This is an optimization exercise on Yosys and OpenROAD, whose aim is small area, not a production implementation.
RTL that was checked went through simulation tests only; none was proved equivalent to the original.
Not every run is shown, and edits may drop behaviour that the tests do not exercise.
No functional check of the RTL was part of runs 2 to 5, 14 and 15.
Power and IR drop assume default switching activity.

**design/flow/design.v**
```verilog
module processing_fsm(clock, reset, start_signal, size, done,
                            buf_0_write_en, buf_1_write_en, error_buf_write_en,
                            buf_0_w_data, buf_1_w_data, error_mem_w_data,
                            buf_0_r_data, buf_1_r_data, error_mem_r_data,
                            buf_0_addr, buf_1_addr, error_mem_addr, buf_sel);
    input clock;
    input reset;
    input start_signal;
    input size;
    output reg done;
    output buf_0_write_en;
    output buf_1_write_en;
    output error_buf_write_en;
    output reg [7:0] buf_0_w_data;
    output reg [7:0] buf_1_w_data;
    output [15:0] error_mem_w_data;
    input  [7:0] buf_0_r_data;
    input  [7:0] buf_1_r_data;
    input  [15:0] error_mem_r_data;
    output reg [15:0] buf_0_addr;
    output reg [15:0] buf_1_addr;
    output [15:0] error_mem_addr;
    output reg buf_sel;
    assign error_buf_write_en = 1'b0;
    assign error_mem_w_data = 16'b0;
    localparam [4:0]
        WAIT   = 5'd0,
        LMID   = 5'd1,
        LBTM1  = 5'd2,    
        LBTM   = 5'd3,    
        CHECK  = 5'd4,
        CHECKN = 5'd5,    
        DONE   = 5'd6,
        NW     = 5'd13,
        N      = 5'd14,
        NE     = 5'd15,
        W      = 5'd16,
        E      = 5'd17,
        SW     = 5'd18,
        S      = 5'd19,
        SE     = 5'd20,
        MW1    = 5'd21,
        MW2    = 5'd22,
        MW3    = 5'd23,
        SUM    = 5'd24,
        WR     = 5'd25;
    reg [4:0] state;
    reg [7:0] ema;
    assign error_mem_addr = {8'b0, ema};
    reg [5:0] pixel_count;
    reg [3:0] packet_count;
    reg       size_r;          
    reg wr;                    
    assign buf_0_write_en = wr & ~buf_sel;
    assign buf_1_write_en = wr & buf_sel;
    reg [15:0] eb0, eb1, eb2;
    reg [1:0]  ptr;
    reg [2:0]  fp;             
    reg [10:0] acc;
    wire s_check  = (state == CHECK) || (state == CHECKN);
    wire s_nw = (state == NW), s_n = (state == N), s_ne = (state == NE);
    wire s_w  = (state == W),  s_e = (state == E), s_sw = (state == SW);
    wire s_s  = (state == S),  s_se = (state == SE);
    wire s_top  = s_nw | s_n | s_ne;
    wire s_addr = s_top | s_w | s_e | s_sw | s_s | s_se;
    wire s_data = state[4] && !state[3];           
    wire [2:0] di = state[2:0];                    
    wire pix0    = (pixel_count == 6'd0);
    wire pix_r   = size_r ? (pixel_count == 6'd31) : (pixel_count == 6'd15);
    wire pkt_r   = size_r ? (packet_count == 4'd7) : (packet_count == 4'd15);
    wire at_top  = (ema == 8'd1);
    wire at_bot  = (ema == 8'd240);
    wire at_left = pix0 && (packet_count == 4'd0);
    wire at_right = pix_r && pkt_r;
    wire off_w   = pix0;
    wire off_e   = !pix0 && pix_r;
    reg [1:0] phys;
    always @(*) begin
        case ({s_check, s_top})
            2'b10, 2'b11: phys = (ptr == 2'd0) ? 2'd1 : (ptr == 2'd1) ? 2'd2 : 2'd0;
            2'b01:        phys = ptr;
            default:      phys = (ptr == 2'd0) ? 2'd2 : (ptr == 2'd1) ? 2'd0 : 2'd1;
        endcase
    end
    wire [15:0] word = (phys == 2'd0) ? eb0 : (phys == 2'd1) ? eb1 : eb2;
    wire dec = (s_nw | s_ne | s_sw) & off_w;
    wire inc = s_se & off_e;
    wire [3:0] pidx = packet_count + {dec, dec, dec, dec | inc};
    wire oob = (dec && packet_count == 4'd0) || (inc && packet_count == 4'd15);
    wire ebit = !oob && word[~pidx];
    wire err_mid = ebit;
    wire f = buf_sel ^ (s_w | s_e | (ebit & !(s_top & at_top)));
    wire dxm = s_nw | s_w | s_sw;
    wire dxp = s_ne | s_e | s_se;
    wire dym = s_top;
    wire dyp = s_sw | s_s | s_se;
    wire [7:0] u   = {2'b0, pixel_count} + {{7{dxm}}, dxm | dxp};    
    wire [10:0] t  = {{3{u[7]}}, u} +
                     (size_r ? {1'b0, packet_count, 5'b0} : {2'b0, packet_count, 4'b0});
    wire [2:0] dya  = dym ? 3'b110 : dyp ? 3'b000 : 3'b111;
    wire [2:0] c3   = t[10:8] + dya;
    wire [7:0] hi   = ema + {{5{c3[2]}}, c3};
    wire [15:0] nbr = {hi, t[7:0]};
    wire [7:0] pix = fp[2] ? buf_1_r_data : buf_0_r_data;
    reg [1:0] wt;
    always @(*) begin
        if (at_top && at_left)       case (di) 4: wt = 3; 6: wt = 3; 7: wt = 2; default: wt = 0; endcase
        else if (at_top && at_right) case (di) 3: wt = 3; 5: wt = 2; 6: wt = 3; default: wt = 0; endcase
        else if (at_top)             case (di) 3: wt = 2; 4: wt = 2; 5: wt = 1; 6: wt = 2; 7: wt = 1; default: wt = 0; endcase
        else if (at_bot && at_left)  case (di) 1: wt = 3; 2: wt = 2; 4: wt = 3; default: wt = 0; endcase
        else if (at_bot && at_right) case (di) 0: wt = 2; 1: wt = 3; 3: wt = 3; default: wt = 0; endcase
        else if (at_left)            case (di) 1: wt = 2; 2: wt = 1; 4: wt = 2; 6: wt = 2; 7: wt = 1; default: wt = 0; endcase
        else if (at_right)           case (di) 0: wt = 1; 1: wt = 2; 3: wt = 2; 5: wt = 1; 6: wt = 2; default: wt = 0; endcase
        else if (at_bot)             case (di) 0: wt = 1; 1: wt = 2; 2: wt = 1; 3: wt = 2; 4: wt = 2; default: wt = 0; endcase
        else                         wt = 1;
        if (!s_data) wt = 0;
    end
    wire [10:0] acc_in = s_w ? 11'd0 : acc;
    always @(posedge clock) begin
        acc <= acc_in + (wt[1] ? {2'b0, pix, 1'b0} : 11'd0) + (wt[0] ? {3'b0, pix} : 11'd0);
        fp  <= {fp[1:0], f};
    end
    wire pix_last  = size ? (pixel_count == 6'd31) : (pixel_count == 6'd15);
    wire pkt_last  = size ? (packet_count == 4'd7) : (packet_count == 4'd15);
    wire line_last = (ema == 8'd240);    
    wire next_pkt  = s_check ? !err_mid : pix_last;
    always @(posedge clock) begin
        if (state == WAIT || state == DONE) begin
            pixel_count <= 0;
            packet_count <= 0;
        end else if (s_check || state == WR) begin
            if (next_pkt) begin
                pixel_count <= 0;
                packet_count <= pkt_last ? 4'd0 : packet_count + 4'd1;
            end else if (state == WR)
                pixel_count <= pixel_count + 6'd1;
        end
        if (s_check) size_r <= size;
    end
    always @(posedge clock) begin
        if (state == WAIT) begin
            ptr <= 2'd0;
            eb1 <= error_mem_r_data;
        end else if (s_check) begin
            case (ptr)
                2'd0: eb2 <= error_mem_r_data;
                2'd1: eb0 <= error_mem_r_data;
                default: eb1 <= error_mem_r_data;
            endcase
        end else if (state == LBTM) begin
            ptr <= {ptr == 2'd1, ptr == 2'd0};
        end
    end
    always @(posedge clock, negedge reset) begin
        if (!reset) begin
            state <= WAIT;
            done <= 1'b0;
            buf_sel <= 1'b0;
            wr <= 1'b0;
            buf_0_w_data <= 8'd0;
            buf_1_w_data <= 8'd0;
            buf_0_addr <= 16'd0;
            buf_1_addr <= 16'd0;
            ema <= 8'd0;
        end else begin
            done <= (state == DONE);
            wr <= (state == WR);
            if (state == DONE) buf_sel <= ~buf_sel;
            if (state == WR) begin
                if (buf_sel) buf_1_w_data <= acc[10:3];
                else         buf_0_w_data <= acc[10:3];
            end
            if (s_addr) begin
                if (f) begin
                    buf_1_addr <= nbr;
                    if (s_e) buf_0_addr <= buf_1_addr;
                end else
                    buf_0_addr <= nbr;
            end
            case (state)
                WAIT:   ema <= {7'b0, start_signal};
                LMID:   ema <= 8'd1;
                CHECKN: ema <= ema + 8'd1;
                default: ;
            endcase
            case (state)
                WAIT:   state <= start_signal ? LMID : WAIT;
                LMID:   state <= LBTM1;
                LBTM1:  state <= CHECK;
                LBTM:   state <= CHECKN;
                DONE:   state <= WAIT;
                CHECK, CHECKN, WR: begin
                    if (s_check && err_mid) state <= NW;
                    else if (!next_pkt || !pkt_last) state <= CHECK;
                    else if (line_last) state <= DONE;
                    else state <= LBTM;
                end
                NW:  state <= N;
                N:   state <= NE;
                NE:  state <= W;
                W:   state <= E;
                E:   state <= SW;
                SW:  state <= S;
                S:   state <= SE;
                SE:  state <= MW1;
                MW1: state <= MW2;
                MW2: state <= MW3;
                MW3: state <= SUM;
                SUM: state <= WR;
                default: state <= WAIT;
            endcase
        end
    end
endmodule
```
**design/flow/flow/run.sh**
```bash
#!/bin/bash
# Standard ORFS layout, with every port buffered by the smallest buffer,
# Yosys/ABC's buffers removed before placement, and one tie cell.
set -euo pipefail
export BUFFER_PORTS_ARGS="-buffer_cell sky130_fd_sc_hd__buf_1"
export REMOVE_ABC_BUFFERS=1
export SKIP_REPAIR_TIE_FANOUT=1
bash standard.sh > standard.log 2>&1
```
**design/flow/standard.sh**
```bash
#!/bin/bash
# synth_recipe.tcl (not shown) runs the flow's synth.tcl, then flattens the netlist and writes it again
# the make line also repeats each setting of config.mk as NAME=value (left out here)
make -C /OpenROAD-flow-scripts/flow DESIGN_CONFIG=/design/flow/config.mk WORK_HOME=/design/flow/orfs CLKGATE_MAP_FILE= SYNTH_SCRIPT=/design/flow/synth_recipe.tcl "${@:-finish}"
```
**design/flow/config.mk**
```make
export PLATFORM = sky130hd
export DESIGN_NAME = processing_fsm
export DESIGN_NICKNAME = processing_fsm
export VERILOG_FILES = /design/flow/design.v
export SDC_FILE = /design/flow/constraint.sdc
export NUM_CORES = 4
export LEC_CHECK = 0
export CAP_MARGIN = 0
export CORE_MARGIN = 2
export CORE_UTILIZATION = 70
export CTS_BUF_LIST = sky130_fd_sc_hd__clkbuf_8
export CTS_CLUSTER_DIAMETER = 60
export CTS_CLUSTER_SIZE = 40
export SLEW_MARGIN = 0
```
**design/flow/constraint.sdc**
```tcl
create_clock -name core_clock -period 7.0 [get_ports {clock}]
set_input_delay 1.4000 -clock core_clock [delete_from_list [all_inputs] [get_ports {clock}]]
set_output_delay 1.4000 -clock core_clock [all_outputs]
set_load 0.01 [all_outputs]
```
==> run_1/zoom.png <==
Window x 32 to 82, y 32 to 82 um. Cells in gray, sequential cells in the stronger gray; small squares are vias.
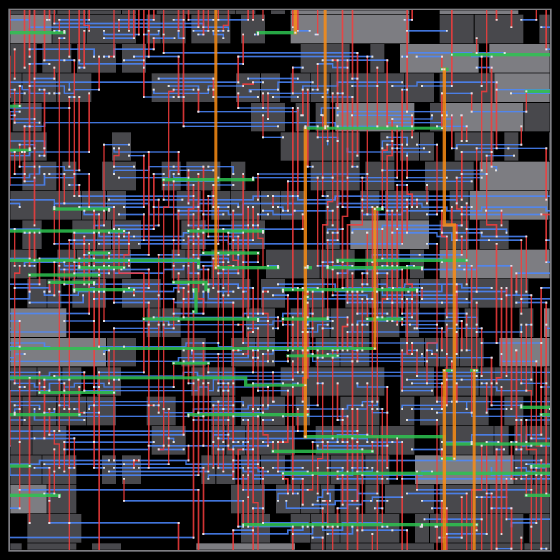
Key: met1 = blue; met4 = orange; met3 = green; met2 = red
205 logic cells have their middle in the window. Sequential cells in the window: 14. Netlist names of flops here include `packet_count` (4), `fp` (3), `state` (2). Most frequent: nand2_1 (21), a21oi_1 (16), nor2_1 (16).

==> run_1/registers.png <==
The bar under the picture is 20 um long. Other sequential cells in the stronger gray, the rest of the logic in the fainter gray.
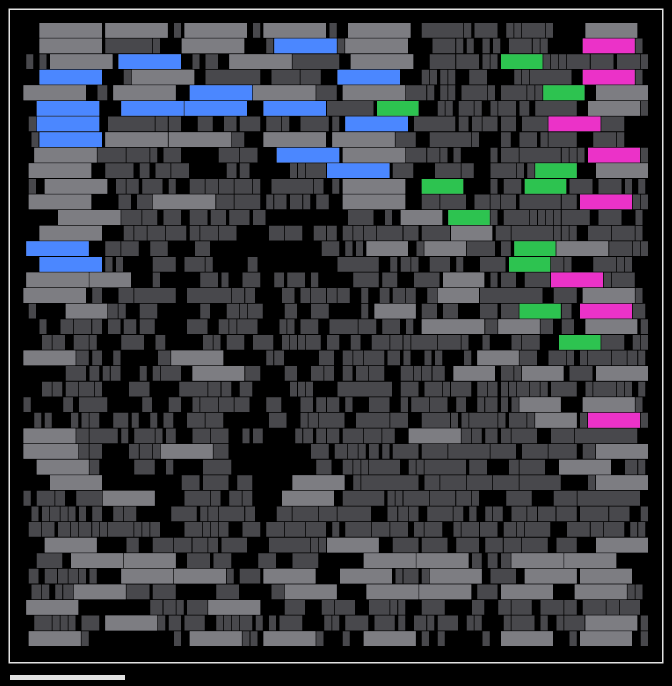
Key: `eb0` = blue [flops 16]; `acc` = green [flops 11]; `buf_0_w_data` = magenta [flops 8]
Another 104 sequential cells are not colored.

==> run_1/final_routing.png <==
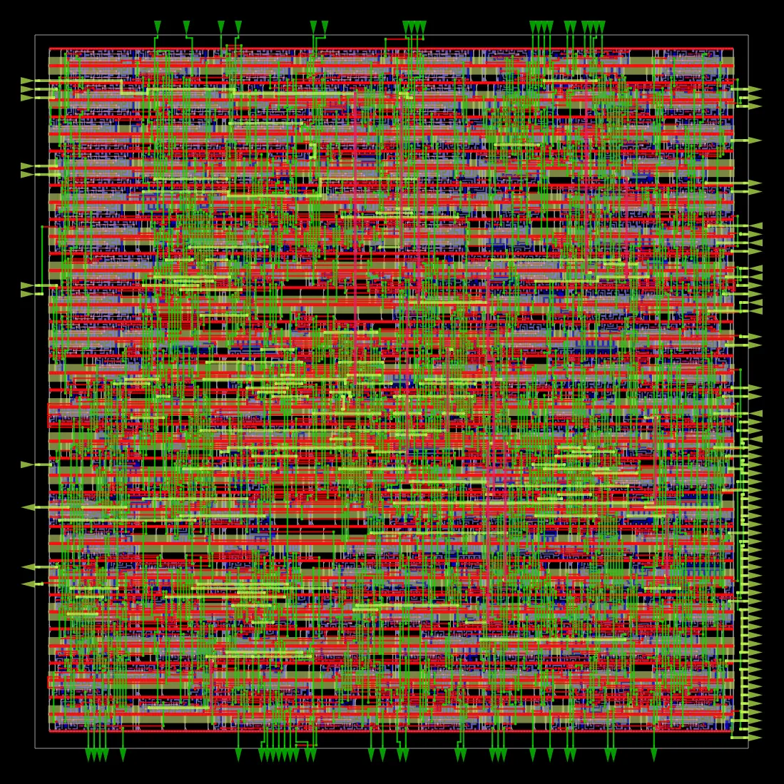
top sig layer: met4
vias: 6417
DR WL met2: 9.165 mm
M1 WL: 8.154 mm

==> run_1/met3.png <==
The bar under the picture is 20 um long. Cells faint in the background.
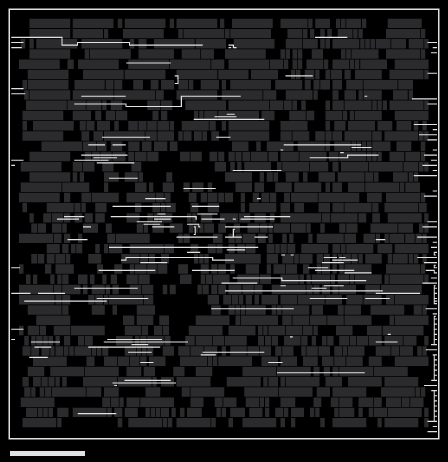
The layer carries 1160 um of wire. 120 nets have wire on it. The wires run mostly horizontal. The layer holds 6.2% of the routed length. The longest straight run is 41.6 um.
grt met3 use: 6.376%
total routed wirelength: 18.78 mm

==> impl_metrics.env, run 1 <==
export IMPL_viasPerCell=6.273
export IMPL_slew_viol_final=0
export IMPL_fin_crit_ps=6530
export IMPL_cpPeakStageDelay_ps=600
export IMPL_wl_per_cell_um=18.35
export IMPL_fin_util_pct=76.84
export IMPL_clkbuf_count=17
export IMPL_drcViolationCount=0
export IMPL_nNonClkInverters=54
export IMPL_hpwl_mm=13.44
export IMPL_r2r_slack_ps=470
export IMPL_cp_depth=25
export IMPL_outcome="complete, no violations"
export IMPL_crit_top_cell="a21oi_1"
export IMPL_portBuffers=95
export IMPL_rsz0062_at_grt="false"
export IMPL_numCtsBuffers=17
export IMPL_initialDrtViolationCount=513
export IMPL_synth_mux_area_share_pct=8.494
export IMPL_tritoncts="yes"
export IMPL_layout_common_cells="buf_1, nand2_1, dfrtp_1"
export IMPL_critPathKind="reg2reg"
export IMPL_power_leakage_nw=3.899
export IMPL_gr_usage_all_layers_pct=30.27
export IMPL_r2r_start="state[4]$_DFF_PN0_"
export IMPL_ys_seq_area_share_pct=42.65
export IMPL_syn_inst=798
export IMPL_peakVddDrop_uv=303.9
export IMPL_cp_startpoint="state[4]$_DFF_PN0_"
export IMPL_cellPowerDensity_nw_per_um2=409.4
export IMPL_multi_input_area_um2=4300
==> run 1: sequential cells by signal, indices dropped and copies added (netlist names) <==
signal and count:
state 5, eb1 16, packet_count 4, buf_0_w_data 8, buf_0_addr 16, eb2 16
wr 1, size_r 1, pixel_count 6, eb0 16, buf_1_addr 16, buf_1_w_data 8
fp 3, ptr 2, buf_sel 1, acc 11, done 1, ema 8
==> run 1: logic make-up (layout without fill, tap and decap cells) <==
kind of cell,after synthesis,in the layout
mux,60,60
xor+xnor,39,39
simple gates,216,216
other cells,1,1
fa+ha+maj,59,59
flops,139,139
buf+inv,112,190
compound gates,172,172
==> run 1: power breakdown <==
group          internal [mW]  switching (mW)  total (mW)
logic                  0.701            1.06        1.76
registers               1.11           0.185        1.29
clock network          0.351           0.324       0.675
total                   2.16            1.57        3.73
==> run 1: layer usage <==
layer	GRT usage [%]	part of all wire [%]
met5	0	0
met3	6.376	6.2
met2	49.90	49
met1	40.55	43
met4	9.675	1.6
## Run 2: what changed since run 1
--- a/design/flow/design.v
+++ b/design/flow/design.v
@@ -95,6 +95,6 @@
     wire dym = s_top;
     wire dyp = s_sw | s_s | s_se;
-    wire [7:0] u   = {2'b0, pixel_count} + {{7{dxm}}, dxm | dxp};    
-    wire [10:0] t  = {{3{u[7]}}, u} +
+    wire [6:0] u   = {1'b0, pixel_count} + {{6{dxm}}, dxm | dxp};    
+    wire [10:0] t  = {{4{u[6]}}, u} +
                      (size_r ? {1'b0, packet_count, 5'b0} : {2'b0, packet_count, 4'b0});
     wire [2:0] dya  = dym ? 3'b110 : dyp ? 3'b000 : 3'b111;
==> run 2 against run 1 <==
Compared with the run above: cell area grew 1.0%; non-clock buffer count grew 2; via count grew 2.7%; clock skew grew 3.0 ps; cell count grew 3.3%; total power shrank 3.9%; critical path type unchanged; largest cell class unchanged; highest routed layer unchanged.
==> impl_metrics.env, run 2 <==
export IMPL_power_frac_comb_pct=45.2
export IMPL_peakVddDrop_uv=256.9
export IMPL_viasPerCell=6.235
export IMPL_nNonClkInverters=65
export IMPL_combinationalPower_mw=1.62
export IMPL_initialDrtViolationCount=540
export IMPL_maxPowerGroup="combinational cells"
export IMPL_tritoncts="yes"
export IMPL_gr_usage_all_layers_pct=30.03
export IMPL_fin_util_pct=77.28
export IMPL_outcome="complete, no violations"
export IMPL_synth_mux_area_share_pct=7.960
export IMPL_multi_input_area_um2=4305
export IMPL_rsz0062_at_grt="false"
export IMPL_crit_top_cell="ha_1"
export IMPL_p_sw_share_pct=40.82
export IMPL_wirelength_met1_mm=8.044
export IMPL_ys_seq_area_share_pct=42.42
export IMPL_fin_crit_ps=6535
export IMPL_layout_common_cells="buf_1, nand2_1, inv_1, dfrtp_1, edfxtp_1"
export IMPL_power_leakage_nw=3.885
export IMPL_hpwl_mm=13.99
export IMPL_cellPowerDensity_nw_per_um2=389.4
export IMPL_p_int_mw=2.121
export IMPL_pwr_share_clk_pct=19.4
export IMPL_cpPeakStageDelay_ps=510
run 2: cell count changes in the layout (fill, tap and decap cells not counted), sizes merged, moves of 5 or more:
cell,before,now
a221o,14,7
and2,23,16
ha,45,40
inv,54,68
nand2,71,78
nand4,10,2
nor2b,8,15
nor3,10,17
o22ai,4,9
or3,3,8
xnor2,28,22
xor2,11,16
run 2: path summary, 6_finish.rpt:
path,start,endpoint,slack (ps),depth (start not counted)
worst max register to register,state[4]$_DFF_PN0_,buf_0_addr[15]$_DFFE_PN0P_,460,28
worst max-delay path,state[4]$_DFF_PN0_,buf_0_addr[15]$_DFFE_PN0P_,460,28
worst min register to register,fp[0]$_DFF_P_,fp[1]$_DFF_P_,330,0
max in group asynchronous,reset,state[2]$_DFF_PN0_,5300,2
min in group asynchronous,reset,ema[3]$_DFFE_PN0P_,1120,2
worst min-delay path,fp[0]$_DFF_P_,fp[1]$_DFF_P_,330,0
run 2: critical path, delay by kind of cell, from the launching register on:
| family | cells | cell delay (ps) |
|---|---|---|
| fa+ha+maj | 5 | 1720 |
| compound gates | 7 | 1420 |
| simple gates | 8 | 1290 |
| xor+xnor | 5 | 1150 |
| flops | 1 | 510 |
| buf+inv | 3 | 360 |
==> run_2/final_clocks.png <==
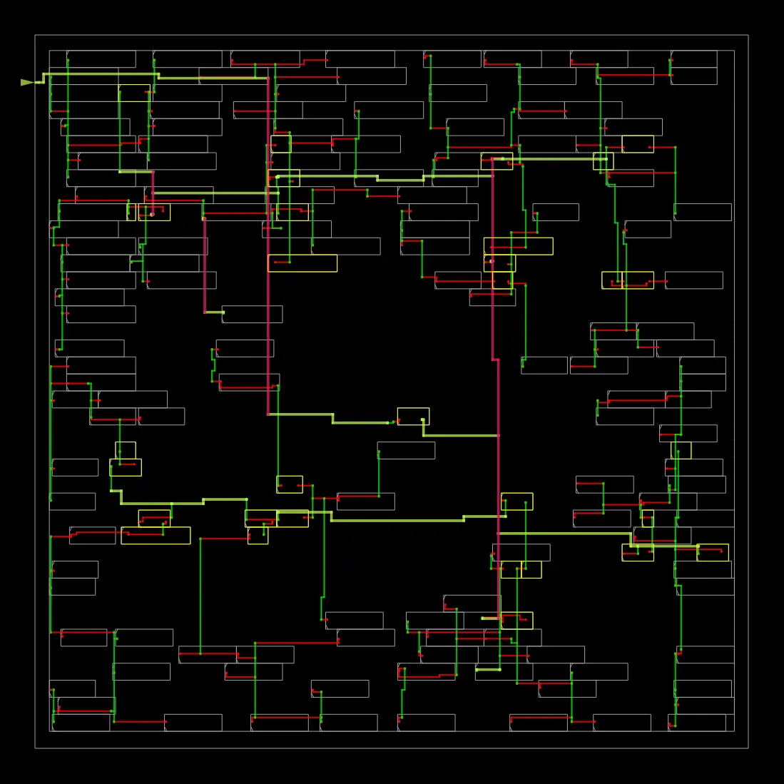
clock skew: 12.48 ps
Clock Sinks: 139
total CTS buffers: 17
clk pwr: 0.697 mW
CLK BUF: 17

==> run_2/met3.png <==
The bar under the picture is 20 um long. Cells faint in the background.
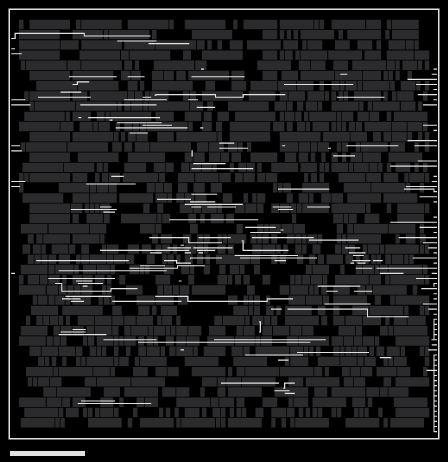
The wires run mostly horizontal. The layer carries 1410 um of wire. 141 nets have wire on it.
total routed wirelength: 19.09 mm
vias: 6590

## Run 3: what changed since run 2
--- a/design/flow/config.mk
+++ b/design/flow/config.mk
@@ -9,6 +9,5 @@
 export CORE_MARGIN = 2
 export CORE_UTILIZATION = 70
-export CTS_BUF_LIST = sky130_fd_sc_hd__clkbuf_8
-export CTS_CLUSTER_DIAMETER = 60
-export CTS_CLUSTER_SIZE = 40
+export CTS_BUF_LIST = sky130_fd_sc_hd__clkbuf_4 sky130_fd_sc_hd__clkbuf_8
+export CTS_CLUSTER_SIZE = 20
 export SLEW_MARGIN = 0
==> run 3 against run 2 <==
Compared with the run above: core utilization unchanged; largest cell class unchanged; clock power about the same; cell count unchanged; via count unchanged; still clean on timing, DRC and antenna; non-clock buffer count unchanged; first-iteration DRC count unchanged; die area unchanged.
==> impl_metrics.env, run 3 <==
export IMPL_multi_input_area_um2=4305
export IMPL_nNonClkInverters=65
export IMPL_layout_common_cells="buf_1, nand2_1, inv_1, dfrtp_1, edfxtp_1"
export IMPL_dieArea_um2=13000
export IMPL_cp_slowest_cell="dfrtp_1"
export IMPL_hpwl_mm=13.99
export IMPL_power_frac_comb_pct=45.2
export IMPL_wirelength_met1_mm=8.044
export IMPL_route_vias_total=6590
export IMPL_ys_seq_area_share_pct=42.42
export IMPL_pwr_group_clock_mw=0.697
export IMPL_power_mw=3.585
export IMPL_cellPowerDensity_nw_per_um2=389.4
export IMPL_worstPathArrival_ps=6910
export IMPL_peakVddDrop_uv=256.9
export IMPL_power_leakage_nw=3.885
export IMPL_critical_path_required_ps=7370
export IMPL_clock_sinks=139
export IMPL_crit_family="adder cells"
export IMPL_multi_input_area_share_pct=46.77
export IMPL_synth_top_cell_by_area="dfrtp_1"
export IMPL_fin_crit_ps=6535
export IMPL_fin_cells=1057
export IMPL_fin_worst_skew_ps=12.48
export IMPL_drcViolationCount=0
export IMPL_worst_path_buf_inv=3
export IMPL_die_w_um=114.0
export IMPL_combinationalPower_mw=1.62
export IMPL_use_met1_pct=39.72
export IMPL_syn_inst=829
export IMPL_clkbuf_count=17
export IMPL_wirelength_mm=19.09
export IMPL_ctsHoldBuffers=0
export IMPL_yosysWarningCount=1
export IMPL_busiest_layer="met2"
export IMPL_p_sw_share_pct=40.82
export IMPL_cpPeakStageDelay_ps=510
export IMPL_p_int_mw=2.121
export IMPL_synth_area_um2=8472
export IMPL_pwr_share_clk_pct=19.4
export IMPL_gr_usage_all_layers_pct=30.03
export IMPL_signal_buffers=106
export IMPL_drive_above_1_share_pct=13.08
export IMPL_fmax_mhz=153.0
export IMPL_outcome="complete, no violations"
export IMPL_crit_top_cell="ha_1"
export IMPL_numCtsBuffers=17
export IMPL_tritoncts="yes"
export IMPL_fillCellCount=823
export IMPL_initialDrtViolationCount=540
export IMPL_rsz0062_at_grt="false"
export IMPL_maxPowerGroup="combinational cells"
export IMPL_clock_area_share_pct=4.594
export IMPL_viasPerCell=6.235
export IMPL_fp_row_count=40
[run 3: path summary, 6_finish.rpt]
check,from,end,slack (ps),cells after the start
min reg2reg,fp[0]$_DFF_P_,fp[1]$_DFF_P_,330,0
max,state[4]$_DFF_PN0_,buf_0_addr[15]$_DFFE_PN0P_,460,28
max in group asynchronous,reset,state[2]$_DFF_PN0_,5300,2
min in group asynchronous,reset,ema[3]$_DFFE_PN0P_,1120,2
max reg2reg,state[4]$_DFF_PN0_,buf_0_addr[15]$_DFFE_PN0P_,460,28
min,fp[0]$_DFF_P_,fp[1]$_DFF_P_,330,0
[run 3: logic make-up after synthesis]
family | synth area share, %
AND/OR/NAND/NOR | 15.20
AO/OA/AOI/OAI | 14.12
flip-flops | 42.42
buffers and inverters | 6.971
multiplexers | 7.960
adder cells (fa/ha/maj) | 9.098
XOR/XNOR | 4.194
other | 0.04426
[run 3: stage by stage]
stage	area, um2	setup WS [ps]	utilization, %	hold slack (ps)
after floorplan	8138	605.7	-	309.6
after detailed placement	8762	338.9	73.56	314.7
after global routing	9205	8.158	77.28	343.5
after global placement	8762	654.1	73.56	317.7
after CTS	9185	286.3	77.11	336.9
final	9205	464.6	77.28	333.3
==> run_3/port_nets.png <==
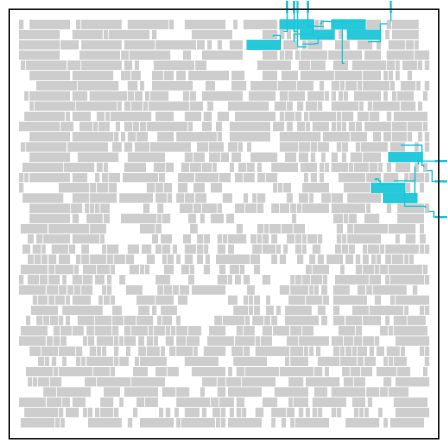
Key: `buf_1_w_data` = cyan [bits 8, direction output, edge 5 top, 3 right, end cells 8, buffers 8, wire 152 um]
quantity of I/O buffers inserted on ports: 95
# IOs: 121

==> run_3/registers.png <==
The bar under the picture is 20 um long. Other sequential cells in the stronger gray, the rest of the logic in the fainter gray.
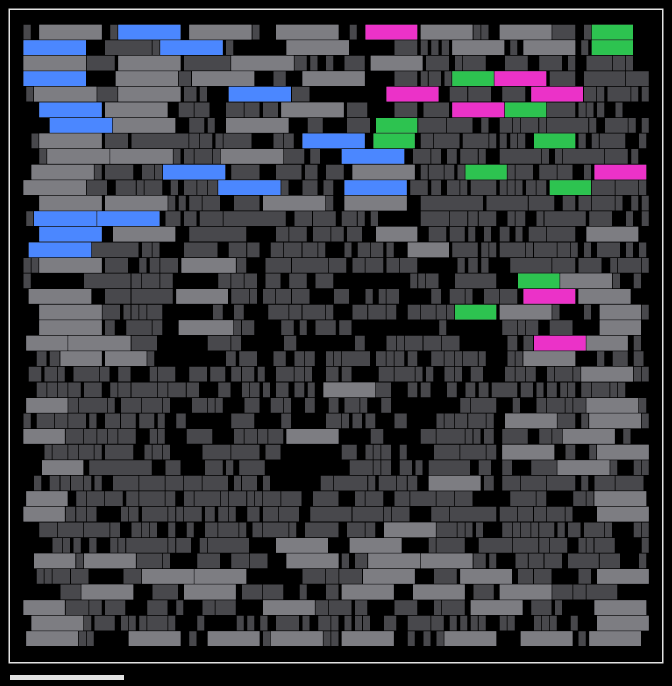
final core utilization: 77.28%
sequential cell power: 1.27 mW
FF/Latch Area: 3596 um2
fraction of area in registers: 39.06%

## Run 4: what changed since run 3
==> design/flow/config.mk (replaced) <==
export PLATFORM = sky130hd
export DESIGN_NAME = processing_fsm
export DESIGN_NICKNAME = processing_fsm
export VERILOG_FILES = /design/flow/design.v
export SDC_FILE = /design/flow/constraint.sdc
export NUM_CORES = 4
export LEC_CHECK = 0
export ABC_AREA = 1
export CAP_MARGIN = 0
export CORE_MARGIN = 2
export CORE_UTILIZATION = 60
export CTS_BUF_LIST = sky130_fd_sc_hd__clkbuf_4
export CTS_CLUSTER_SIZE = 12
export SLEW_MARGIN = 0
==> run 4 against run 3 <==
Compared with the run above: clock skew rose by 10 ps; highest routed layer unchanged; combinational power rose by 48%; critical path type unchanged; still clean; first-iteration DRC count rose by 2.4%; cell count rose by 25%; worst hold slack got worse by 10 ps; critical endpoint unchanged.
==> impl_metrics.env, run 4 <==
export IMPL_dieArea_um2=15170
export IMPL_ys_seq_area_share_pct=42.19
export IMPL_holdCritStartpoint="fp[1]$_DFF_P_"
export IMPL_crit_path_end="buf_0_addr[15]$_DFFE_PN0P_"
export IMPL_outcome="complete, no violations"
export IMPL_cp_startpoint="state[1]$_DFF_PN0_"
export IMPL_multi_input_area_um2=4070
export IMPL_final_cell_area_um2=9153
export IMPL_fmax_mhz=157.2
export IMPL_cp_slowest_cell="dfrtp_2"
export IMPL_cts_max_level=4
export IMPL_critical_path_required_ps=7440
export IMPL_min_to="fp[2]$_DFF_P_"
export IMPL_power_mw=4.154
export IMPL_cellPowerDensity_nw_per_um2=453.8
export IMPL_cp_depth=47
export IMPL_portBuffers=95
export IMPL_fin_crit_ps=6360
export IMPL_placed_area_um2=8802
export IMPL_pin_count=121
export IMPL_syn_inst=1050
export IMPL_yosysWarningCount=1
export IMPL_met3WireLength_mm=1.057
export IMPL_reg2reg_depth=47
export IMPL_hpwl_mm=14.02
export IMPL_peakVddDrop_uv=267.8
export IMPL_fin_hold_ws_ps=323.1
export IMPL_die_w_um=123.2
export IMPL_use_met1_pct=37.78
export IMPL_worst_path_buf_inv=10
export IMPL_worstPathArrival_ps=6800
export IMPL_wirelength_met1_mm=9.010
export IMPL_fp_row_count=43
export IMPL_synth_area_um2=8518
export IMPL_busiest_layer="met2"
export IMPL_drive_above_1_share_pct=9.515
export IMPL_gr_usage_all_layers_pct=26.70
export IMPL_power_leakage_nw=4.543
export IMPL_numCtsBuffers=17
export IMPL_fillCellCount=1235
export IMPL_timing_rr_end="buf_0_addr[15]$_DFFE_PN0P_"
export IMPL_crit_family="simple AND/OR/NAND/NOR gates"
export IMPL_crit_top_cell="nand2_1"
export IMPL_drcViolationCount=0
export IMPL_synth_top_cell_by_area="dfrtp_1"
export IMPL_r2r_start="state[1]$_DFF_PN0_"
export IMPL_fin_worst_skew_ps=22.85
export IMPL_route_vias_total=6954
export IMPL_design_core_area_um2=13880
export IMPL_layout_common_cells="nand2_1, inv_1, buf_1"
export IMPL_cpPeakStageDelay_ps=460
export IMPL_tritoncts="yes"
run 4: layout make-up:
cell class              count  share of cell area, %
multi-input cells         710                  44.47
flip-flops and latches    139                  39.32
inverters                 153                  6.329
repair buffers            101                  4.402
well taps                 180                  2.461
clock buffers              26                  2.133
clock inverters             6                 0.8612
diodes                      1                0.02734
run 4: power breakdown:
part | internal [mW] | switching [mW]
combinational | 0.738 | 1.65
clock | 0.245 | 0.275
sequential | 1.10 | 0.147
total | 2.08 | 2.07
run 4: cells by family after synthesis:
logic type	synth area share [%]
buffers and inverters	10.69
other	0.04402
AND/OR/NAND/NOR	26.72
flip-flops	42.19
AO/OA/AOI/OAI	7.903
XOR/XNOR	2.879
multiplexers	0.6463
adder cells (fa/ha/maj)	8.931
run 4: what timing repair did:
action | CTS | global route
setup endpoints to repair | 0 | 8
gates resized for setup | 0 | 19
hold buffers | 0 | 0
setup buffers | 0 | 2
run 4: metrics by stage:
stage	setup WS, ps	util (%)	cells
after floorplan	699.8	-	1002
after global placement	381.2	63.41	1281
final	640.1	65.94	1316
after global routing	-45.28	65.94	1316
after CTS	33.96	65.39	1313
after detailed placement	81.57	63.41	1281
==> run_4/registers.png <==
The bar under the picture is 20 um long. Other sequential cells in the stronger gray, the rest of the logic in the fainter gray.
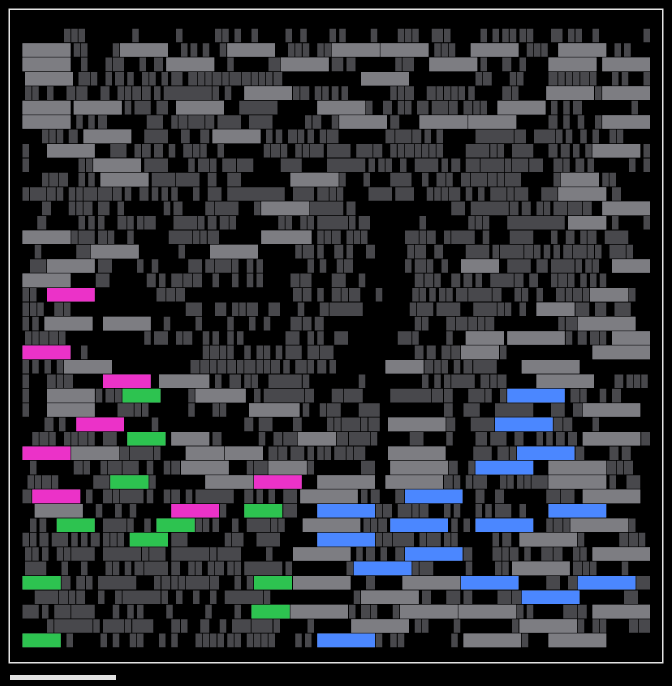
Key: `acc` = green [flops 11, where lower left]; `buf_0_w_data` = magenta [flops 8]; `eb0` = blue [flops 16]
Another 104 sequential cells are not colored.
FF/Latch Area: 3598 um2
fraction of area in registers: 39.32%
sequential cell power: 1.25 mW

==> run_4/port_nets.png <==
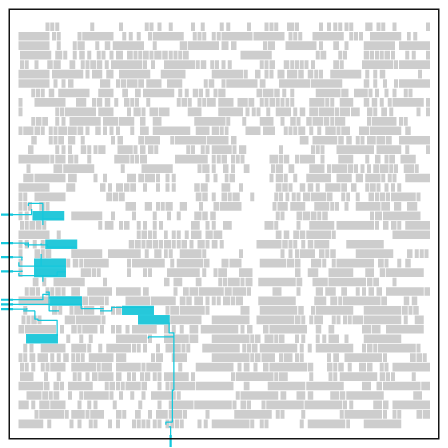
Key: `buf_1_w_data` = cyan [bits 8, direction output, edge 7 left, 1 bottom, end cells 8, buffers 8, wire 228 um]

## Run 5: what changed since run 4
==> design/flow/flow/run.sh (replaced) <==
#!/bin/bash
# Standard ORFS layout, with every port buffered by the smallest buffer and
# Yosys/ABC's buffers removed before placement.
set -euo pipefail
export BUFFER_PORTS_ARGS="-buffer_cell sky130_fd_sc_hd__buf_1"
export REMOVE_ABC_BUFFERS=1
bash standard.sh > standard.log 2>&1
==> design/flow/config.mk (replaced) <==
export PLATFORM = sky130hd
export DESIGN_NAME = processing_fsm
export DESIGN_NICKNAME = processing_fsm
export VERILOG_FILES = /design/flow/design.v
export SDC_FILE = /design/flow/constraint.sdc
export NUM_CORES = 4
export LEC_CHECK = 0
export CAP_MARGIN = 20
export CORE_MARGIN = 2
export CORE_UTILIZATION = 60
export CTS_BUF_LIST = sky130_fd_sc_hd__clkbuf_8
export CTS_CLUSTER_SIZE = 20
export SLEW_MARGIN = 20
==> run 5 against run 4 <==
Compared with the run above: still clean on timing, DRC and antenna; clock power up 22%; total power down 16%; clock skew decreased by 11 ps; cell area increased by 1.4%; critical path type unchanged; critical endpoint unchanged.
==> impl_metrics.env, run 5 <==
export IMPL_outcome="complete, no violations"
export IMPL_sh_seq_area_pct=38.72
export IMPL_gr_usage_all_layers_pct=26.31
export IMPL_fin_cells=1114
export IMPL_nNonClkInverters=65
export IMPL_drcViolationCount=0
export IMPL_numCtsBuffers=17
export IMPL_cpPeakStageDelay_ps=500
export IMPL_fin_crit_ps=6559
export IMPL_setup_slack_ps=441.2
export IMPL_synth_top_family_by_area="simple AND/OR/NAND/NOR gates"
export IMPL_pwr_share_clk_pct=18.2
export IMPL_peakVddDrop_uv=246.3
export IMPL_dominant_cells="multi-input gates"
export IMPL_hpwl_mm=14.04
export IMPL_crit_top_cell="ha_1"
export IMPL_layout_common_cells="buf_1, nand2_1, dfrtp_1"
export IMPL_dp_cells=1082
export IMPL_cp_slowest_cell="dfrtp_1"
export IMPL_seq_power_mw=1.26
export IMPL_p_sw_mw=1.482
export IMPL_ctsHoldBuffers=0
export IMPL_fin_util_pct=67.14
export IMPL_seqPwrFrac_pct=35.9
export IMPL_p_sw_share_pct=42.29
export IMPL_tritoncts="yes"
export IMPL_pin_count=121
export IMPL_critical_path_required_ps=7380
export IMPL_power_frac_comb_pct=45.9
export IMPL_die_w_um=122.8
export IMPL_dieArea_um2=15090
export IMPL_maxPowerGroup="combinational cells"
export IMPL_synth_xor_area_share_pct=4.194
export IMPL_multi_input_area_um2=4385
export IMPL_cts_resized=0
export IMPL_cts_max_level=4
export IMPL_design_core_area_um2=13830
export IMPL_synth_simple_area_share_pct=15.20
export IMPL_synth_compound_area_share_pct=14.12
export IMPL_fin_hold_ws_ps=338.2
export IMPL_clkbuf_count=17
export IMPL_drive_above_1_share_pct=12.53
export IMPL_power_mw=3.504
export IMPL_post_cts_setup_buffers=0
export IMPL_crit_family="adder cells"
export IMPL_bufAreaShareNonClock_pct=4.744
export IMPL_pre_cts_slack_ps=442.9
export IMPL_multi_input_cells=592
==> run 5: changes by cell type in the layout (fill, tap and decap cells not counted), moves of 19 or more <==
cell	change
clkbuf_4	-26
conb_1	+24
inv_1	-80
mux2_2	+31
nand2_1	-190
nand3_1	-73
nor2_1	-19
o21ai_0	-20
==> run 5: path summary, 6_finish.rpt <==
| kind | startpoint | end | slack, ps | cells past startpoint |
|---|---|---|---|---|
| setup / recovery | state[2]$_DFF_PN0_ | buf_0_addr[15]$_DFFE_PN0P_ | 440 | 30 |
| max in group asynchronous | reset | state[3]$_DFF_PN0_ | 5300 | 2 |
| min in group asynchronous | reset | buf_0_addr[11]$_DFFE_PN0P_ | 1130 | 2 |
| hold reg to reg | fp[1]$_DFF_P_ | fp[2]$_DFF_P_ | 340 | 0 |
| setup reg to reg | state[2]$_DFF_PN0_ | buf_0_addr[15]$_DFFE_PN0P_ | 440 | 30 |
| hold / removal | fp[1]$_DFF_P_ | fp[2]$_DFF_P_ | 340 | 0 |
==> run 5: metal layers <==
metal  vias up  part of all wire [%]  track usage [%]
met4         0                   2.0            9.986
met1      3228                    45            36.46
li1       3096                     -                -
met2       233                    47            41.33
met3        32                   5.9            4.600
met5         -                     0                0
==> run_5/met3.png <==
The bar under the picture is 20 um long. Cells faint in the background.
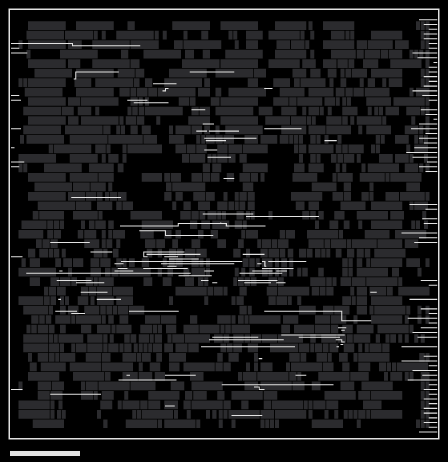
138 nets have wire on it. The longest straight run is 46.9 um. The wires run mostly horizontal.
total routed wirelength: 19.08 mm
grt met3 use: 4.600%
vias: 6589

==> run_5/final_clocks.png <==
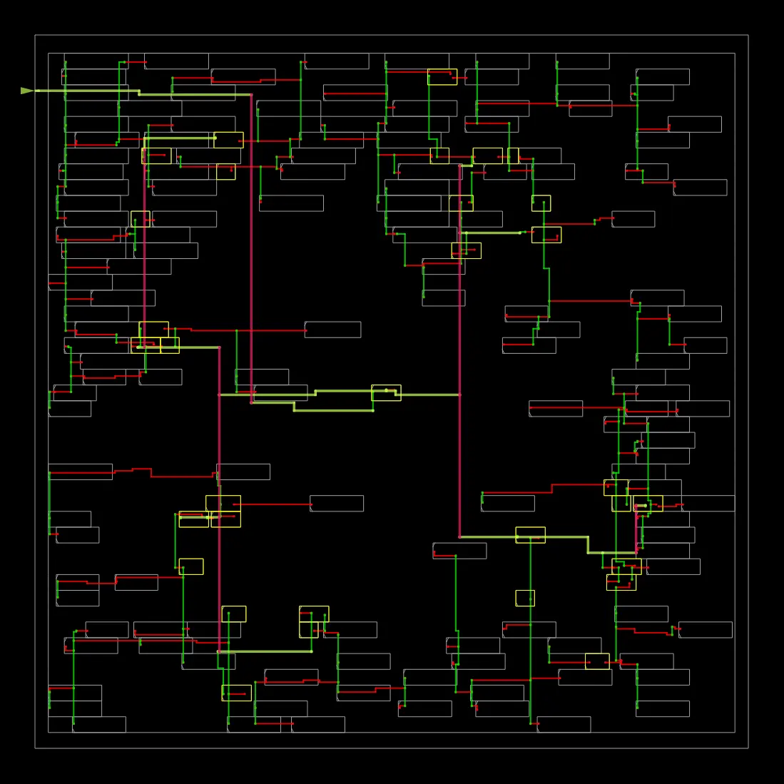
sequential cell count: 139
clock skew: 12.24 ps

## Run 6: what changed since run 5
--- a/design/flow/design.v
+++ b/design/flow/design.v
@@ -95,6 +95,6 @@
     wire dym = s_top;
     wire dyp = s_sw | s_s | s_se;
-    wire [6:0] u   = {1'b0, pixel_count} + {{6{dxm}}, dxm | dxp};    
-    wire [10:0] t  = {{4{u[6]}}, u} +
+    wire [7:0] u   = {2'b0, pixel_count} + {{7{dxm}}, dxm | dxp};    
+    wire [10:0] t  = {{3{u[7]}}, u} +
                      (size_r ? {1'b0, packet_count, 5'b0} : {2'b0, packet_count, 4'b0});
     wire [2:0] dya  = dym ? 3'b110 : dyp ? 3'b000 : 3'b111;
==> design/flow/flow/run.sh (replaced) <==
#!/bin/bash
# Standard ORFS layout, with every port buffered by the smallest buffer,
# Yosys/ABC's buffers removed before placement, one tie cell, and a clock
# tree without dummy loads.
set -euo pipefail
export BUFFER_PORTS_ARGS="-buffer_cell sky130_fd_sc_hd__buf_1"
export REMOVE_ABC_BUFFERS=1
export SKIP_REPAIR_TIE_FANOUT=1
export CTS_ARGS="-sink_clustering_enable -repair_clock_nets -dont_use_dummy_load -buf_list sky130_fd_sc_hd__clkbuf_8 -sink_clustering_size 20"
bash standard.sh > standard.log 2>&1
==> design/flow/config.mk (replaced) <==
export PLATFORM = sky130hd
export DESIGN_NAME = processing_fsm
export DESIGN_NICKNAME = processing_fsm
export VERILOG_FILES = /design/flow/design.v
export SDC_FILE = /design/flow/constraint.sdc
export NUM_CORES = 4
export LEC_CHECK = 0
export CAP_MARGIN = 0
export CORE_MARGIN = 2
export CORE_UTILIZATION = 70
export GPL_TIMING_DRIVEN = 0
export SLEW_MARGIN = 0
==> run 6 against run 5 <==
Compared with the run above: non-clock buffer count shrank 8; critical path type unchanged; synthesized cell count shrank 3.7%; cell area shrank 3.6%; combinational power grew 6%; fmax grew 3.4%; largest cell class unchanged; area after synthesis shrank 0.55%; wire length shrank 5.4%; cell count shrank 10%; core utilization grew 8.3 points; still clean; die area shrank 14%; sequential power grew 6%; register-to-register slack gained 210 ps.
==> impl_metrics.env, run 6 <==
export IMPL_hpwl_mm=13.20
export IMPL_crit_top_cell="a21oi_1"
export IMPL_dp_cells=985
export IMPL_peakVddDrop_uv=230.5
export IMPL_tritoncts="yes"
export IMPL_cp_slowest_cell="dfrtp_2"
export IMPL_seqPwrFrac_pct=38.2
export IMPL_cts_max_level=4
export IMPL_post_cts_setup_buffers=0
export IMPL_critical_path_required_ps=7340
export IMPL_crit_family="compound AO/OA/AOI/OAI gates"
export IMPL_dieArea_um2=12930
export IMPL_pwr_share_clk_pct=13.3
export IMPL_maxPowerGroup="combinational cells"
export IMPL_synth_area_um2=8426
export IMPL_setup_slack_ps=654.5
export IMPL_synth_top_family_by_area="compound AO/OA/AOI/OAI gates"
export IMPL_wl_met2_mm=8.887
export IMPL_clock_sinks=139
export IMPL_hold_depth=0
export IMPL_outcome="complete, no violations"
export IMPL_r2r_slack_ps=650
export IMPL_reg2reg_depth=25
export IMPL_fin_util_pct=75.46
export IMPL_fin_hold_ws_ps=331.6
export IMPL_layout_common_cells="buf_1, nand2_1, dfrtp_1"
export IMPL_ctsHoldBuffers=0
export IMPL_fin_crit_ps=6345
export IMPL_p_sw_mw=1.486
export IMPL_die_w_um=113.7
export IMPL_drive_above_1_share_pct=10.88
export IMPL_timing_rr_end="buf_0_addr[15]$_DFFE_PN0P_"
export IMPL_synth_xor_area_share_pct=4.054
export IMPL_design_core_area_um2=11860
export IMPL_regArea_um2=3598
export IMPL_synth_compound_area_share_pct=15.37
export IMPL_cp_startpoint="state[2]$_DFF_PN0_"
export IMPL_cpPeakStageDelay_ps=600
export IMPL_seq_power_mw=1.34
export IMPL_wirelength_mm=18.05
export IMPL_pre_cts_slack_ps=-93.57
export IMPL_crit_path_end="buf_0_addr[15]$_DFFE_PN0P_"
export IMPL_multi_input_area_um2=4319
export IMPL_cp_depth=25
export IMPL_power_mw=3.498
export IMPL_power_frac_comb_pct=48.5
export IMPL_r2r_start="state[2]$_DFF_PN0_"
export IMPL_drcViolationCount=0
==> run 6: worst min-delay path by stage <==
stage	from	end	slack [ps]
global route	fp[0]$_DFF_P_	fp[1]$_DFF_P_	340
global placement	fp[1]$_DFF_P_	fp[2]$_DFF_P_	310
detailed placement	fp[0]$_DFF_P_	fp[1]$_DFF_P_	320
floorplan	fp[0]$_DFF_P_	fp[1]$_DFF_P_	310
CTS	fp[0]$_DFF_P_	fp[1]$_DFF_P_	330
finish	fp[0]$_DFF_P_	fp[1]$_DFF_P_	330
==> run 6: per-layer routing <==
layer / up-vias / track usage [%]
met5: - / 0
li1: 2975 / -
met4: 0 / 8.130
met2: 210 / 47.58
met3: 26 / 6.164
met1: 3109 / 37.71
==> run 6: cell type report <==
| class | instances | area share, % |
|---|---|---|
| sequential | 139 | 40.20 |
| multi-input combinational | 547 | 48.25 |
| tap | 147 | 2.055 |
| clock buffer | 17 | 2.614 |
| timing repair buffer | 98 | 4.613 |
| inverter | 54 | 2.264 |
==> run 6: timing repair <==
item | CTS | global route
resized for setup | 3 | 6
pin swaps | 0 | 0
endpoints found under the setup margin | 2 | 6
==> run_6/final_routing.png <==
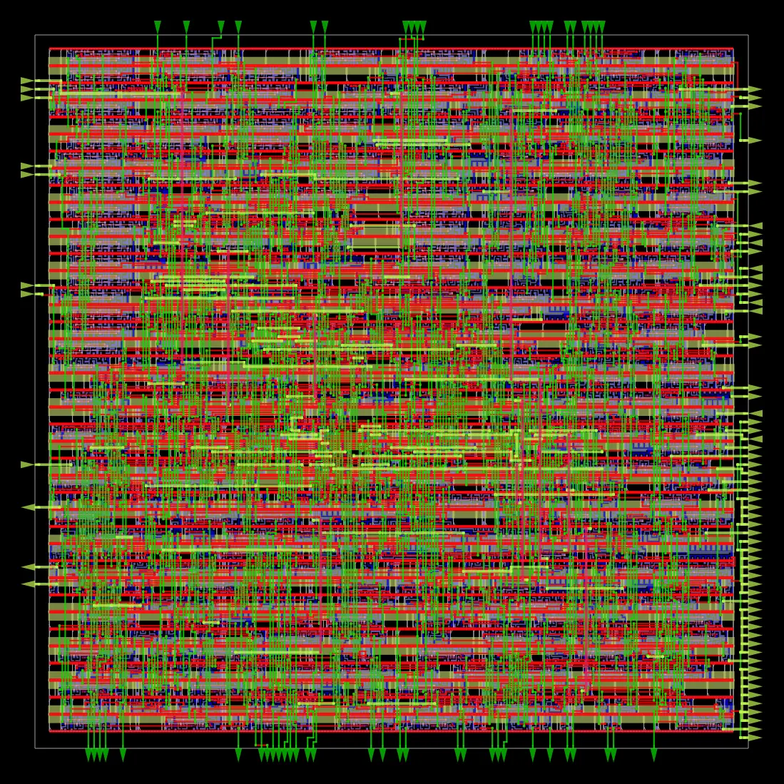
Global Route Usage Sum: 28.43%
metal3 WL: 999 um
WL/cell: 18.01 um

==> run_6/met3.png <==
The bar under the picture is 20 um long. Cells faint in the background.
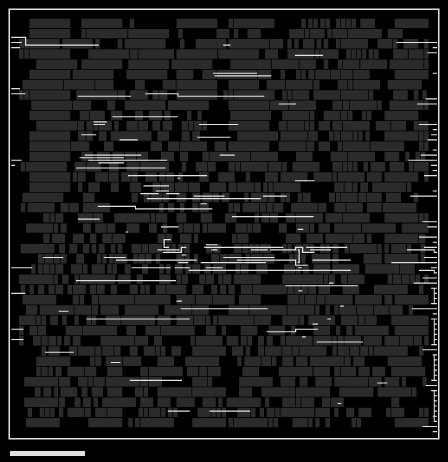
The layer carries 999 um of wire. The wires run mostly horizontal. The longest straight run is 42.8 um. The layer holds 5.5% of the routed length. 103 nets have wire on it.

## Run 7: what changed since run 6
--- a/design/flow/flow/run.sh
+++ b/design/flow/flow/run.sh
@@ -7,4 +7,4 @@
 export REMOVE_ABC_BUFFERS=1
 export SKIP_REPAIR_TIE_FANOUT=1
-export CTS_ARGS="-sink_clustering_enable -repair_clock_nets -dont_use_dummy_load -buf_list sky130_fd_sc_hd__clkbuf_8 -sink_clustering_size 20"
+export CTS_ARGS="-sink_clustering_enable -repair_clock_nets -dont_use_dummy_load -buf_list {sky130_fd_sc_hd__clkbuf_8 sky130_fd_sc_hd__clkbuf_16} -sink_clustering_size 30 -sink_clustering_max_diameter 150"
 bash standard.sh > standard.log 2>&1
==> run 7 against run 6 <==
Compared with the run above: sequential cell count stayed put; still clean; sequential power about the same; largest cell class unchanged; die area stayed put; worst hold slack worse by 6.0 ps; critical endpoint unchanged; register-to-register slack got worse by 30 ps; wire length is 1.0% higher; largest power group unchanged; highest routed layer unchanged; worst setup slack worse by 27 ps; cell count did not move.
==> impl_metrics.env, run 7 <==
export IMPL_seq_power_mw=1.34
export IMPL_peakVddDrop_uv=253.4
export IMPL_synth_area_um2=8426
export IMPL_cp_startpoint="state[4]$_DFF_PN0_"
export IMPL_r2r_start="state[4]$_DFF_PN0_"
export IMPL_post_cts_setup_buffers=0
export IMPL_cts_max_level=4
export IMPL_fin_util_pct=77.08
export IMPL_drcViolationCount=0
export IMPL_seqPwrFrac_pct=35.8
export IMPL_tritoncts="yes"
export IMPL_critical_path_required_ps=7310
export IMPL_power_mw=3.739
export IMPL_cp_slowest_cell="dfrtp_1"
export IMPL_reg2reg_depth=25
export IMPL_gr_usage_all_layers_pct=29.22
export IMPL_die_w_um=113.7
export IMPL_design_core_area_um2=11860
export IMPL_hpwl_mm=13.20
export IMPL_p_sw_mw=1.520
export IMPL_r2r_slack_ps=630
export IMPL_cp_depth=25
export IMPL_wirelength_mm=18.23
export IMPL_hold_depth=0
export IMPL_power_frac_comb_pct=45.5
export IMPL_crit_family="compound AO/OA/AOI/OAI gates"
export IMPL_drive_above_1_share_pct=10.88
export IMPL_min_to="fp[1]$_DFF_P_"
export IMPL_outcome="complete, no violations"
export IMPL_cpPeakStageDelay_ps=630
export IMPL_holdCritStartpoint="fp[0]$_DFF_P_"
export IMPL_fin_crit_ps=6372
[run 7: routing by layer]
layer  GRT usage (%)  vias to the layer above  share of wire [%]
li1                -                     2978                  -
met2           49.50                      246                 50
met5               0                        -                  0
met4           10.65                        0                2.1
met1           37.50                     3067                 42
met3           5.951                       37                5.8
[run 7: cell type report]
class                      count  area [um2]
inverter                      54       202.7
fill                         832        2719
multi-input combinational    547        4319
timing repair buffer          98       412.9
sequential                   139        3598
tap                          147       183.9
clock buffer                  17       425.4
[run 7: logic make-up after synthesis]
| kind of cell | after synthesis | synth area share (%) |
|---|---|---|
| DFF | 139 | 42.65 |
| adders and majority gates | 59 | 10.01 |
| muxes | 60 | 8.494 |
| AOI/OAI and AO/OA | 172 | 15.37 |
| other | 1 | 0.04451 |
| xor gates and xnor gates | 39 | 4.054 |
| and+or+nand+nor | 216 | 12.90 |
| buffers and inverters | 112 | 6.474 |
[run 7: timing repair]
action,CTS,global route
pin swaps,0,0
hold buffers,0,0
setup endpoints to repair,3,7
hold endpoints to repair,0,0
resized for setup,3,6
==> run_7/final_routing.png <==
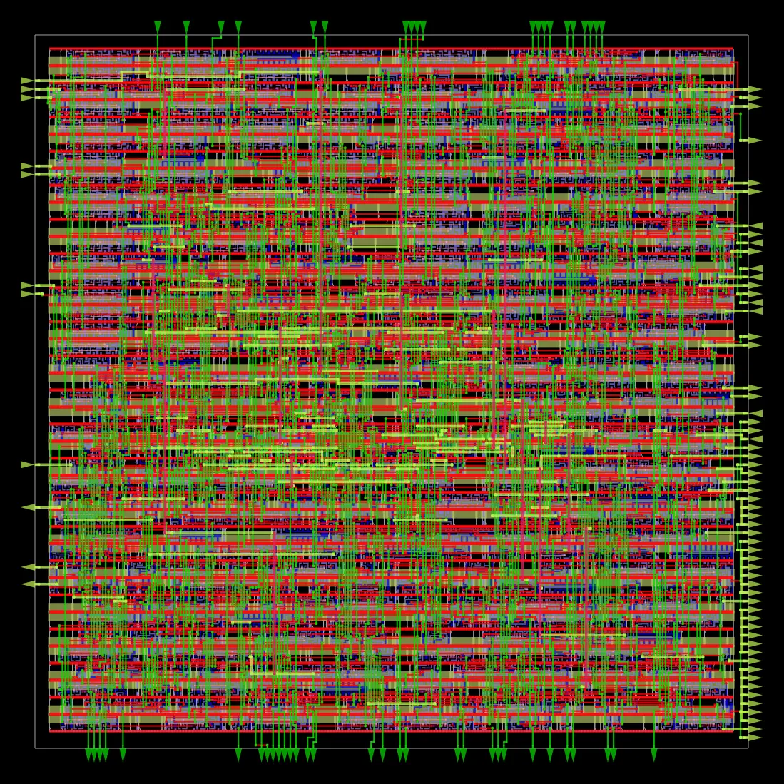
DR WL met2: 9.077 mm
WL/cell: 18.19 um
metal3 WL: 1.056 mm

==> run_7/zoom.png <==
Window x 32 to 82, y 32 to 82 um. Cells in gray, sequential cells in the stronger gray; small squares are vias.
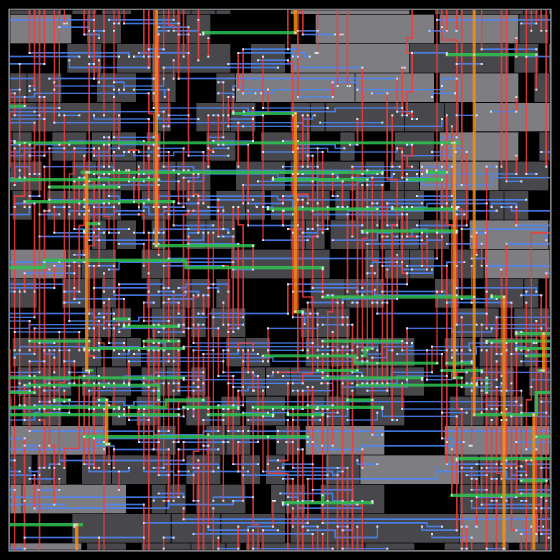

## Run 8: what changed since run 7
==> design/flow/flow/run.sh (replaced) <==
#!/bin/bash
# Standard ORFS layout, with every port buffered by the smallest buffer,
# Yosys/ABC's buffers removed before placement, one tie cell, and a clock
# tree without dummy loads.
set -euo pipefail
export BUFFER_PORTS_ARGS="-buffer_cell sky130_fd_sc_hd__buf_1"
export REMOVE_ABC_BUFFERS=1
export SKIP_REPAIR_TIE_FANOUT=1
export CTS_ARGS="-sink_clustering_enable -repair_clock_nets -dont_use_dummy_load -buf_list sky130_fd_sc_hd__clkbuf_4 -root_buf sky130_fd_sc_hd__clkbuf_8 -sink_clustering_size 20"
bash standard.sh > standard.log 2>&1
--- a/design/flow/config.mk
+++ b/design/flow/config.mk
@@ -6,7 +6,7 @@
 export NUM_CORES = 4
 export LEC_CHECK = 0
-export CAP_MARGIN = 0
+export CAP_MARGIN = 10
 export CORE_MARGIN = 2
 export CORE_UTILIZATION = 70
 export GPL_TIMING_DRIVEN = 0
-export SLEW_MARGIN = 0
+export SLEW_MARGIN = 10
==> run 8 against run 7 <==
Compared with the run above: still clean on timing, DRC and antenna; worst hold slack improved by 15 ps; total power shrank 9.5%; sequential power hardly changed; critical endpoint unchanged; largest cell class unchanged; highest routed layer unchanged.
==> impl_metrics.env, run 8 <==
export IMPL_outcome="complete, no violations"
export IMPL_cp_slowest_cell="dfrtp_1"
export IMPL_fillCellCount=882
export IMPL_cp_startpoint="state[3]$_DFF_PN0_"
export IMPL_synth_xor_area_share_pct=4.054
export IMPL_seqPwrFrac_pct=39.5
export IMPL_synth_area_um2=8426
export IMPL_cp_start_kind="flip-flop"
export IMPL_cellPowerDensity_nw_per_um2=381.8
export IMPL_r2r_start="state[3]$_DFF_PN0_"
export IMPL_hpwl_mm=13.11
export IMPL_crit_family="compound AO/OA/AOI/OAI gates"
export IMPL_reg2reg_depth=25
export IMPL_cpPeakStageDelay_ps=750
export IMPL_synth_top_family_by_area="compound AO/OA/AOI/OAI gates"
export IMPL_multi_input_area_um2=4319
export IMPL_ctsHoldBuffers=0
export IMPL_cp_depth=25
export IMPL_min_to="fp[2]$_DFF_P_"
export IMPL_fin_crit_ps=6366
export IMPL_regArea_um2=3598
export IMPL_holdCritStartpoint="fp[1]$_DFF_P_"
export IMPL_wl_per_cell_um=17.68
export IMPL_synth_simple_area_share_pct=12.90
export IMPL_gr_usage_all_layers_pct=28.33
export IMPL_design_core_area_um2=11860
export IMPL_hold_depth=0
export IMPL_die_w_um=113.7
export IMPL_synth_mux_area_share_pct=8.494
export IMPL_p_sw_mw=1.467
export IMPL_power_frac_comb_pct=50.0
export IMPL_drive_above_1_share_pct=10.98
export IMPL_peakVddDrop_uv=225.1
-- run 8: power by group through the flow --
stage	Combinational, mW	Sequential [mW]	Clock, mW
floorplan	1.21	1.33	0
global placement	1.60	1.33	0
detailed placement	1.68	1.34	0
CTS	1.68	1.33	0.363
global route	1.87	1.37	0.390
finish	1.69	1.33	0.355
-- run 8: through the flow --
step	power, mW	hold WS [ps]	area, um2	setup TNS (ps)	utilization [%]
detailed placement	3.022	316.8	8688	-98.15	73.25
finish	3.382	340.7	8859	0	74.68
global route	3.622	352.3	8859	-1.635	74.68
global placement	2.925	311.7	8623	0	72.70
floorplan	2.539	309.6	8083	0	-
CTS	3.373	341.8	8826	0	74.41
-- run 8: repair_timing --
item	in CTS	in global routing
buffers inserted	0	0
setup endpoints to repair	2	6
resized for setup	3	6
-- run 8: layout make-up --
cell class | count | share of cell area (%)
multi-input cells | 547 | 48.76
flip-flops and latches | 139 | 40.62
repair buffers | 99 | 4.718
diodes | 1 | 0.02825
clock buffers | 17 | 1.511
well taps | 147 | 2.076
inverters | 54 | 2.288
-- run 8: routing by layer --
metal	global-route usage [%]	share of wire [%]
met3	5.845	5.7
met1	38.13	44
met4	8.455	1.7
met5	0	0
met2	46.87	49
==> run_8/met3.png <==
The bar under the picture is 20 um long. Cells faint in the background.
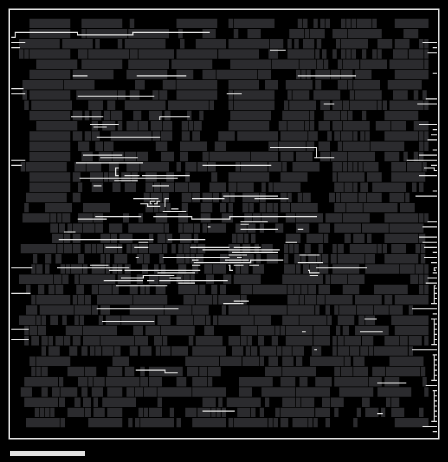
vias: 6315
grt met3 use: 5.845%
total routed wirelength: 17.75 mm

==> run_8/zoom.png <==
Window x 32 to 82, y 32 to 82 um. Cells in gray, sequential cells in the stronger gray; small squares are vias.
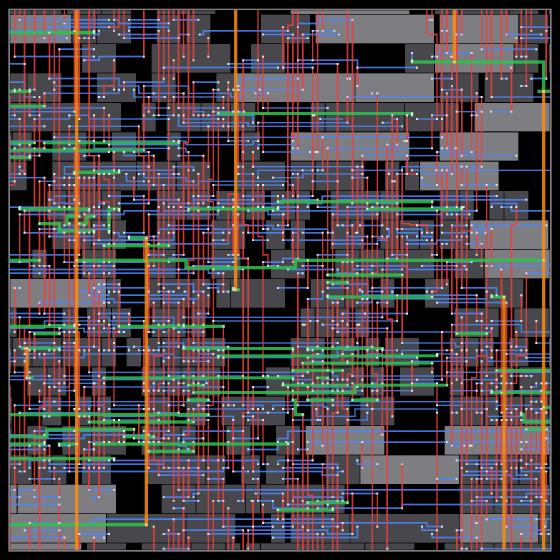
Key: met2 = red; met4 = orange; met3 = green; met1 = blue
203 logic cells have their middle in the window. Netlist names of flops here include `packet_count` (4), `fp` (3), `eb0` (2). Most frequent: nand2_1 (23), nor2_1 (15), a21oi_1 (15). Sequential cells in the window: 19.

## Run 9: what changed since run 8
--- a/design/flow/flow/run.sh
+++ b/design/flow/flow/run.sh
@@ -7,4 +7,4 @@
 export REMOVE_ABC_BUFFERS=1
 export SKIP_REPAIR_TIE_FANOUT=1
-export CTS_ARGS="-sink_clustering_enable -repair_clock_nets -dont_use_dummy_load -buf_list sky130_fd_sc_hd__clkbuf_4 -root_buf sky130_fd_sc_hd__clkbuf_8 -sink_clustering_size 20"
+export CTS_ARGS="-sink_clustering_enable -repair_clock_nets -dont_use_dummy_load -buf_list sky130_fd_sc_hd__clkbuf_4 -root_buf sky130_fd_sc_hd__clkbuf_16 -sink_clustering_size 10"
 bash standard.sh > standard.log 2>&1
==> run 9 against run 8 <==
Compared with the run above: area after synthesis stayed put; total power is 0.48% higher; worst setup slack better by 6.0 ps; wire length hardly changed; die area stayed put; clock skew hardly changed; critical path depth stayed put; largest cell class unchanged; largest power group unchanged.
==> impl_metrics.env, run 9 <==
export IMPL_outcome="complete, no violations"
export IMPL_clkbuf_count=17
export IMPL_design_core_area_um2=11860
export IMPL_synth_simple_area_share_pct=12.90
export IMPL_drive_above_1_share_pct=10.98
export IMPL_synth_top_family_by_area="compound AO/OA/AOI/OAI gates"
export IMPL_holdCritStartpoint="fp[1]$_DFF_P_"
export IMPL_post_cts_setup_buffers=0
export IMPL_synth_xor_area_share_pct=4.054
export IMPL_diodes=1
export IMPL_multi_input_area_um2=4319
export IMPL_route_vias_total=6304
export IMPL_cp_start_kind="flip-flop"
export IMPL_power_mw=3.399
export IMPL_placed_area_um2=8688
export IMPL_crit_family="compound AO/OA/AOI/OAI gates"
export IMPL_synth_area_um2=8426
export IMPL_bufAreaShareNonClock_pct=4.712
export IMPL_die_w_um=113.7
export IMPL_multi_input_cells=547
export IMPL_peakVddDrop_uv=225.8
export IMPL_fillCellCount=879
export IMPL_cellPowerDensity_nw_per_um2=383.2
export IMPL_final_cell_area_um2=8870
export IMPL_wl_per_cell_um=17.69
export IMPL_multi_input_area_share_pct=48.70
export IMPL_seq_cell_count=139
export IMPL_regArea_um2=3598
export IMPL_wirelength_mm=17.76
export IMPL_setup_tns_ps=0
export IMPL_signal_buffers=99
export IMPL_fin_crit_ps=6360
export IMPL_fin_hold_ws_ps=340.5
export IMPL_cp_depth=25
export IMPL_num_tap_cells=147
export IMPL_cp_startpoint="state[3]$_DFF_PN0_"
export IMPL_hpwl_mm=13.11
export IMPL_dominant_cells="multi-input gates"
export IMPL_reg2reg_depth=25
export IMPL_sh_seq_area_pct=40.57
export IMPL_r2r_start="state[3]$_DFF_PN0_"
==> run 9: cell counts after synthesis <==
No cell type changed its count.
==> run 9: routing by layer <==
layer	track usage, %	wire [um]	vias to the layer above
li1	-	-	2982
met4	8.455	287	0
met2	46.91	8690	216
met3	5.845	990	25
met5	0	0	-
met1	38.16	7790	3081
==> run 9: report_power, final <==
part | internal (mW) | switching, mW
clock | 0.133 | 0.236
combinational | 0.689 | 1.01
sequential | 1.11 | 0.227
total | 1.93 | 1.47
==> run 9: repair_timing <==
item	in CTS	in global routing
gates resized for setup	3	6
endpoints found under the setup margin	2	6
pin swaps	0	0
hold buffers	0	0
==> run 9: worst register-to-register path, stage by stage (launching register included) <==
cell      delay (ps)
dfrtp_1          750
and3b_2          480
a21oi_2          150
inv_1            270
ha_1             300
ha_1             230
fa_1             410
a21o_1           170
a21oi_1          200
o21ai_0          120
a21oi_1          230
o21bai_1          90
a21oi_1          180
xor2_1           110
fa_1             410
xnor2_1          180
xnor2_2          380
ha_1             350
a21oi_1          210
o21ai_0          160
o21ai_0          170
nand2b_1          70
a21oi_1          170
xnor2_1          180
xnor2_1          110
a222oi_1         210
==> run_9/registers.png <==
The bar under the picture is 20 um long. Other sequential cells in the stronger gray, the rest of the logic in the fainter gray.
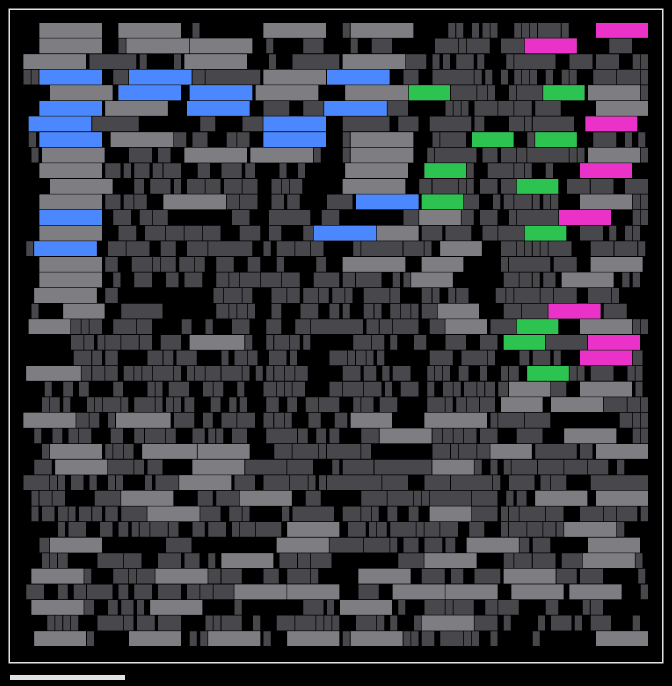
Key: `acc` = green [flops 11]; `eb0` = blue [flops 16]; `buf_0_w_data` = magenta [flops 8]

==> run_9/zoom.png <==
Window x 32 to 82, y 32 to 82 um. Cells in gray, sequential cells in the stronger gray; small squares are vias.
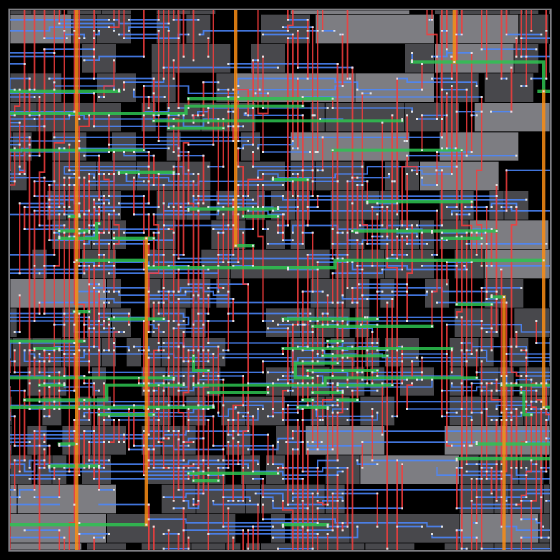

## Run 10: what changed since run 9
==> design/flow/flow/run.sh (replaced) <==
#!/bin/bash
# The standard ORFS layout with these changes:
#  - synthesis: ABC maps for area (flow/area.abc) and Yosys does not extract
#    full/half adder cells; registers are untouched (same script otherwise);
#  - every port is buffered by the smallest buffer;
#  - Yosys/ABC buffers are removed before placement and one tie cell is kept;
#  - the clock tree uses no dummy loads.
set -euo pipefail
W=$PWD
{
  echo 'proc extract_fa {args} {}'
  echo 'proc abc {args} {'
  echo '  set i [lsearch -exact $args -script]'
  echo "  if {\$i >= 0} { lset args [expr {\$i + 1}] $W/flow/area.abc }"
  echo '  yosys abc {*}$args'
  echo '}'
  cat synth_recipe.tcl
} > flow_synth.tcl
sed "s#SYNTH_SCRIPT=[^ ]*#SYNTH_SCRIPT=$W/flow_synth.tcl#" standard.sh > flow_standard.sh
export BUFFER_PORTS_ARGS="-buffer_cell sky130_fd_sc_hd__buf_1"
export REMOVE_ABC_BUFFERS=1
export SKIP_REPAIR_TIE_FANOUT=1
export CTS_ARGS="-sink_clustering_enable -repair_clock_nets -dont_use_dummy_load -buf_list sky130_fd_sc_hd__clkbuf_8 -sink_clustering_size 20"
bash flow_standard.sh > standard.log 2>&1
==> design/flow/flow/area.abc (new file) <==
strash
dch -f
map -a
topo
dnsize -c
==> run 10 against run 9 <==
Compared with the run above: non-clock buffer count rose by 1; synthesized cell count increased by 23%; register-to-register slack barely moved.
==> impl_metrics.env, run 10 <==
export IMPL_cp_depth=32
export IMPL_outcome="complete, no violations"
export IMPL_synth_area_um2=7705
export IMPL_placed_area_um2=8135
export IMPL_setup_slack_ps=628.5
export IMPL_fillCellCount=801
export IMPL_power_mw=3.797
export IMPL_die_w_um=108.9
export IMPL_drcViolationCount=0
export IMPL_hpwl_mm=12.43
export IMPL_cp_startpoint="state[4]$_DFF_PN0_"
export IMPL_fmax_mhz=156.9
export IMPL_fin_hold_ws_ps=328.7
export IMPL_met3WireLength_um=995
export IMPL_wirelength_met1_mm=7.329
export IMPL_holdCritStartpoint="fp[0]$_DFF_P_"
export IMPL_peakVddDrop_uv=277.1
export IMPL_power_frac_comb_pct=54.8
export IMPL_pwr_share_clk_pct=12.2
export IMPL_final_cell_area_um2=8406
export IMPL_cellPowerDensity_nw_per_um2=451.7
export IMPL_drive_above_1_share_pct=3.724
export IMPL_design_core_area_um2=10790
export IMPL_busiest_layer="met2"
export IMPL_dieArea_um2=11860
export IMPL_setup_tns_ps=0
export IMPL_reg2reg_depth=32
export IMPL_diodes=0
export IMPL_seqPwrFrac_pct=33.0
export IMPL_use_met1_pct=37.96
export IMPL_maxCapViolCount=0
export IMPL_wl_per_cell_um=13.62
export IMPL_p_sw_share_pct=47.34
export IMPL_wl_met2_mm=7.752
export IMPL_p_int_mw=2.000
export IMPL_r2r_start="state[4]$_DFF_PN0_"
export IMPL_p_sw_mw=1.797
export IMPL_highest_layer="met4"
run 10: power groups by stage:
| stage | Clock, mW | Sequential (mW) | Combinational (mW) |
|---|---|---|---|
| after floorplan | 0 | 1.28 | 1.46 |
| after global placement | 0 | 1.26 | 1.94 |
| after detailed placement | 0 | 1.26 | 2.04 |
| after CTS | 0.470 | 1.25 | 2.07 |
| after global routing | 0.502 | 1.29 | 2.37 |
| final | 0.463 | 1.25 | 2.08 |
run 10: repair_timing:
item,4_1_cts,5_1_grt
gates cloned,0,0
endpoints found under the setup margin,10,24
resized for setup,5,4
run 10: area by class of cell:
type / count / area [um2] / area share (%)
timing repair buffer: 100 / 430.4 / 5.121
inverter: 144 / 540.5 / 6.430
tap: 140 / 175.2 / 2.084
multi-input combinational: 674 / 3432 / 40.83
sequential: 139 / 3593 / 42.75
clock buffer: 17 / 234.0 / 2.784
run 10: cell families after synthesis:
group | after synthesis | synth area share, %
flops | 139 | 46.64
xor+xnor | 45 | 5.115
mux | 17 | 2.257
buf+inv | 169 | 9.451
compound gates | 222 | 16.06
other cells | 1 | 0.04867
simple gates | 389 | 20.43
==> run_10/registers.png <==
The bar under the picture is 20 um long. Other sequential cells in the stronger gray, the rest of the logic in the fainter gray.
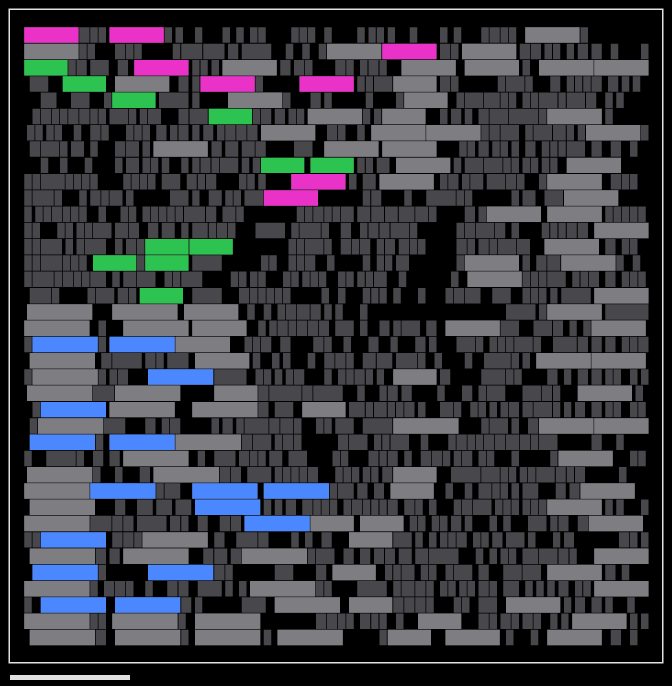
Key: `eb0` = blue [flops 16]; `buf_0_w_data` = magenta [flops 8]; `acc` = green [flops 11, where upper left]

==> run_10/met3.png <==
The bar under the picture is 20 um long. Cells faint in the background.
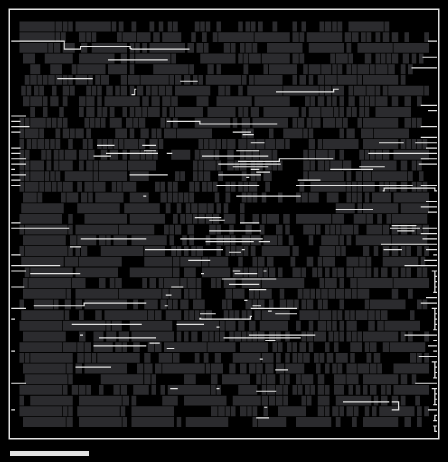
vias: 6767
total routed wirelength: 16.54 mm
grt met3 use: 6.814%

## Run 11: what changed since run 10
==> design/flow/flow/area.abc (replaced) <==
strash
dc2
dch -f
amap
strash
dch -f
amap
topo
dnsize -c
==> run 11 against run 10 <==
Compared with the run above: largest power group unchanged; critical path depth decreased by 8; register-to-register slack got worse by 300 ps; worst setup slack worse by 300 ps; via count rose by 1.8%; global-route usage increased by 3.4 points; synthesized cell count decreased by 15%; non-clock buffer count is 13 higher; total power down 3.8%; area after synthesis is 7.4% lower; wire length rose by 9.7%; worst hold slack got worse by 4.4 ps; critical path type unchanged.
==> impl_metrics.env, run 11 <==
export IMPL_outcome="complete, no violations"
export IMPL_power_mw=3.654
export IMPL_p_int_mw=2.022
export IMPL_seqPwrFrac_pct=34.9
export IMPL_p_sw_share_pct=44.67
export IMPL_wl_met2_mm=8.978
export IMPL_synth_xor_area_share_pct=0
export IMPL_highest_layer="met4"
export IMPL_synth_top_family_by_area="compound AO/OA/AOI/OAI gates"
export IMPL_multi_input_area_um2=3196
export IMPL_drive_above_1_share_pct=6.937
export IMPL_fmax_mhz=150.0
export IMPL_use_met3_pct=6.550
export IMPL_cellPowerDensity_nw_per_um2=455.2
export IMPL_drcViolationCount=0
export IMPL_dieArea_um2=11020
export IMPL_die_w_um=105.0
export IMPL_synthAdderAreaFrac_pct=0
export IMPL_synth_area_um2=7138
export IMPL_setup_tns_ps=0
export IMPL_fin_hold_ws_ps=324.4
export IMPL_hpwl_mm=12.99
export IMPL_design_core_area_um2=9819
export IMPL_met3WireLength_mm=1.637
export IMPL_wirelength_met1_mm=7.023
## run 11: path summary, 6_finish.rpt
check,depth (start not counted),slack (ps),to,start
max,24,330,buf_0_addr[9]$_DFFE_PN0P_,state[1]$_DFF_PN0_
min,0,320,fp[1]$_DFF_P_,fp[0]$_DFF_P_
max reg2reg,24,330,buf_0_addr[9]$_DFFE_PN0P_,state[1]$_DFF_PN0_
min reg2reg,0,320,fp[1]$_DFF_P_,fp[0]$_DFF_P_
max in group asynchronous,2,5380,buf_1_addr[6]$_DFFE_PN0P_,reset
min in group asynchronous,1,970,buf_0_w_data[1]$_DFFE_PN0P_,reset
## run 11: power groups by stage
stage / Combinational (mW) / Clock (mW) / Sequential, mW
finish: 1.92 / 0.462 / 1.27
global route: 2.10 / 0.497 / 1.30
CTS: 1.74 / 0.469 / 1.27
detailed placement: 1.70 / 0 / 1.28
global placement: 1.61 / 0 / 1.27
floorplan: 1.18 / 0 / 1.31
## run 11: repair_timing
action                                  CTS  global route
pin swaps                                 0             3
buffers inserted                          0            16
endpoints found under the setup margin   34            27
gates resized for setup                  22            16
gates cloned                              0             0
==> run_11/final_clocks.png <==
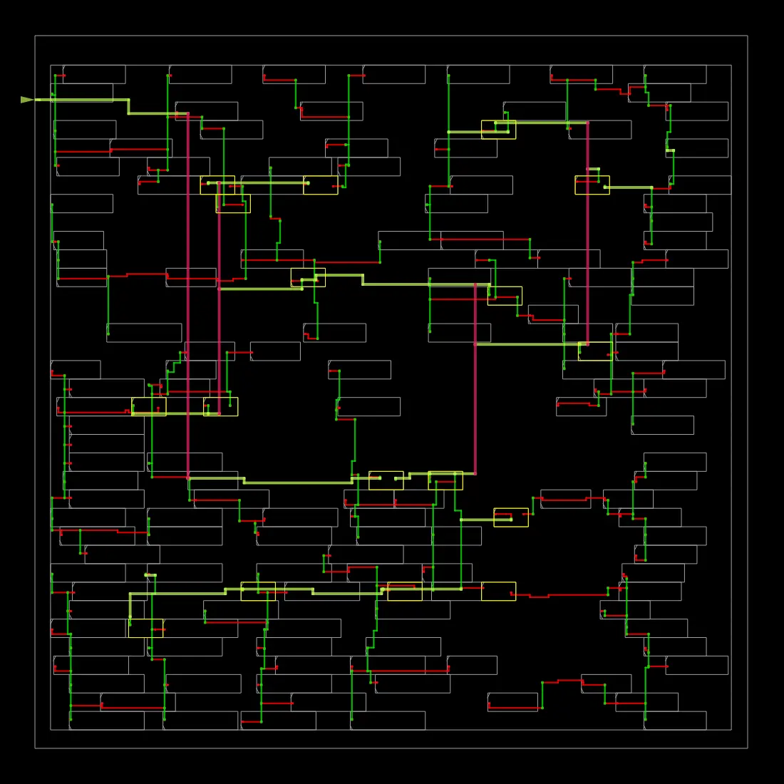
clock skew: 29.38 ps
worst-skew pair later-pin latency: 450 ps
clk pwr: 0.462 mW

==> run_11/registers.png <==
The bar under the picture is 20 um long. Other sequential cells in the stronger gray, the rest of the logic in the fainter gray.
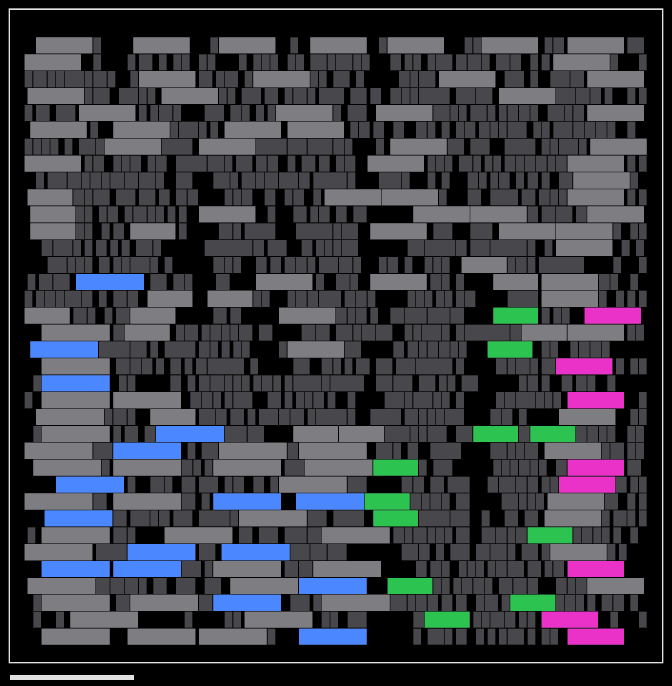
Key: `eb0` = blue [flops 16]; `acc` = green [flops 11]; `buf_0_w_data` = magenta [flops 8]
Another 104 sequential cells are not colored.
FF/Latch Area: 3593 um2
fraction of area in registers: 44.76%
final core utilization: 81.75%

## Run 12: what changed since run 11
==> design/flow/flow/area.abc (replaced) <==
strash
&get -n
&deepsyn -T 60
&put
dch -f
amap
strash
dch -f
amap
topo
dnsize -c
==> run 12 against run 11 <==
Compared with the run above: total power fell by 9.7%; combinational power fell by 19%; via count fell by 7.8%; register-to-register slack improved by 80 ps; non-clock buffer count fell by 12; sequential cell count did not move; clock power rose by 2%; die area fell by 3.8%; area after synthesis fell by 3.9%; wire length fell by 4.7%; worst setup slack improved by 79 ps.
==> impl_metrics.env, run 12 <==
export IMPL_timing_rr_end="acc[10]$_DFF_P_"
export IMPL_p_sw_share_pct=44.33
export IMPL_combinationalPower_mw=1.55
export IMPL_outcome="complete, no violations"
export IMPL_fmax_mhz=151.8
export IMPL_regArea_um2=3595
export IMPL_fin_worst_skew_ps=22.03
export IMPL_cp_depth=39
export IMPL_tightest_slew_ps=1079
export IMPL_hold_depth=0
export IMPL_pre_cts_slack_ps=-343.1
export IMPL_setup_tns_ps=0
export IMPL_holdCritStartpoint="fp[1]$_DFF_P_"
export IMPL_drcViolationCount=0
export IMPL_clock_latency_ps=440
export IMPL_dieArea_um2=10610
export IMPL_maxPowerGroup="combinational cells"
export IMPL_reg2reg_depth=39
export IMPL_r2r_slack_ps=410
export IMPL_drive_above_1_share_pct=5.487
export IMPL_multi_input_area_um2=2783
export IMPL_fin_hold_ws_ps=326.1
export IMPL_fin_util_pct=78.95
export IMPL_crit_path_end_kind="flip-flop"
export IMPL_pwr_group_clock_mw=0.471
export IMPL_synth_area_um2=6859
export IMPL_crit_path_end="acc[10]$_DFF_P_"
export IMPL_p_int_mw=1.837
export IMPL_design_core_area_um2=9639
export IMPL_seqPwrFrac_pct=38.6
export IMPL_cellPowerDensity_nw_per_um2=433.7
export IMPL_highest_layer="met4"
export IMPL_min_to="fp[2]$_DFF_P_"
export IMPL_die_w_um=103.0
export IMPL_cp_startpoint="pixel_count[0]$_SDFFE_PP0P_"
export IMPL_r2r_start="pixel_count[0]$_SDFFE_PP0P_"
export IMPL_setup_slack_ps=411.3
run 12: area by class of cell:
type                       instances  area share (%)
clock buffer                      17           3.075
sequential                       139           47.24
timing repair buffer             101           5.656
tap                              133           2.187
inverter                         106           5.278
multi-input combinational        530           36.57
run 12: cells by family (layout without fill, tap and decap cells):
logic type | after synthesis | count (layout) | share of synthesized area, %
buffers and inverters | 131 | 224 | 8.537
flip-flops | 139 | 139 | 52.39
AND/OR/NAND/NOR | 278 | 278 | 16.71
other | 1 | 1 | 0.05467
AO/OA/AOI/OAI | 251 | 251 | 22.31
run 12: stage by stage:
| step | cells | total power [mW] |
|---|---|---|
| floorplan | 775 | 2.301 |
| global placement | 1003 | 2.653 |
| detailed placement | 1006 | 2.764 |
| CTS | 1023 | 3.238 |
| global route | 1026 | 3.549 |
| finish | 1026 | 3.300 |
run 12: repair_timing:
| item | CTS | global route |
|---|---|---|
| gates resized for setup | 10 | 19 |
| buffers inserted | 0 | 3 |
| setup endpoints to repair | 13 | 19 |
| gates cloned | 0 | 0 |
| pin swaps | 0 | 1 |
==> run_12/final_routing.png <==
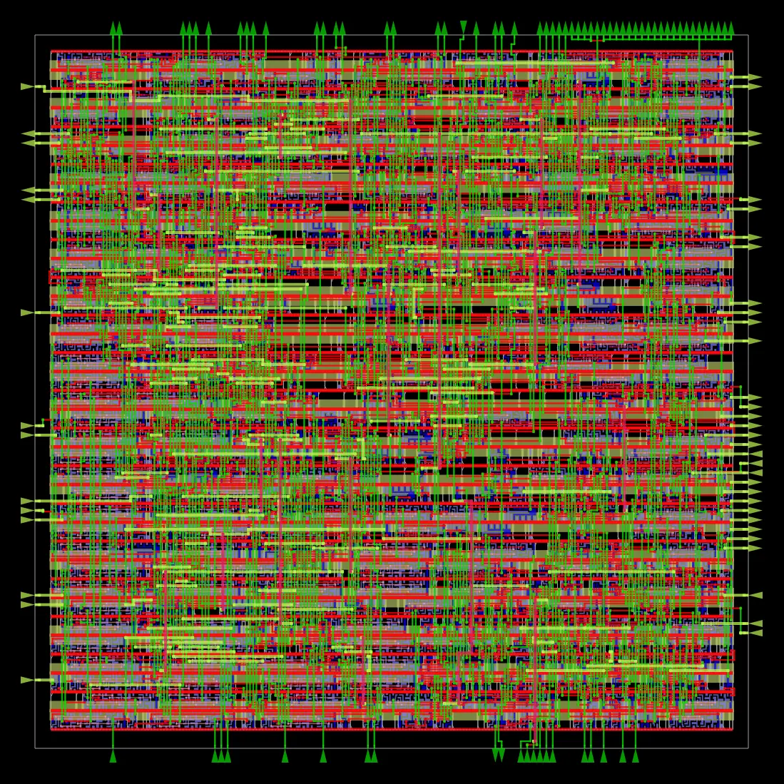
vias: 6356
metal3 WL: 1.338 mm
Global Route Usage Sum: 33.00%
M1 WL: 6.973 mm
DR WL met2: 8.581 mm

==> run_12/met3.png <==
The bar under the picture is 20 um long. Cells faint in the background.
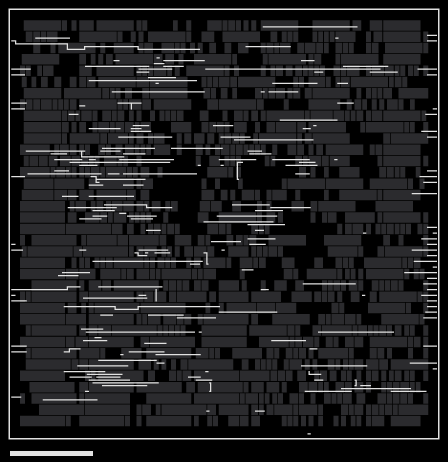
total routed wirelength: 17.29 mm
grt met3 use: 6.576%

## Run 13: what changed since run 12
--- a/design/flow/flow/run.sh
+++ b/design/flow/flow/run.sh
@@ -21,4 +21,4 @@
 export REMOVE_ABC_BUFFERS=1
 export SKIP_REPAIR_TIE_FANOUT=1
-export CTS_ARGS="-sink_clustering_enable -repair_clock_nets -dont_use_dummy_load -buf_list sky130_fd_sc_hd__clkbuf_8 -sink_clustering_size 20"
+export CTS_ARGS="-sink_clustering_enable -repair_clock_nets -dont_use_dummy_load -buf_list sky130_fd_sc_hd__clkbuf_4 -root_buf sky130_fd_sc_hd__clkbuf_8 -sink_clustering_size 20"
 bash flow_standard.sh > standard.log 2>&1
==> design/flow/flow/area.abc (replaced) <==
strash
dch -f
map -a
topo
dnsize -c
==> run 13 against run 12 <==
Compared with the run above: die area grew 12%; still clean on timing, DRC and antenna; worst hold slack gained 9.0 ps; cell area grew 9.1%; sequential power is essentially flat; total power grew 11%; combinational power grew 34%; clock-buffer cell count is the same; core utilization shrank 2.0 points; clock power shrank 25%.
==> impl_metrics.env, run 13 <==
export IMPL_outcome="complete, no violations"
export IMPL_design_core_area_um2=10790
export IMPL_seqPwrFrac_pct=34.1
export IMPL_pre_cts_slack_ps=-696.1
export IMPL_use_met3_pct=7.113
export IMPL_bufAreaShareNonClock_pct=5.182
export IMPL_post_cts_setup_buffers=0
export IMPL_num_tap_cells=140
export IMPL_cts_resized=6
export IMPL_holdCritStartpoint="fp[0]$_DFF_P_"
export IMPL_min_to="fp[1]$_DFF_P_"
export IMPL_route_vias_total=6775
export IMPL_p_int_mw=1.903
export IMPL_p_sw_share_pct=48.11
export IMPL_wl_met2_mm=7.653
export IMPL_hold_depth=0
export IMPL_r2r_start="state[4]$_DFF_PN0_"
export IMPL_fin_hold_ws_ps=335.1
export IMPL_r2r_slack_ps=620
export IMPL_clkbuf_count=17
export IMPL_multi_input_cells=674
export IMPL_fmax_mhz=156.8
export IMPL_crit_path_end="buf_0_addr[15]$_DFFE_PN0P_"
export IMPL_tightest_slew_ps=851.2
export IMPL_clock_area_share_pct=1.612
export IMPL_seq_cell_count=139
export IMPL_setup_slack_ps=624.2
export IMPL_multi_input_area_share_pct=41.32
export IMPL_sh_seq_area_pct=43.27
export IMPL_dominant_cells="registers"
export IMPL_drive_above_1_share_pct=3.724
run 13: cell count changes after synthesis, moves of 9 or more:
cell and delta:
nand2_1 +69, o21ai_0 +37, nor2_1 +25, nor3_1 +10
clkinv_1 +38, o22ai_1 -47, mux2i_1 +14, nand3_1 +9
xor2_1 +35, xnor2_1 +10
run 13: power by group through the flow:
stage	Sequential (mW)	Clock [mW]	Combinational, mW
finish	1.25	0.351	2.07
global route	1.28	0.391	2.36
CTS	1.25	0.362	2.06
detailed placement	1.26	0	2.04
global placement	1.26	0	1.94
floorplan	1.28	0	1.46
run 13: through the flow:
stage	util (%)	TNS, ps	total power [mW]	area [um2]	std cells
5_1_grt	76.95	0	4.039	8305	1214
3_5_place_dp	75.38	-5334	3.303	8135	1197
3_3_place_gp	74.58	-29310	3.203	8049	1192
2_1_floorplan	-	0	2.743	7517	957
4_1_cts	76.83	0	3.675	8292	1214
6_report	76.95	0	3.668	8305	1214
run 13: cell families after synthesis:
kind of cell | share of synthesized area (%)
simple gates | 20.43
other cells | 0.04867
mux | 2.257
buf+inv | 9.451
compound gates | 16.06
flops | 46.64
xor+xnor | 5.115
==> run_13/final_clocks.png <==
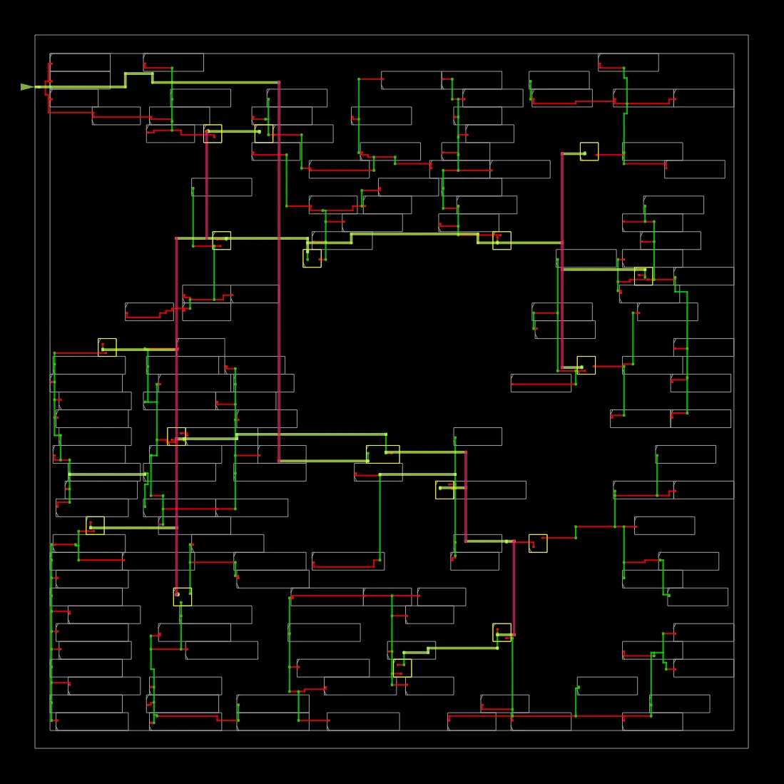
clock skew: 45.09 ps
worst-skew pair later-pin latency: 440 ps
clk pwr: 0.351 mW

==> run_13/port_nets.png <==
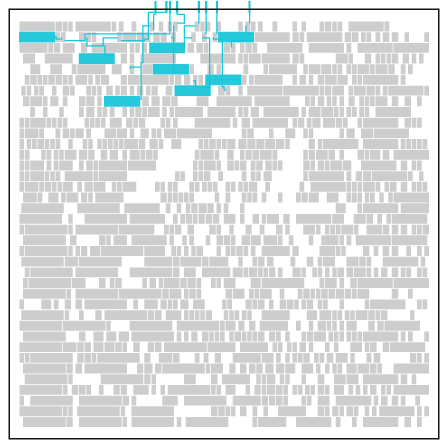
Key: `buf_1_w_data` = cyan [bits 8, direction output, edge top, end cells 8, buffers 8, wire 205 um]

## Run 14: what changed since run 13
--- a/design/flow/design.v
+++ b/design/flow/design.v
@@ -92,5 +92,6 @@
     wire f = buf_sel ^ (s_w | s_e | (ebit & !(s_top & at_top)));
     wire dxm = s_nw | s_w | s_sw;
-    wire dxp = s_ne | s_e | s_se;
+    wire s_wr = (state == WR);
+    wire dxp = s_ne | s_e | s_se | s_wr;    
     wire dym = s_top;
     wire dyp = s_sw | s_s | s_se;
@@ -99,5 +100,5 @@
                      (size_r ? {1'b0, packet_count, 5'b0} : {2'b0, packet_count, 4'b0});
     wire [2:0] dya  = dym ? 3'b110 : dyp ? 3'b000 : 3'b111;
-    wire [2:0] c3   = t[10:8] + dya;
+    wire [2:0] c3   = (state == CHECKN) ? 3'd1 : t[10:8] + dya;
     wire [7:0] hi   = ema + {{5{c3[2]}}, c3};
     wire [15:0] nbr = {hi, t[7:0]};
@@ -134,5 +135,5 @@
                 packet_count <= pkt_last ? 4'd0 : packet_count + 4'd1;
             end else if (state == WR)
-                pixel_count <= pixel_count + 6'd1;
+                pixel_count <= u[5:0];
         end
         if (s_check) size_r <= size;
@@ -181,5 +182,5 @@
                 WAIT:   ema <= {7'b0, start_signal};
                 LMID:   ema <= 8'd1;
-                CHECKN: ema <= ema + 8'd1;
+                CHECKN: ema <= hi;
                 default: ;
             endcase
--- a/design/flow/flow/run.sh
+++ b/design/flow/flow/run.sh
@@ -21,4 +21,4 @@
 export REMOVE_ABC_BUFFERS=1
 export SKIP_REPAIR_TIE_FANOUT=1
-export CTS_ARGS="-sink_clustering_enable -repair_clock_nets -dont_use_dummy_load -buf_list sky130_fd_sc_hd__clkbuf_4 -root_buf sky130_fd_sc_hd__clkbuf_8 -sink_clustering_size 20"
+export CTS_ARGS="-repair_clock_nets -dont_use_dummy_load -buf_list sky130_fd_sc_hd__clkbuf_8"
 bash flow_standard.sh > standard.log 2>&1
==> design/flow/flow/area.abc (replaced) <==
strash
&get -n
&deepsyn -T 60
&put
dch -f
amap
strash
dch -f
amap
topo
dnsize -c
==> run 14 against run 13 <==
Compared with the run above: first-iteration DRC count is 19% lower; clock skew decreased by 13 ps; cell count shrank 15%; die area decreased by 10%; via count is 8.5% lower; sequential power rose by 7%; clock-buffer cell count unchanged; global-route usage is 3.4 points higher; largest cell class unchanged; largest power group unchanged.
==> impl_metrics.env, run 14 <==
export IMPL_outcome="complete, no violations"
export IMPL_hold_depth=0
export IMPL_synth_compound_area_share_pct=21.50
export IMPL_p_int_mw=2.121
export IMPL_dp_cells=1010
export IMPL_design_core_area_um2=9639
export IMPL_final_cell_area_um2=7570
export IMPL_maxPowerGroup="combinational cells"
export IMPL_drive_above_1_share_pct=4.459
export IMPL_power_mw=4.128
export IMPL_fin_worst_skew_ps=32.24
export IMPL_p_sw_share_pct=48.62
export IMPL_combinationalPower_mw=2.32
export IMPL_gr_usage_all_layers_pct=32.90
export IMPL_min_to="fp[2]$_DFF_P_"
export IMPL_fin_util_pct=78.53
export IMPL_r2r_start="state[4]$_DFF_PN0_"
export IMPL_holdCritStartpoint="fp[1]$_DFF_P_"
export IMPL_pwr_group_clock_mw=0.466
export IMPL_fmax_mhz=156.6
export IMPL_setup_tns_ps=0
export IMPL_crit_path_end="buf_0_addr[10]$_DFFE_PN0P_"
export IMPL_fin_hold_ws_ps=325.6
export IMPL_synth_xor_area_share_pct=0
export IMPL_synth_simple_area_share_pct=18.51
export IMPL_synth_top_family_by_area="compound AO/OA/AOI/OAI gates"
export IMPL_fin_cells=1030
-- run 14: cell types whose count changed after synthesis, moves of 10 or more --
cell | previous run | this run
o21ai_0 | 108 | 80
nand2_1 | 145 | 79
o22ai_1 | 8 | 50
clkinv_1 | 144 | 89
a22oi_1 | 3 | 17
nand3_1 | 21 | 7
or2_0 | 0 | 11
mux2i_1 | 14 | 0
xnor2_1 | 10 | 0
xor2_1 | 35 | 0
nor2_1 | 176 | 154
-- run 14: layer usage --
layer  part of all wire, %  up-vias
met2                    50      296
met3                   8.8       25
met5                     0        -
met4                   1.7        0
li1                      -     3012
met1                    40     2867
-- run 14: layout make-up --
type	count	area, um2	share of cell area [%]
Sequential cell	139	3593	47.47
Multi-Input combinational cell	551	2814	37.17
Timing Repair Buffer	101	424.2	5.603
Inverter	89	337.8	4.463
Clock buffer	17	234.0	3.091
Tap cell	133	166.4	2.198
-- run 14: cell families after synthesis --
kind of cell / after synthesis
AOI/OAI and AO/OA: 247
DFF: 139
buffers and inverters: 114
other: 1
and+or+nand+nor: 303
-- run 14: timing repair --
item                       in CTS  in global routing
setup endpoints to repair      16                 25
buffers inserted                0                  2
gates resized for setup         1                 17
==> run_14/registers.png <==
The bar under the picture is 20 um long. Other sequential cells in the stronger gray, the rest of the logic in the fainter gray.
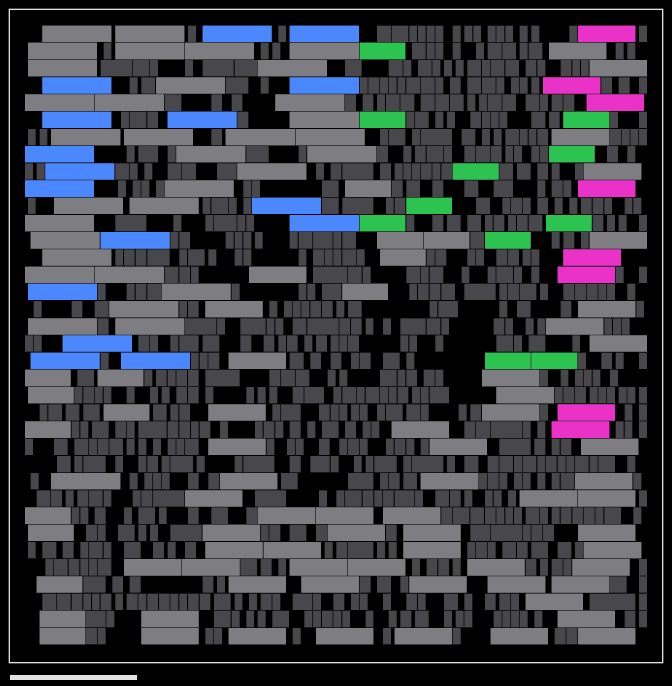
Key: `buf_0_w_data` = magenta [flops 8]; `eb0` = blue [flops 16]; `acc` = green [flops 11]

==> run_14/met3.png <==
The bar under the picture is 20 um long. Cells faint in the background.
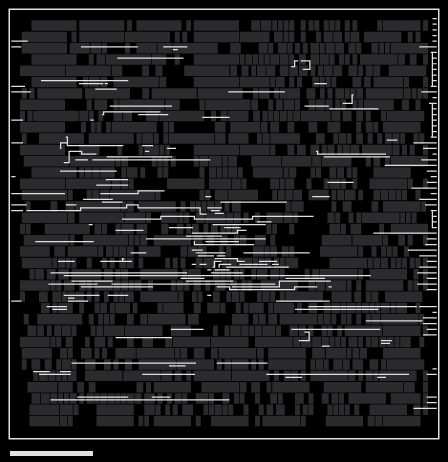
grt met3 use: 8.271%
total routed wirelength: 16.69 mm
vias: 6200

## Run 15: what changed since run 14
--- a/design/flow/flow/run.sh
+++ b/design/flow/flow/run.sh
@@ -21,4 +21,4 @@
 export REMOVE_ABC_BUFFERS=1
 export SKIP_REPAIR_TIE_FANOUT=1
-export CTS_ARGS="-repair_clock_nets -dont_use_dummy_load -buf_list sky130_fd_sc_hd__clkbuf_8"
+export CTS_ARGS="-sink_clustering_enable -repair_clock_nets -dont_use_dummy_load -buf_list sky130_fd_sc_hd__clkbuf_8 -sink_clustering_size 20"
 bash flow_standard.sh > standard.log 2>&1
==> run 15 against run 14 <==
Compared with the run above: clock skew is the same; cell area unchanged; wire length did not move; register-to-register slack about the same; core utilization unchanged; clock-buffer cell count unchanged; die area did not move; combinational power hardly changed; worst hold slack is the same; via count did not move; area after synthesis unchanged; clock power about the same; largest cell class unchanged.
==> impl_metrics.env, run 15 <==
export IMPL_outcome="complete, no violations"
export IMPL_fmax_mhz=156.6
export IMPL_synth_compound_area_share_pct=21.50
export IMPL_setup_tns_ps=0
export IMPL_dp_cells=1010
export IMPL_r2r_start="state[4]$_DFF_PN0_"
export IMPL_finalSetupViolCount=0
export IMPL_fin_hold_ws_ps=325.6
export IMPL_grt_pass1_wl_mm=27.03
export IMPL_num_nets_final=935
export IMPL_gp_congestion=0.9752
export IMPL_route_vias_total=6200
export IMPL_p_int_mw=2.121
export IMPL_final_common_cell="nor2_1"
export IMPL_hold_depth=0
export IMPL_timing_rr_end="buf_0_addr[10]$_DFFE_PN0P_"
export IMPL_combinationalPower_mw=2.32
export IMPL_holdCritStartpoint="fp[1]$_DFF_P_"
export IMPL_power_mw=4.128
export IMPL_synth_xor_area_share_pct=0
export IMPL_cts_root_buf="clkbuf_8"
export IMPL_gr_usage_all_layers_pct=32.90
export IMPL_drive_above_1_share_pct=4.459
export IMPL_synth_area_per_cell_um2=8.541
export IMPL_final_cell_area_um2=7570
export IMPL_maxPowerGroup="combinational cells"
export IMPL_crit_path_end="buf_0_addr[10]$_DFFE_PN0P_"
export IMPL_fin_cells=1030
export IMPL_synth_top_family_by_area="compound AO/OA/AOI/OAI gates"
export IMPL_min_to="fp[2]$_DFF_P_"
export IMPL_design_core_area_um2=9639
export IMPL_wirelength_mm=16.69
export IMPL_tightest_slew_ps=995.5
export IMPL_p_sw_share_pct=48.62
export IMPL_clk_pin_slew_worst_paths_ps=60
export IMPL_peakVddDrop_uv=287.1
run 15: cell counts in the layout (fill, tap and decap cells not counted):
No cell type changed its count.
run 15: per-layer routing:
metal,GRT usage (%),up-vias,routed length (um)
li1,-,3012,-
met1,41.95,2867,6643
met4,11.84,0,291
met2,54.75,296,8286
met3,8.271,25,1463
met5,0,-,0
run 15: cell type report:
class / count / area (um2)
Timing Repair Buffer: 101 / 424.2
Inverter: 89 / 337.8
Fill cell: 702 / 2069
Clock buffer: 17 / 234.0
Tap cell: 133 / 166.4
Multi-Input combinational cell: 551 / 2814
Sequential cell: 139 / 3593
run 15: kinds of logic (layout without fill, tap and decap cells):
kind of cell | after synthesis | after routing
buffers and inverters | 114 | 207
and+or+nand+nor | 303 | 303
AOI/OAI and AO/OA | 247 | 247
DFF | 139 | 139
other | 1 | 1
run 15: worst max-delay path, delay by kind of cell (launching register included):
family,cells,cell delay (ps)
AND/OR/NAND/NOR,11,2270
AO/OA/AOI/OAI,12,2380
flip-flops,1,370
buffers and inverters,5,1200
run 15: what timing repair did:
action / in CTS / in global routing
cloned: 0 / 0
setup endpoints to repair: 16 / 25
resized for setup: 1 / 17
setup buffers: 0 / 2
==> run_15/final_routing.png <==
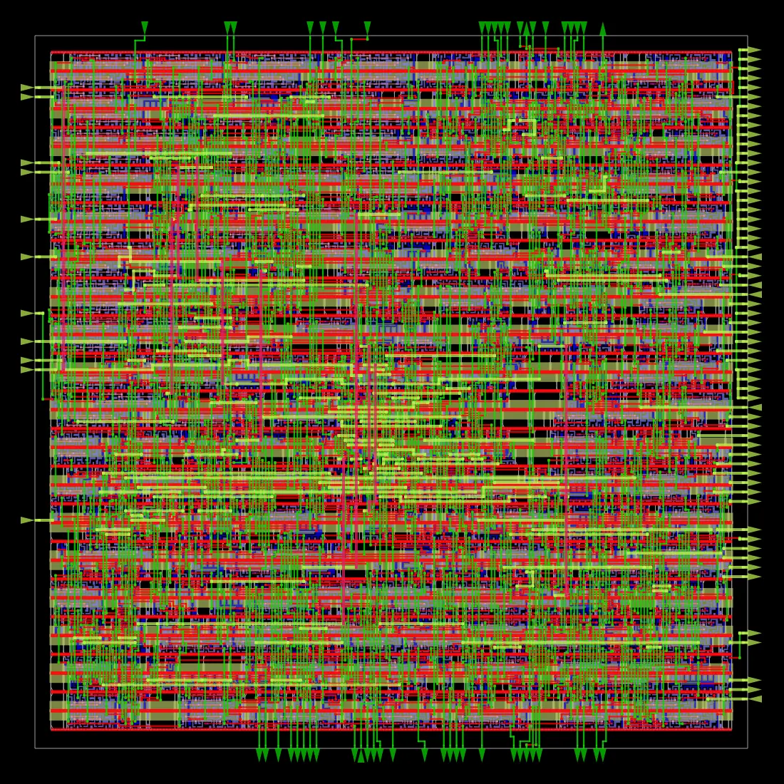
metal3 WL: 1.463 mm
M1 WL: 6.643 mm
DR WL met2: 8.286 mm

==> run_15/final_clocks.png <==
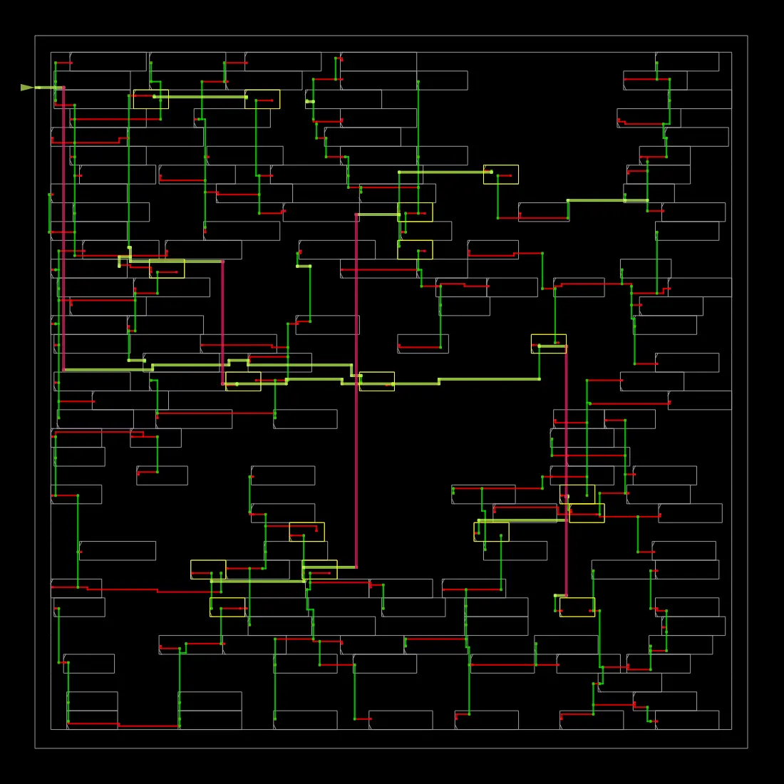
clk pwr: 0.466 mW
clock skew: 32.24 ps

## Run 16: what changed since run 15
--- a/design/flow/design.v
+++ b/design/flow/design.v
@@ -103,18 +103,18 @@
     wire [7:0] hi   = ema + {{5{c3[2]}}, c3};
     wire [15:0] nbr = {hi, t[7:0]};
+    wire a0_nbr  = s_addr & !f;
+    wire a0_a1   = s_e & f;
+    wire a0_hold = !(a0_nbr | a0_a1);
     wire [7:0] pix = fp[2] ? buf_1_r_data : buf_0_r_data;
-    reg [1:0] wt;
-    always @(*) begin
-        if (at_top && at_left)       case (di) 4: wt = 3; 6: wt = 3; 7: wt = 2; default: wt = 0; endcase
-        else if (at_top && at_right) case (di) 3: wt = 3; 5: wt = 2; 6: wt = 3; default: wt = 0; endcase
-        else if (at_top)             case (di) 3: wt = 2; 4: wt = 2; 5: wt = 1; 6: wt = 2; 7: wt = 1; default: wt = 0; endcase
-        else if (at_bot && at_left)  case (di) 1: wt = 3; 2: wt = 2; 4: wt = 3; default: wt = 0; endcase
-        else if (at_bot && at_right) case (di) 0: wt = 2; 1: wt = 3; 3: wt = 3; default: wt = 0; endcase
-        else if (at_left)            case (di) 1: wt = 2; 2: wt = 1; 4: wt = 2; 6: wt = 2; 7: wt = 1; default: wt = 0; endcase
-        else if (at_right)           case (di) 0: wt = 1; 1: wt = 2; 3: wt = 2; 5: wt = 1; 6: wt = 2; default: wt = 0; endcase
-        else if (at_bot)             case (di) 0: wt = 1; 1: wt = 2; 2: wt = 1; 3: wt = 2; 4: wt = 2; default: wt = 0; endcase
-        else                         wt = 1;
-        if (!s_data) wt = 0;
-    end
+    wire up  = (di <= 3'd2);                     
+    wire dn  = (di >= 3'd5);                     
+    wire lf  = (di == 3'd0) || (di == 3'd3) || (di == 3'd5);
+    wire rt  = (di == 3'd2) || (di == 3'd4) || (di == 3'd7);
+    wire orth = (di == 3'd1) || (di == 3'd3) || (di == 3'd4) || (di == 3'd6);
+    wire ev  = at_top | at_bot;
+    wire eh  = at_left | at_right;
+    wire off = (at_top & up) | (at_bot & dn) | (at_left & lf) | (at_right & rt);
+    wire [1:0] wt = (!s_data || off) ? 2'd0 :
+                    orth ? 2'd1 + ev + eh : 2'd1 + (ev & eh);
     wire [10:0] acc_in = s_w ? 11'd0 : acc;
     always @(posedge clock) begin
@@ -172,11 +172,6 @@
                 else         buf_0_w_data <= acc[10:3];
             end
-            if (s_addr) begin
-                if (f) begin
-                    buf_1_addr <= nbr;
-                    if (s_e) buf_0_addr <= buf_1_addr;
-                end else
-                    buf_0_addr <= nbr;
-            end
+            buf_0_addr <= ({16{a0_nbr}} & nbr) | ({16{a0_a1}} & buf_1_addr) | ({16{a0_hold}} & buf_0_addr);
+            if (s_addr && f) buf_1_addr <= nbr;
             case (state)
                 WAIT:   ema <= {7'b0, start_signal};
==> design/flow/flow/area.abc (replaced) <==
strash
&get -n
&deepsyn -T 300
&put
dch -f
amap
strash
dch -f
amap
topo
dnsize -c
==> run 16 against run 15 <==
Compared with the run above: still clean on timing, DRC and antenna; first-iteration DRC count grew 18%; critical path depth shrank 4; synthesized cell count fell by 3.1%; cell area fell by 1.5%; global-route usage hardly changed; worst setup slack worse by 85 ps; worst hold slack worse by 12 ps; largest power group unchanged.
==> impl_metrics.env, run 16 <==
export IMPL_outcome="complete, no violations"
export IMPL_timing_rr_end="buf_0_addr[4]$_DFF_PN0_"
export IMPL_drcViolationCount=0
export IMPL_bufAreaShareNonClock_pct=5.669
export IMPL_regArea_um2=3595
export IMPL_holdCritStartpoint="fp[1]$_DFF_P_"
export IMPL_signal_buffers=100
export IMPL_fillCellCount=657
export IMPL_dp_cells=983
export IMPL_gr_usage_all_layers_pct=32.86
export IMPL_synth_xor_area_share_pct=0.1292
export IMPL_fin_worst_skew_ps=32.85
export IMPL_drive_above_1_share_pct=3.904
export IMPL_nNonClkInverters=95
export IMPL_fin_hold_ws_ps=313.8
export IMPL_tightest_slew_ps=1215
export IMPL_clkbuf_count=17
export IMPL_sh_seq_area_pct=48.19
export IMPL_num_tap_cells=129
export IMPL_grtUsageMet2_pct=53.95
export IMPL_finalSetupViolCount=0
export IMPL_setup_tns_ps=0
export IMPL_final_common_cell="nor2_1"
export IMPL_peakVddDrop_uv=321.3
export IMPL_synth_compound_area_share_pct=22.10
export IMPL_crit_family="compound AO/OA/AOI/OAI gates"
export IMPL_post_cts_setup_buffers=0
export IMPL_clock_area_share_pct=3.137
export IMPL_synth_top_family_by_area="compound AO/OA/AOI/OAI gates"
export IMPL_multi_input_area_share_pct=36.06
export IMPL_r2r_start="state[4]$_DFF_PN0_"
export IMPL_worst_path_buf_inv=4
export IMPL_cts_root_buf="clkbuf_8"
export IMPL_design_core_area_um2=9328
export IMPL_num_nets_final=909
export IMPL_fmax_mhz=154.5
export IMPL_gp_congestion=0.9437
export IMPL_fin_cells=1000
export IMPL_dominant_cells="registers"
export IMPL_multi_input_cells=520
export IMPL_crit_path_end="buf_0_addr[4]$_DFF_PN0_"
export IMPL_use_met1_pct=43.74
==> run 16: cell types whose count changed after synthesis, sizes merged, moves of 6 or more <==
cell and change:
o22ai -10, or2 -6, nand2 -12, clkinv +6
nor2 -13, o21ai -6
==> run 16: cells by family (layout without fill, tap and decap cells) <==
logic type	count (synthesis)	count (layout)
xor+xnor	1	1
other cells	1	1
simple gates	272	272
flops	139	139
buf+inv	120	212
compound gates	246	246
==> run 16: report_power, final <==
part | switching, mW | internal [mW]
registers | 0.195 | 1.18
clock network | 0.254 | 0.214
logic | 1.38 | 0.628
total | 1.82 | 2.02
==> run 16: through the flow <==
step	setup WS (ps)	instance area [um2]	utilization (%)	total power [mW]
CTS	148.3	7431	79.66	3.772
floorplan	1552	6594	-	2.711
global placement	117.5	7112	76.24	3.168
global route	31.10	7460	79.97	4.135
detailed placement	199.4	7197	77.16	3.306
finish	527.7	7460	79.97	3.844
==> run 16: metal layers <==
| metal | wire [um] | vias up |
|---|---|---|
| met5 | 0 | - |
| met4 | 451 | 0 |
| met3 | 1388 | 53 |
| met2 | 8059 | 348 |
| met1 | 6765 | 2892 |
| li1 | - | 2935 |
==> run_16/met3.png <==
The bar under the picture is 20 um long. Cells faint in the background.
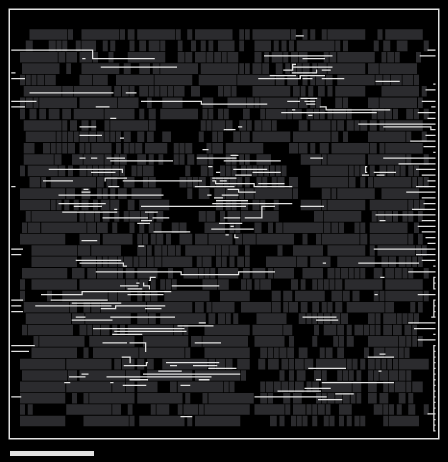
The layer holds 8.3% of the routed length. The longest straight run is 24.8 um. 164 nets have wire on it.
grt met3 use: 5.677%
vias: 6228
total routed wirelength: 16.67 mm

==> run_16/final_routing.png <==
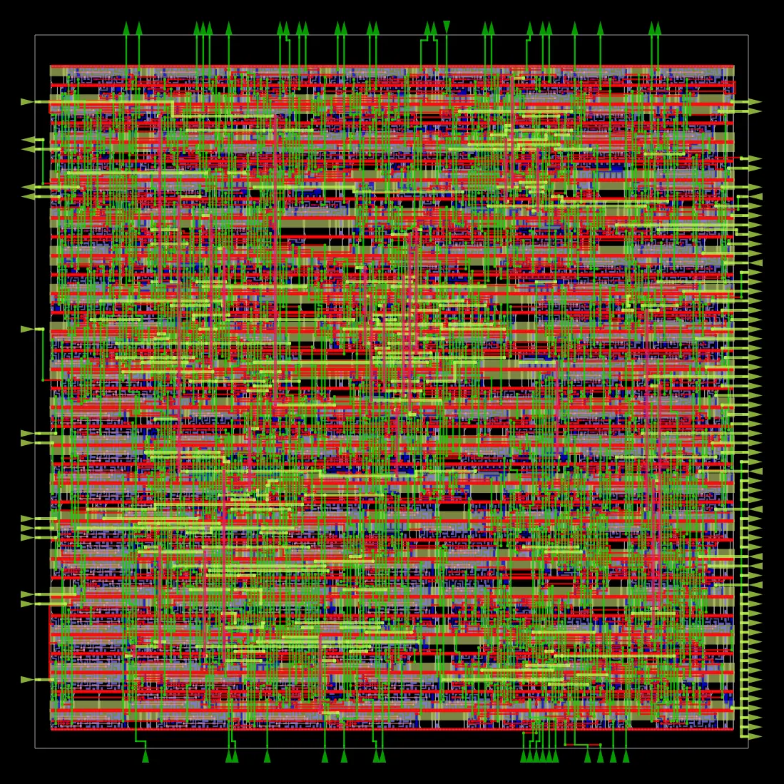
metal3 WL: 1.388 mm
WL/cell: 16.67 um

## Run 17: what changed since run 16
==> design/flow/flow/area.abc (replaced) <==
strash
&get -n
&deepsyn -T 60
&put
dch -f
amap
strash
dch -f
amap
topo
dnsize -c
==> run 17 against run 16 <==
Compared with the run above: still clean on timing, DRC and antenna; wire length unchanged; worst setup slack unchanged; sequential power about the same; synthesized cell count unchanged; fmax unchanged; die area unchanged; register-to-register slack about the same; clock skew unchanged; via count unchanged; non-clock buffer count unchanged; total power unchanged; critical path type unchanged; largest power group unchanged.
==> impl_metrics.env, run 17 <==
export IMPL_outcome="complete, no violations"
export IMPL_p_sw_mw=1.825
export IMPL_cts_root_buf="clkbuf_8"
export IMPL_fin_util_pct=79.97
export IMPL_sh_seq_area_pct=48.19
export IMPL_signal_buffers=100
export IMPL_num_nets_final=909
export IMPL_fillCellCount=657
export IMPL_wirelength_mm=16.67
export IMPL_fmax_mhz=154.5
export IMPL_use_met3_pct=5.677
export IMPL_combinationalPower_mw=2.00
export IMPL_final_cell_area_um2=7460
export IMPL_wl_per_cell_um=16.67
export IMPL_post_cts_setup_buffers=0
export IMPL_dp_cells=983
export IMPL_regArea_um2=3595
export IMPL_finalSetupViolCount=0
export IMPL_p_sw_share_pct=47.47
export IMPL_seq_power_mw=1.37
export IMPL_placed_area_um2=7197
export IMPL_gp_congestion=0.9437
export IMPL_fin_hold_ws_ps=313.8
export IMPL_pwr_group_clock_mw=0.468
export IMPL_clock_area_share_pct=3.137
export IMPL_multi_input_area_share_pct=36.06
## run 17: cell counts in the layout (fill, tap and decap cells not counted)
No cell type changed its count.
## run 17: path summary, 6_finish.rpt
path | start | to | cells past startpoint
setup / recovery | state[4]$_DFF_PN0_ | buf_0_addr[4]$_DFF_PN0_ | 24
hold / removal | fp[1]$_DFF_P_ | fp[2]$_DFF_P_ | 0
setup reg to reg | state[4]$_DFF_PN0_ | buf_0_addr[4]$_DFF_PN0_ | 24
hold reg to reg | fp[1]$_DFF_P_ | fp[2]$_DFF_P_ | 0
max in group asynchronous | reset | state[2]$_DFF_PN0_ | 2
min in group asynchronous | reset | buf_1_addr[12]$_DFFE_PN0P_ | 1
## run 17: logic make-up (layout without fill, tap and decap cells)
family,count (synthesis),in the layout,synth area share (%)
and+or+nand+nor,272,272,16.70
AOI/OAI and AO/OA,246,246,22.10
DFF,139,139,52.99
buffers and inverters,120,212,8.026
other,1,1,0.05530
xor gates and xnor gates,1,1,0.1292
## run 17: routing by layer
metal,up-vias,routed length [um],share of wire (%)
met2,348,8059,48
met5,-,0,0
met1,2892,6765,41
met4,0,451,2.7
met3,53,1388,8.3
li1,2935,-,-
==> run_17/port_nets.png <==
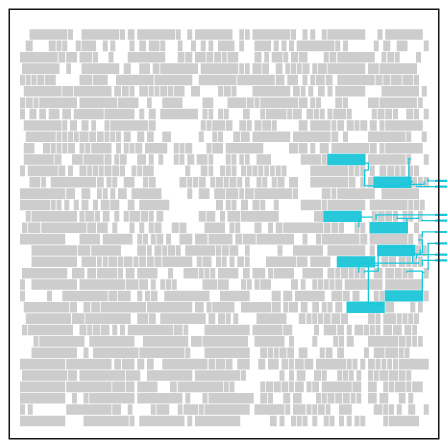

==> run_17/registers.png <==
The bar under the picture is 20 um long. Other sequential cells in the stronger gray, the rest of the logic in the fainter gray.
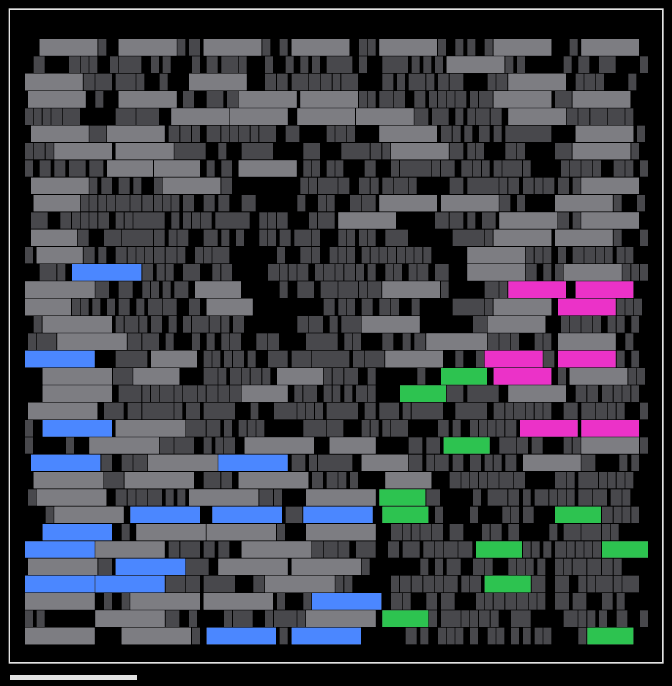
Key: `buf_0_w_data` = magenta [flops 8, where middle right]; `acc` = green [flops 11]; `eb0` = blue [flops 16]
Another 104 sequential cells are not colored.

## Run 18: what changed since run 17
--- a/design/flow/flow/run.sh
+++ b/design/flow/flow/run.sh
@@ -21,4 +21,4 @@
 export REMOVE_ABC_BUFFERS=1
 export SKIP_REPAIR_TIE_FANOUT=1
-export CTS_ARGS="-sink_clustering_enable -repair_clock_nets -dont_use_dummy_load -buf_list sky130_fd_sc_hd__clkbuf_8 -sink_clustering_size 20"
+export CTS_ARGS="-sink_clustering_enable -repair_clock_nets -dont_use_dummy_load -buf_list sky130_fd_sc_hd__clkbuf_8 -sink_clustering_size 20 -sink_buffer_max_cap_derate 0.5"
 bash flow_standard.sh > standard.log 2>&1
==> run 18 against run 17 <==
Compared with the run above: clock skew stayed put; global-route usage stayed put; die area stayed put; clock power hardly changed; cell area stayed put; via count stayed put; critical path type unchanged; highest routed layer unchanged.
==> impl_metrics.env, run 18 <==
export IMPL_outcome="complete, no violations"
export IMPL_signal_buffers=100
export IMPL_fmax_mhz=154.5
export IMPL_p_sw_share_pct=47.47
export IMPL_setup_tns_ps=0
export IMPL_cp_slowest_cell="nor2_2"
export IMPL_cts_root_buf="clkbuf_8"
export IMPL_maxCapViolCount=0
export IMPL_synth_top_cell_by_area="dfrtp_1"
export IMPL_clockBufferDepth=2
export IMPL_fillCellCount=657
export IMPL_cellPowerDensity_nw_per_um2=515.3
export IMPL_fin_util_pct=79.97
export IMPL_post_cts_setup_buffers=0
export IMPL_wirelength_mm=16.67
export IMPL_clkbuf_count=17
export IMPL_final_cell_area_um2=7460
export IMPL_antenna_found_initial=0
export IMPL_synth_top_cells_by_area="dfrtp_1, edfxtp_1, nor2_1"
export IMPL_finalSetupViolCount=0
export IMPL_pin_count=121
export IMPL_grt_overflow=0
export IMPL_multi_input_cells=520
export IMPL_seq_cell_count=139
export IMPL_regArea_um2=3595
export IMPL_num_nets_final=909
export IMPL_fin_hold_ws_ps=313.8
export IMPL_combinationalPower_mw=2.00
export IMPL_power_leakage_nw=2.826
export IMPL_dominant_cells="registers"
export IMPL_fin_cells=1000
export IMPL_final_common_cell="nor2_1"
export IMPL_seq_power_mw=1.37
export IMPL_synth_area_per_cell_um2=8.705
export IMPL_multi_input_area_share_pct=36.06
export IMPL_hpwl_mm=12.28
export IMPL_p_int_mw=2.019
export IMPL_sh_seq_area_pct=48.19
export IMPL_ys_seq_area_share_pct=52.99
export IMPL_placed_area_um2=7197
export IMPL_dp_cells=983
export IMPL_slew_viol_final=0
export IMPL_pwr_share_clk_pct=12.2
export IMPL_setup_slack_ps=527.7
export IMPL_wl_per_cell_um=16.67
export IMPL_p_sw_mw=1.825
export IMPL_synthDistinctLibCells=43
export IMPL_synth_top_cell_area_share_pct=23.62
export IMPL_synthArstFlopShare_pct=46.04
export IMPL_synth_most_common_cell="nor2_1"
export IMPL_drtPass1Iterations=5
export IMPL_dieArea_um2=10490
export IMPL_clock_area_share_pct=3.137
export IMPL_gp_congestion=0.9437
export IMPL_drive_above_1_share_pct=3.904
export IMPL_portBuffers=95
export IMPL_critical_path_required_ps=7310
export IMPL_layout_common_cells="nor2_1, clkinv_1, buf_1"
==> run 18: cell counts after synthesis <==
Identical to the previous run, type by type.
==> run 18: layer usage <==
layer	vias to the layer above	GRT usage, %	share of wire (%)
li1	2935	-	-
met1	2892	43.74	41
met2	348	53.95	48
met3	53	5.677	8.3
met4	0	13.33	2.7
met5	-	0	0
==> run 18: path summary, 6_finish.rpt <==
path	startpoint	to	depth (start not counted)
max	state[4]$_DFF_PN0_	buf_0_addr[4]$_DFF_PN0_	24
min	fp[1]$_DFF_P_	fp[2]$_DFF_P_	0
max reg2reg	state[4]$_DFF_PN0_	buf_0_addr[4]$_DFF_PN0_	24
min reg2reg	fp[1]$_DFF_P_	fp[2]$_DFF_P_	0
max in group asynchronous	reset	state[2]$_DFF_PN0_	2
min in group asynchronous	reset	buf_1_addr[12]$_DFFE_PN0P_	1
==> run 18: kinds of logic (layout without fill, tap and decap cells) <==
family          after synthesis  in the layout  share of synthesized area, %
compound gates              246            246                         22.10
flops                       139            139                         52.99
buf+inv                     120            212                         8.026
simple gates                272            272                         16.70
other cells                   1              1                       0.05530
xor+xnor                      1              1                        0.1292
==> run_18/zoom.png <==
Window x 26 to 76, y 26 to 76 um. Cells in gray, sequential cells in the stronger gray; small squares are vias.
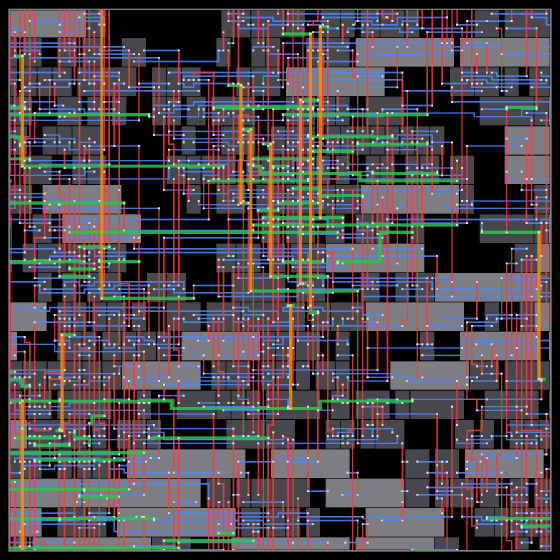

==> run_18/final_clocks.png <==
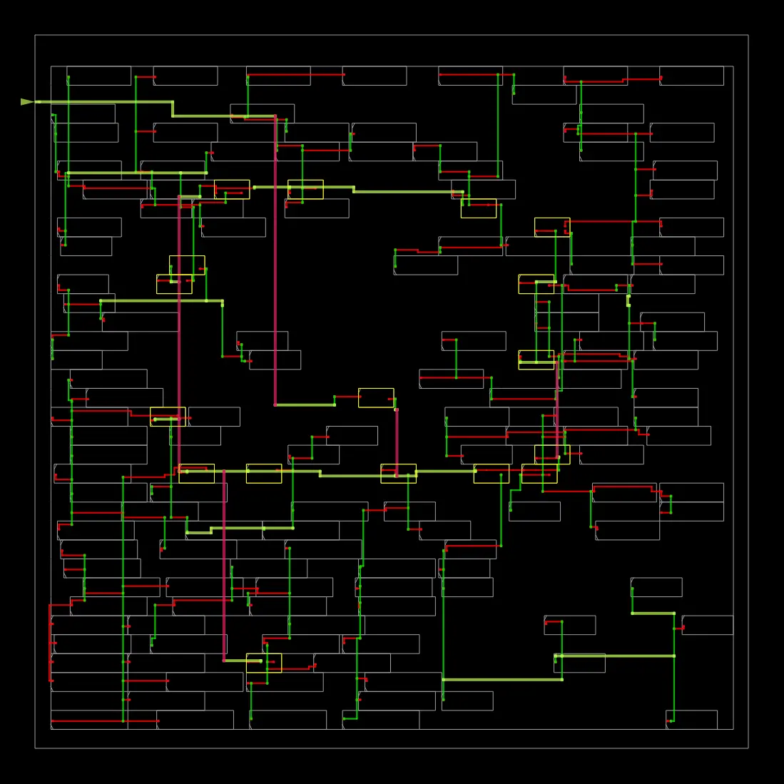
clk pwr: 0.468 mW
clock skew: 32.85 ps

==> what the ideal ports hide <==
The results above use ideal ports. As a check the final layouts listed here were re-extracted and re-timed, cells and wires unchanged.
Step 1, drivers: a clkbuf_16 drives clock and a buf_2 each remaining input, both assumed.
Step 2 also shifts input and output timing later by t, the mid clock arrival at the registers, as if the neighbouring blocks saw the same clock.
Slacks: ideal / step 1 / step 2; pairs: ideal / step 1.
run | shift t [ns] | slack for setup (ns) | hold WS [ns]
run 1 | 0.483 | 0.470 / 0.470 / 0.470 | 0.337 / 0.337 / 0.337
run 2 | 0.498 | 0.465 / 0.465 / 0.465 | 0.333 / 0.333 / 0.333
run 3 | 0.498 | 0.465 / 0.465 / 0.465 | 0.333 / 0.333 / 0.333
run 4 | 0.574 | 0.640 / 0.640 / 0.640 | 0.323 / 0.323 / 0.323
run 5 | 0.502 | 0.441 / 0.441 / 0.441 | 0.338 / 0.338 / 0.338
run 6 | 0.469 | 0.655 / 0.655 / 0.655 | 0.332 / 0.332 / 0.332
run 7 | 0.460 | 0.628 / 0.628 / 0.628 | 0.326 / 0.326 / 0.326
run 8 | 0.455 | 0.634 / 0.634 / 0.634 | 0.341 / 0.341 / 0.341
run 9 | 0.399 | 0.640 / 0.640 / 0.640 | 0.341 / 0.341 / 0.341
run 10 | 0.481 | 0.628 / 0.628 / 0.628 | 0.329 / 0.329 / 0.329
run 11 | 0.473 | 0.333 / 0.333 / 0.333 | 0.324 / 0.324 / 0.324
run 12 | 0.457 | 0.411 / 0.411 / 0.411 | 0.326 / 0.326 / 0.326
run 13 | 0.459 | 0.624 / 0.624 / 0.624 | 0.335 / 0.335 / 0.335
run 14 | 0.465 | 0.613 / 0.613 / 0.613 | 0.326 / 0.326 / 0.326
run 15 | 0.465 | 0.613 / 0.613 / 0.613 | 0.326 / 0.326 / 0.326
run 16 | 0.456 | 0.528 / 0.528 / 0.528 | 0.314 / 0.314 / 0.314
run 17 | 0.456 | 0.528 / 0.528 / 0.528 | 0.314 / 0.314 / 0.314
run 18 | 0.456 | 0.528 / 0.528 / 0.528 | 0.314 / 0.314 / 0.314
After both steps setup and hold are still met in every run listed.
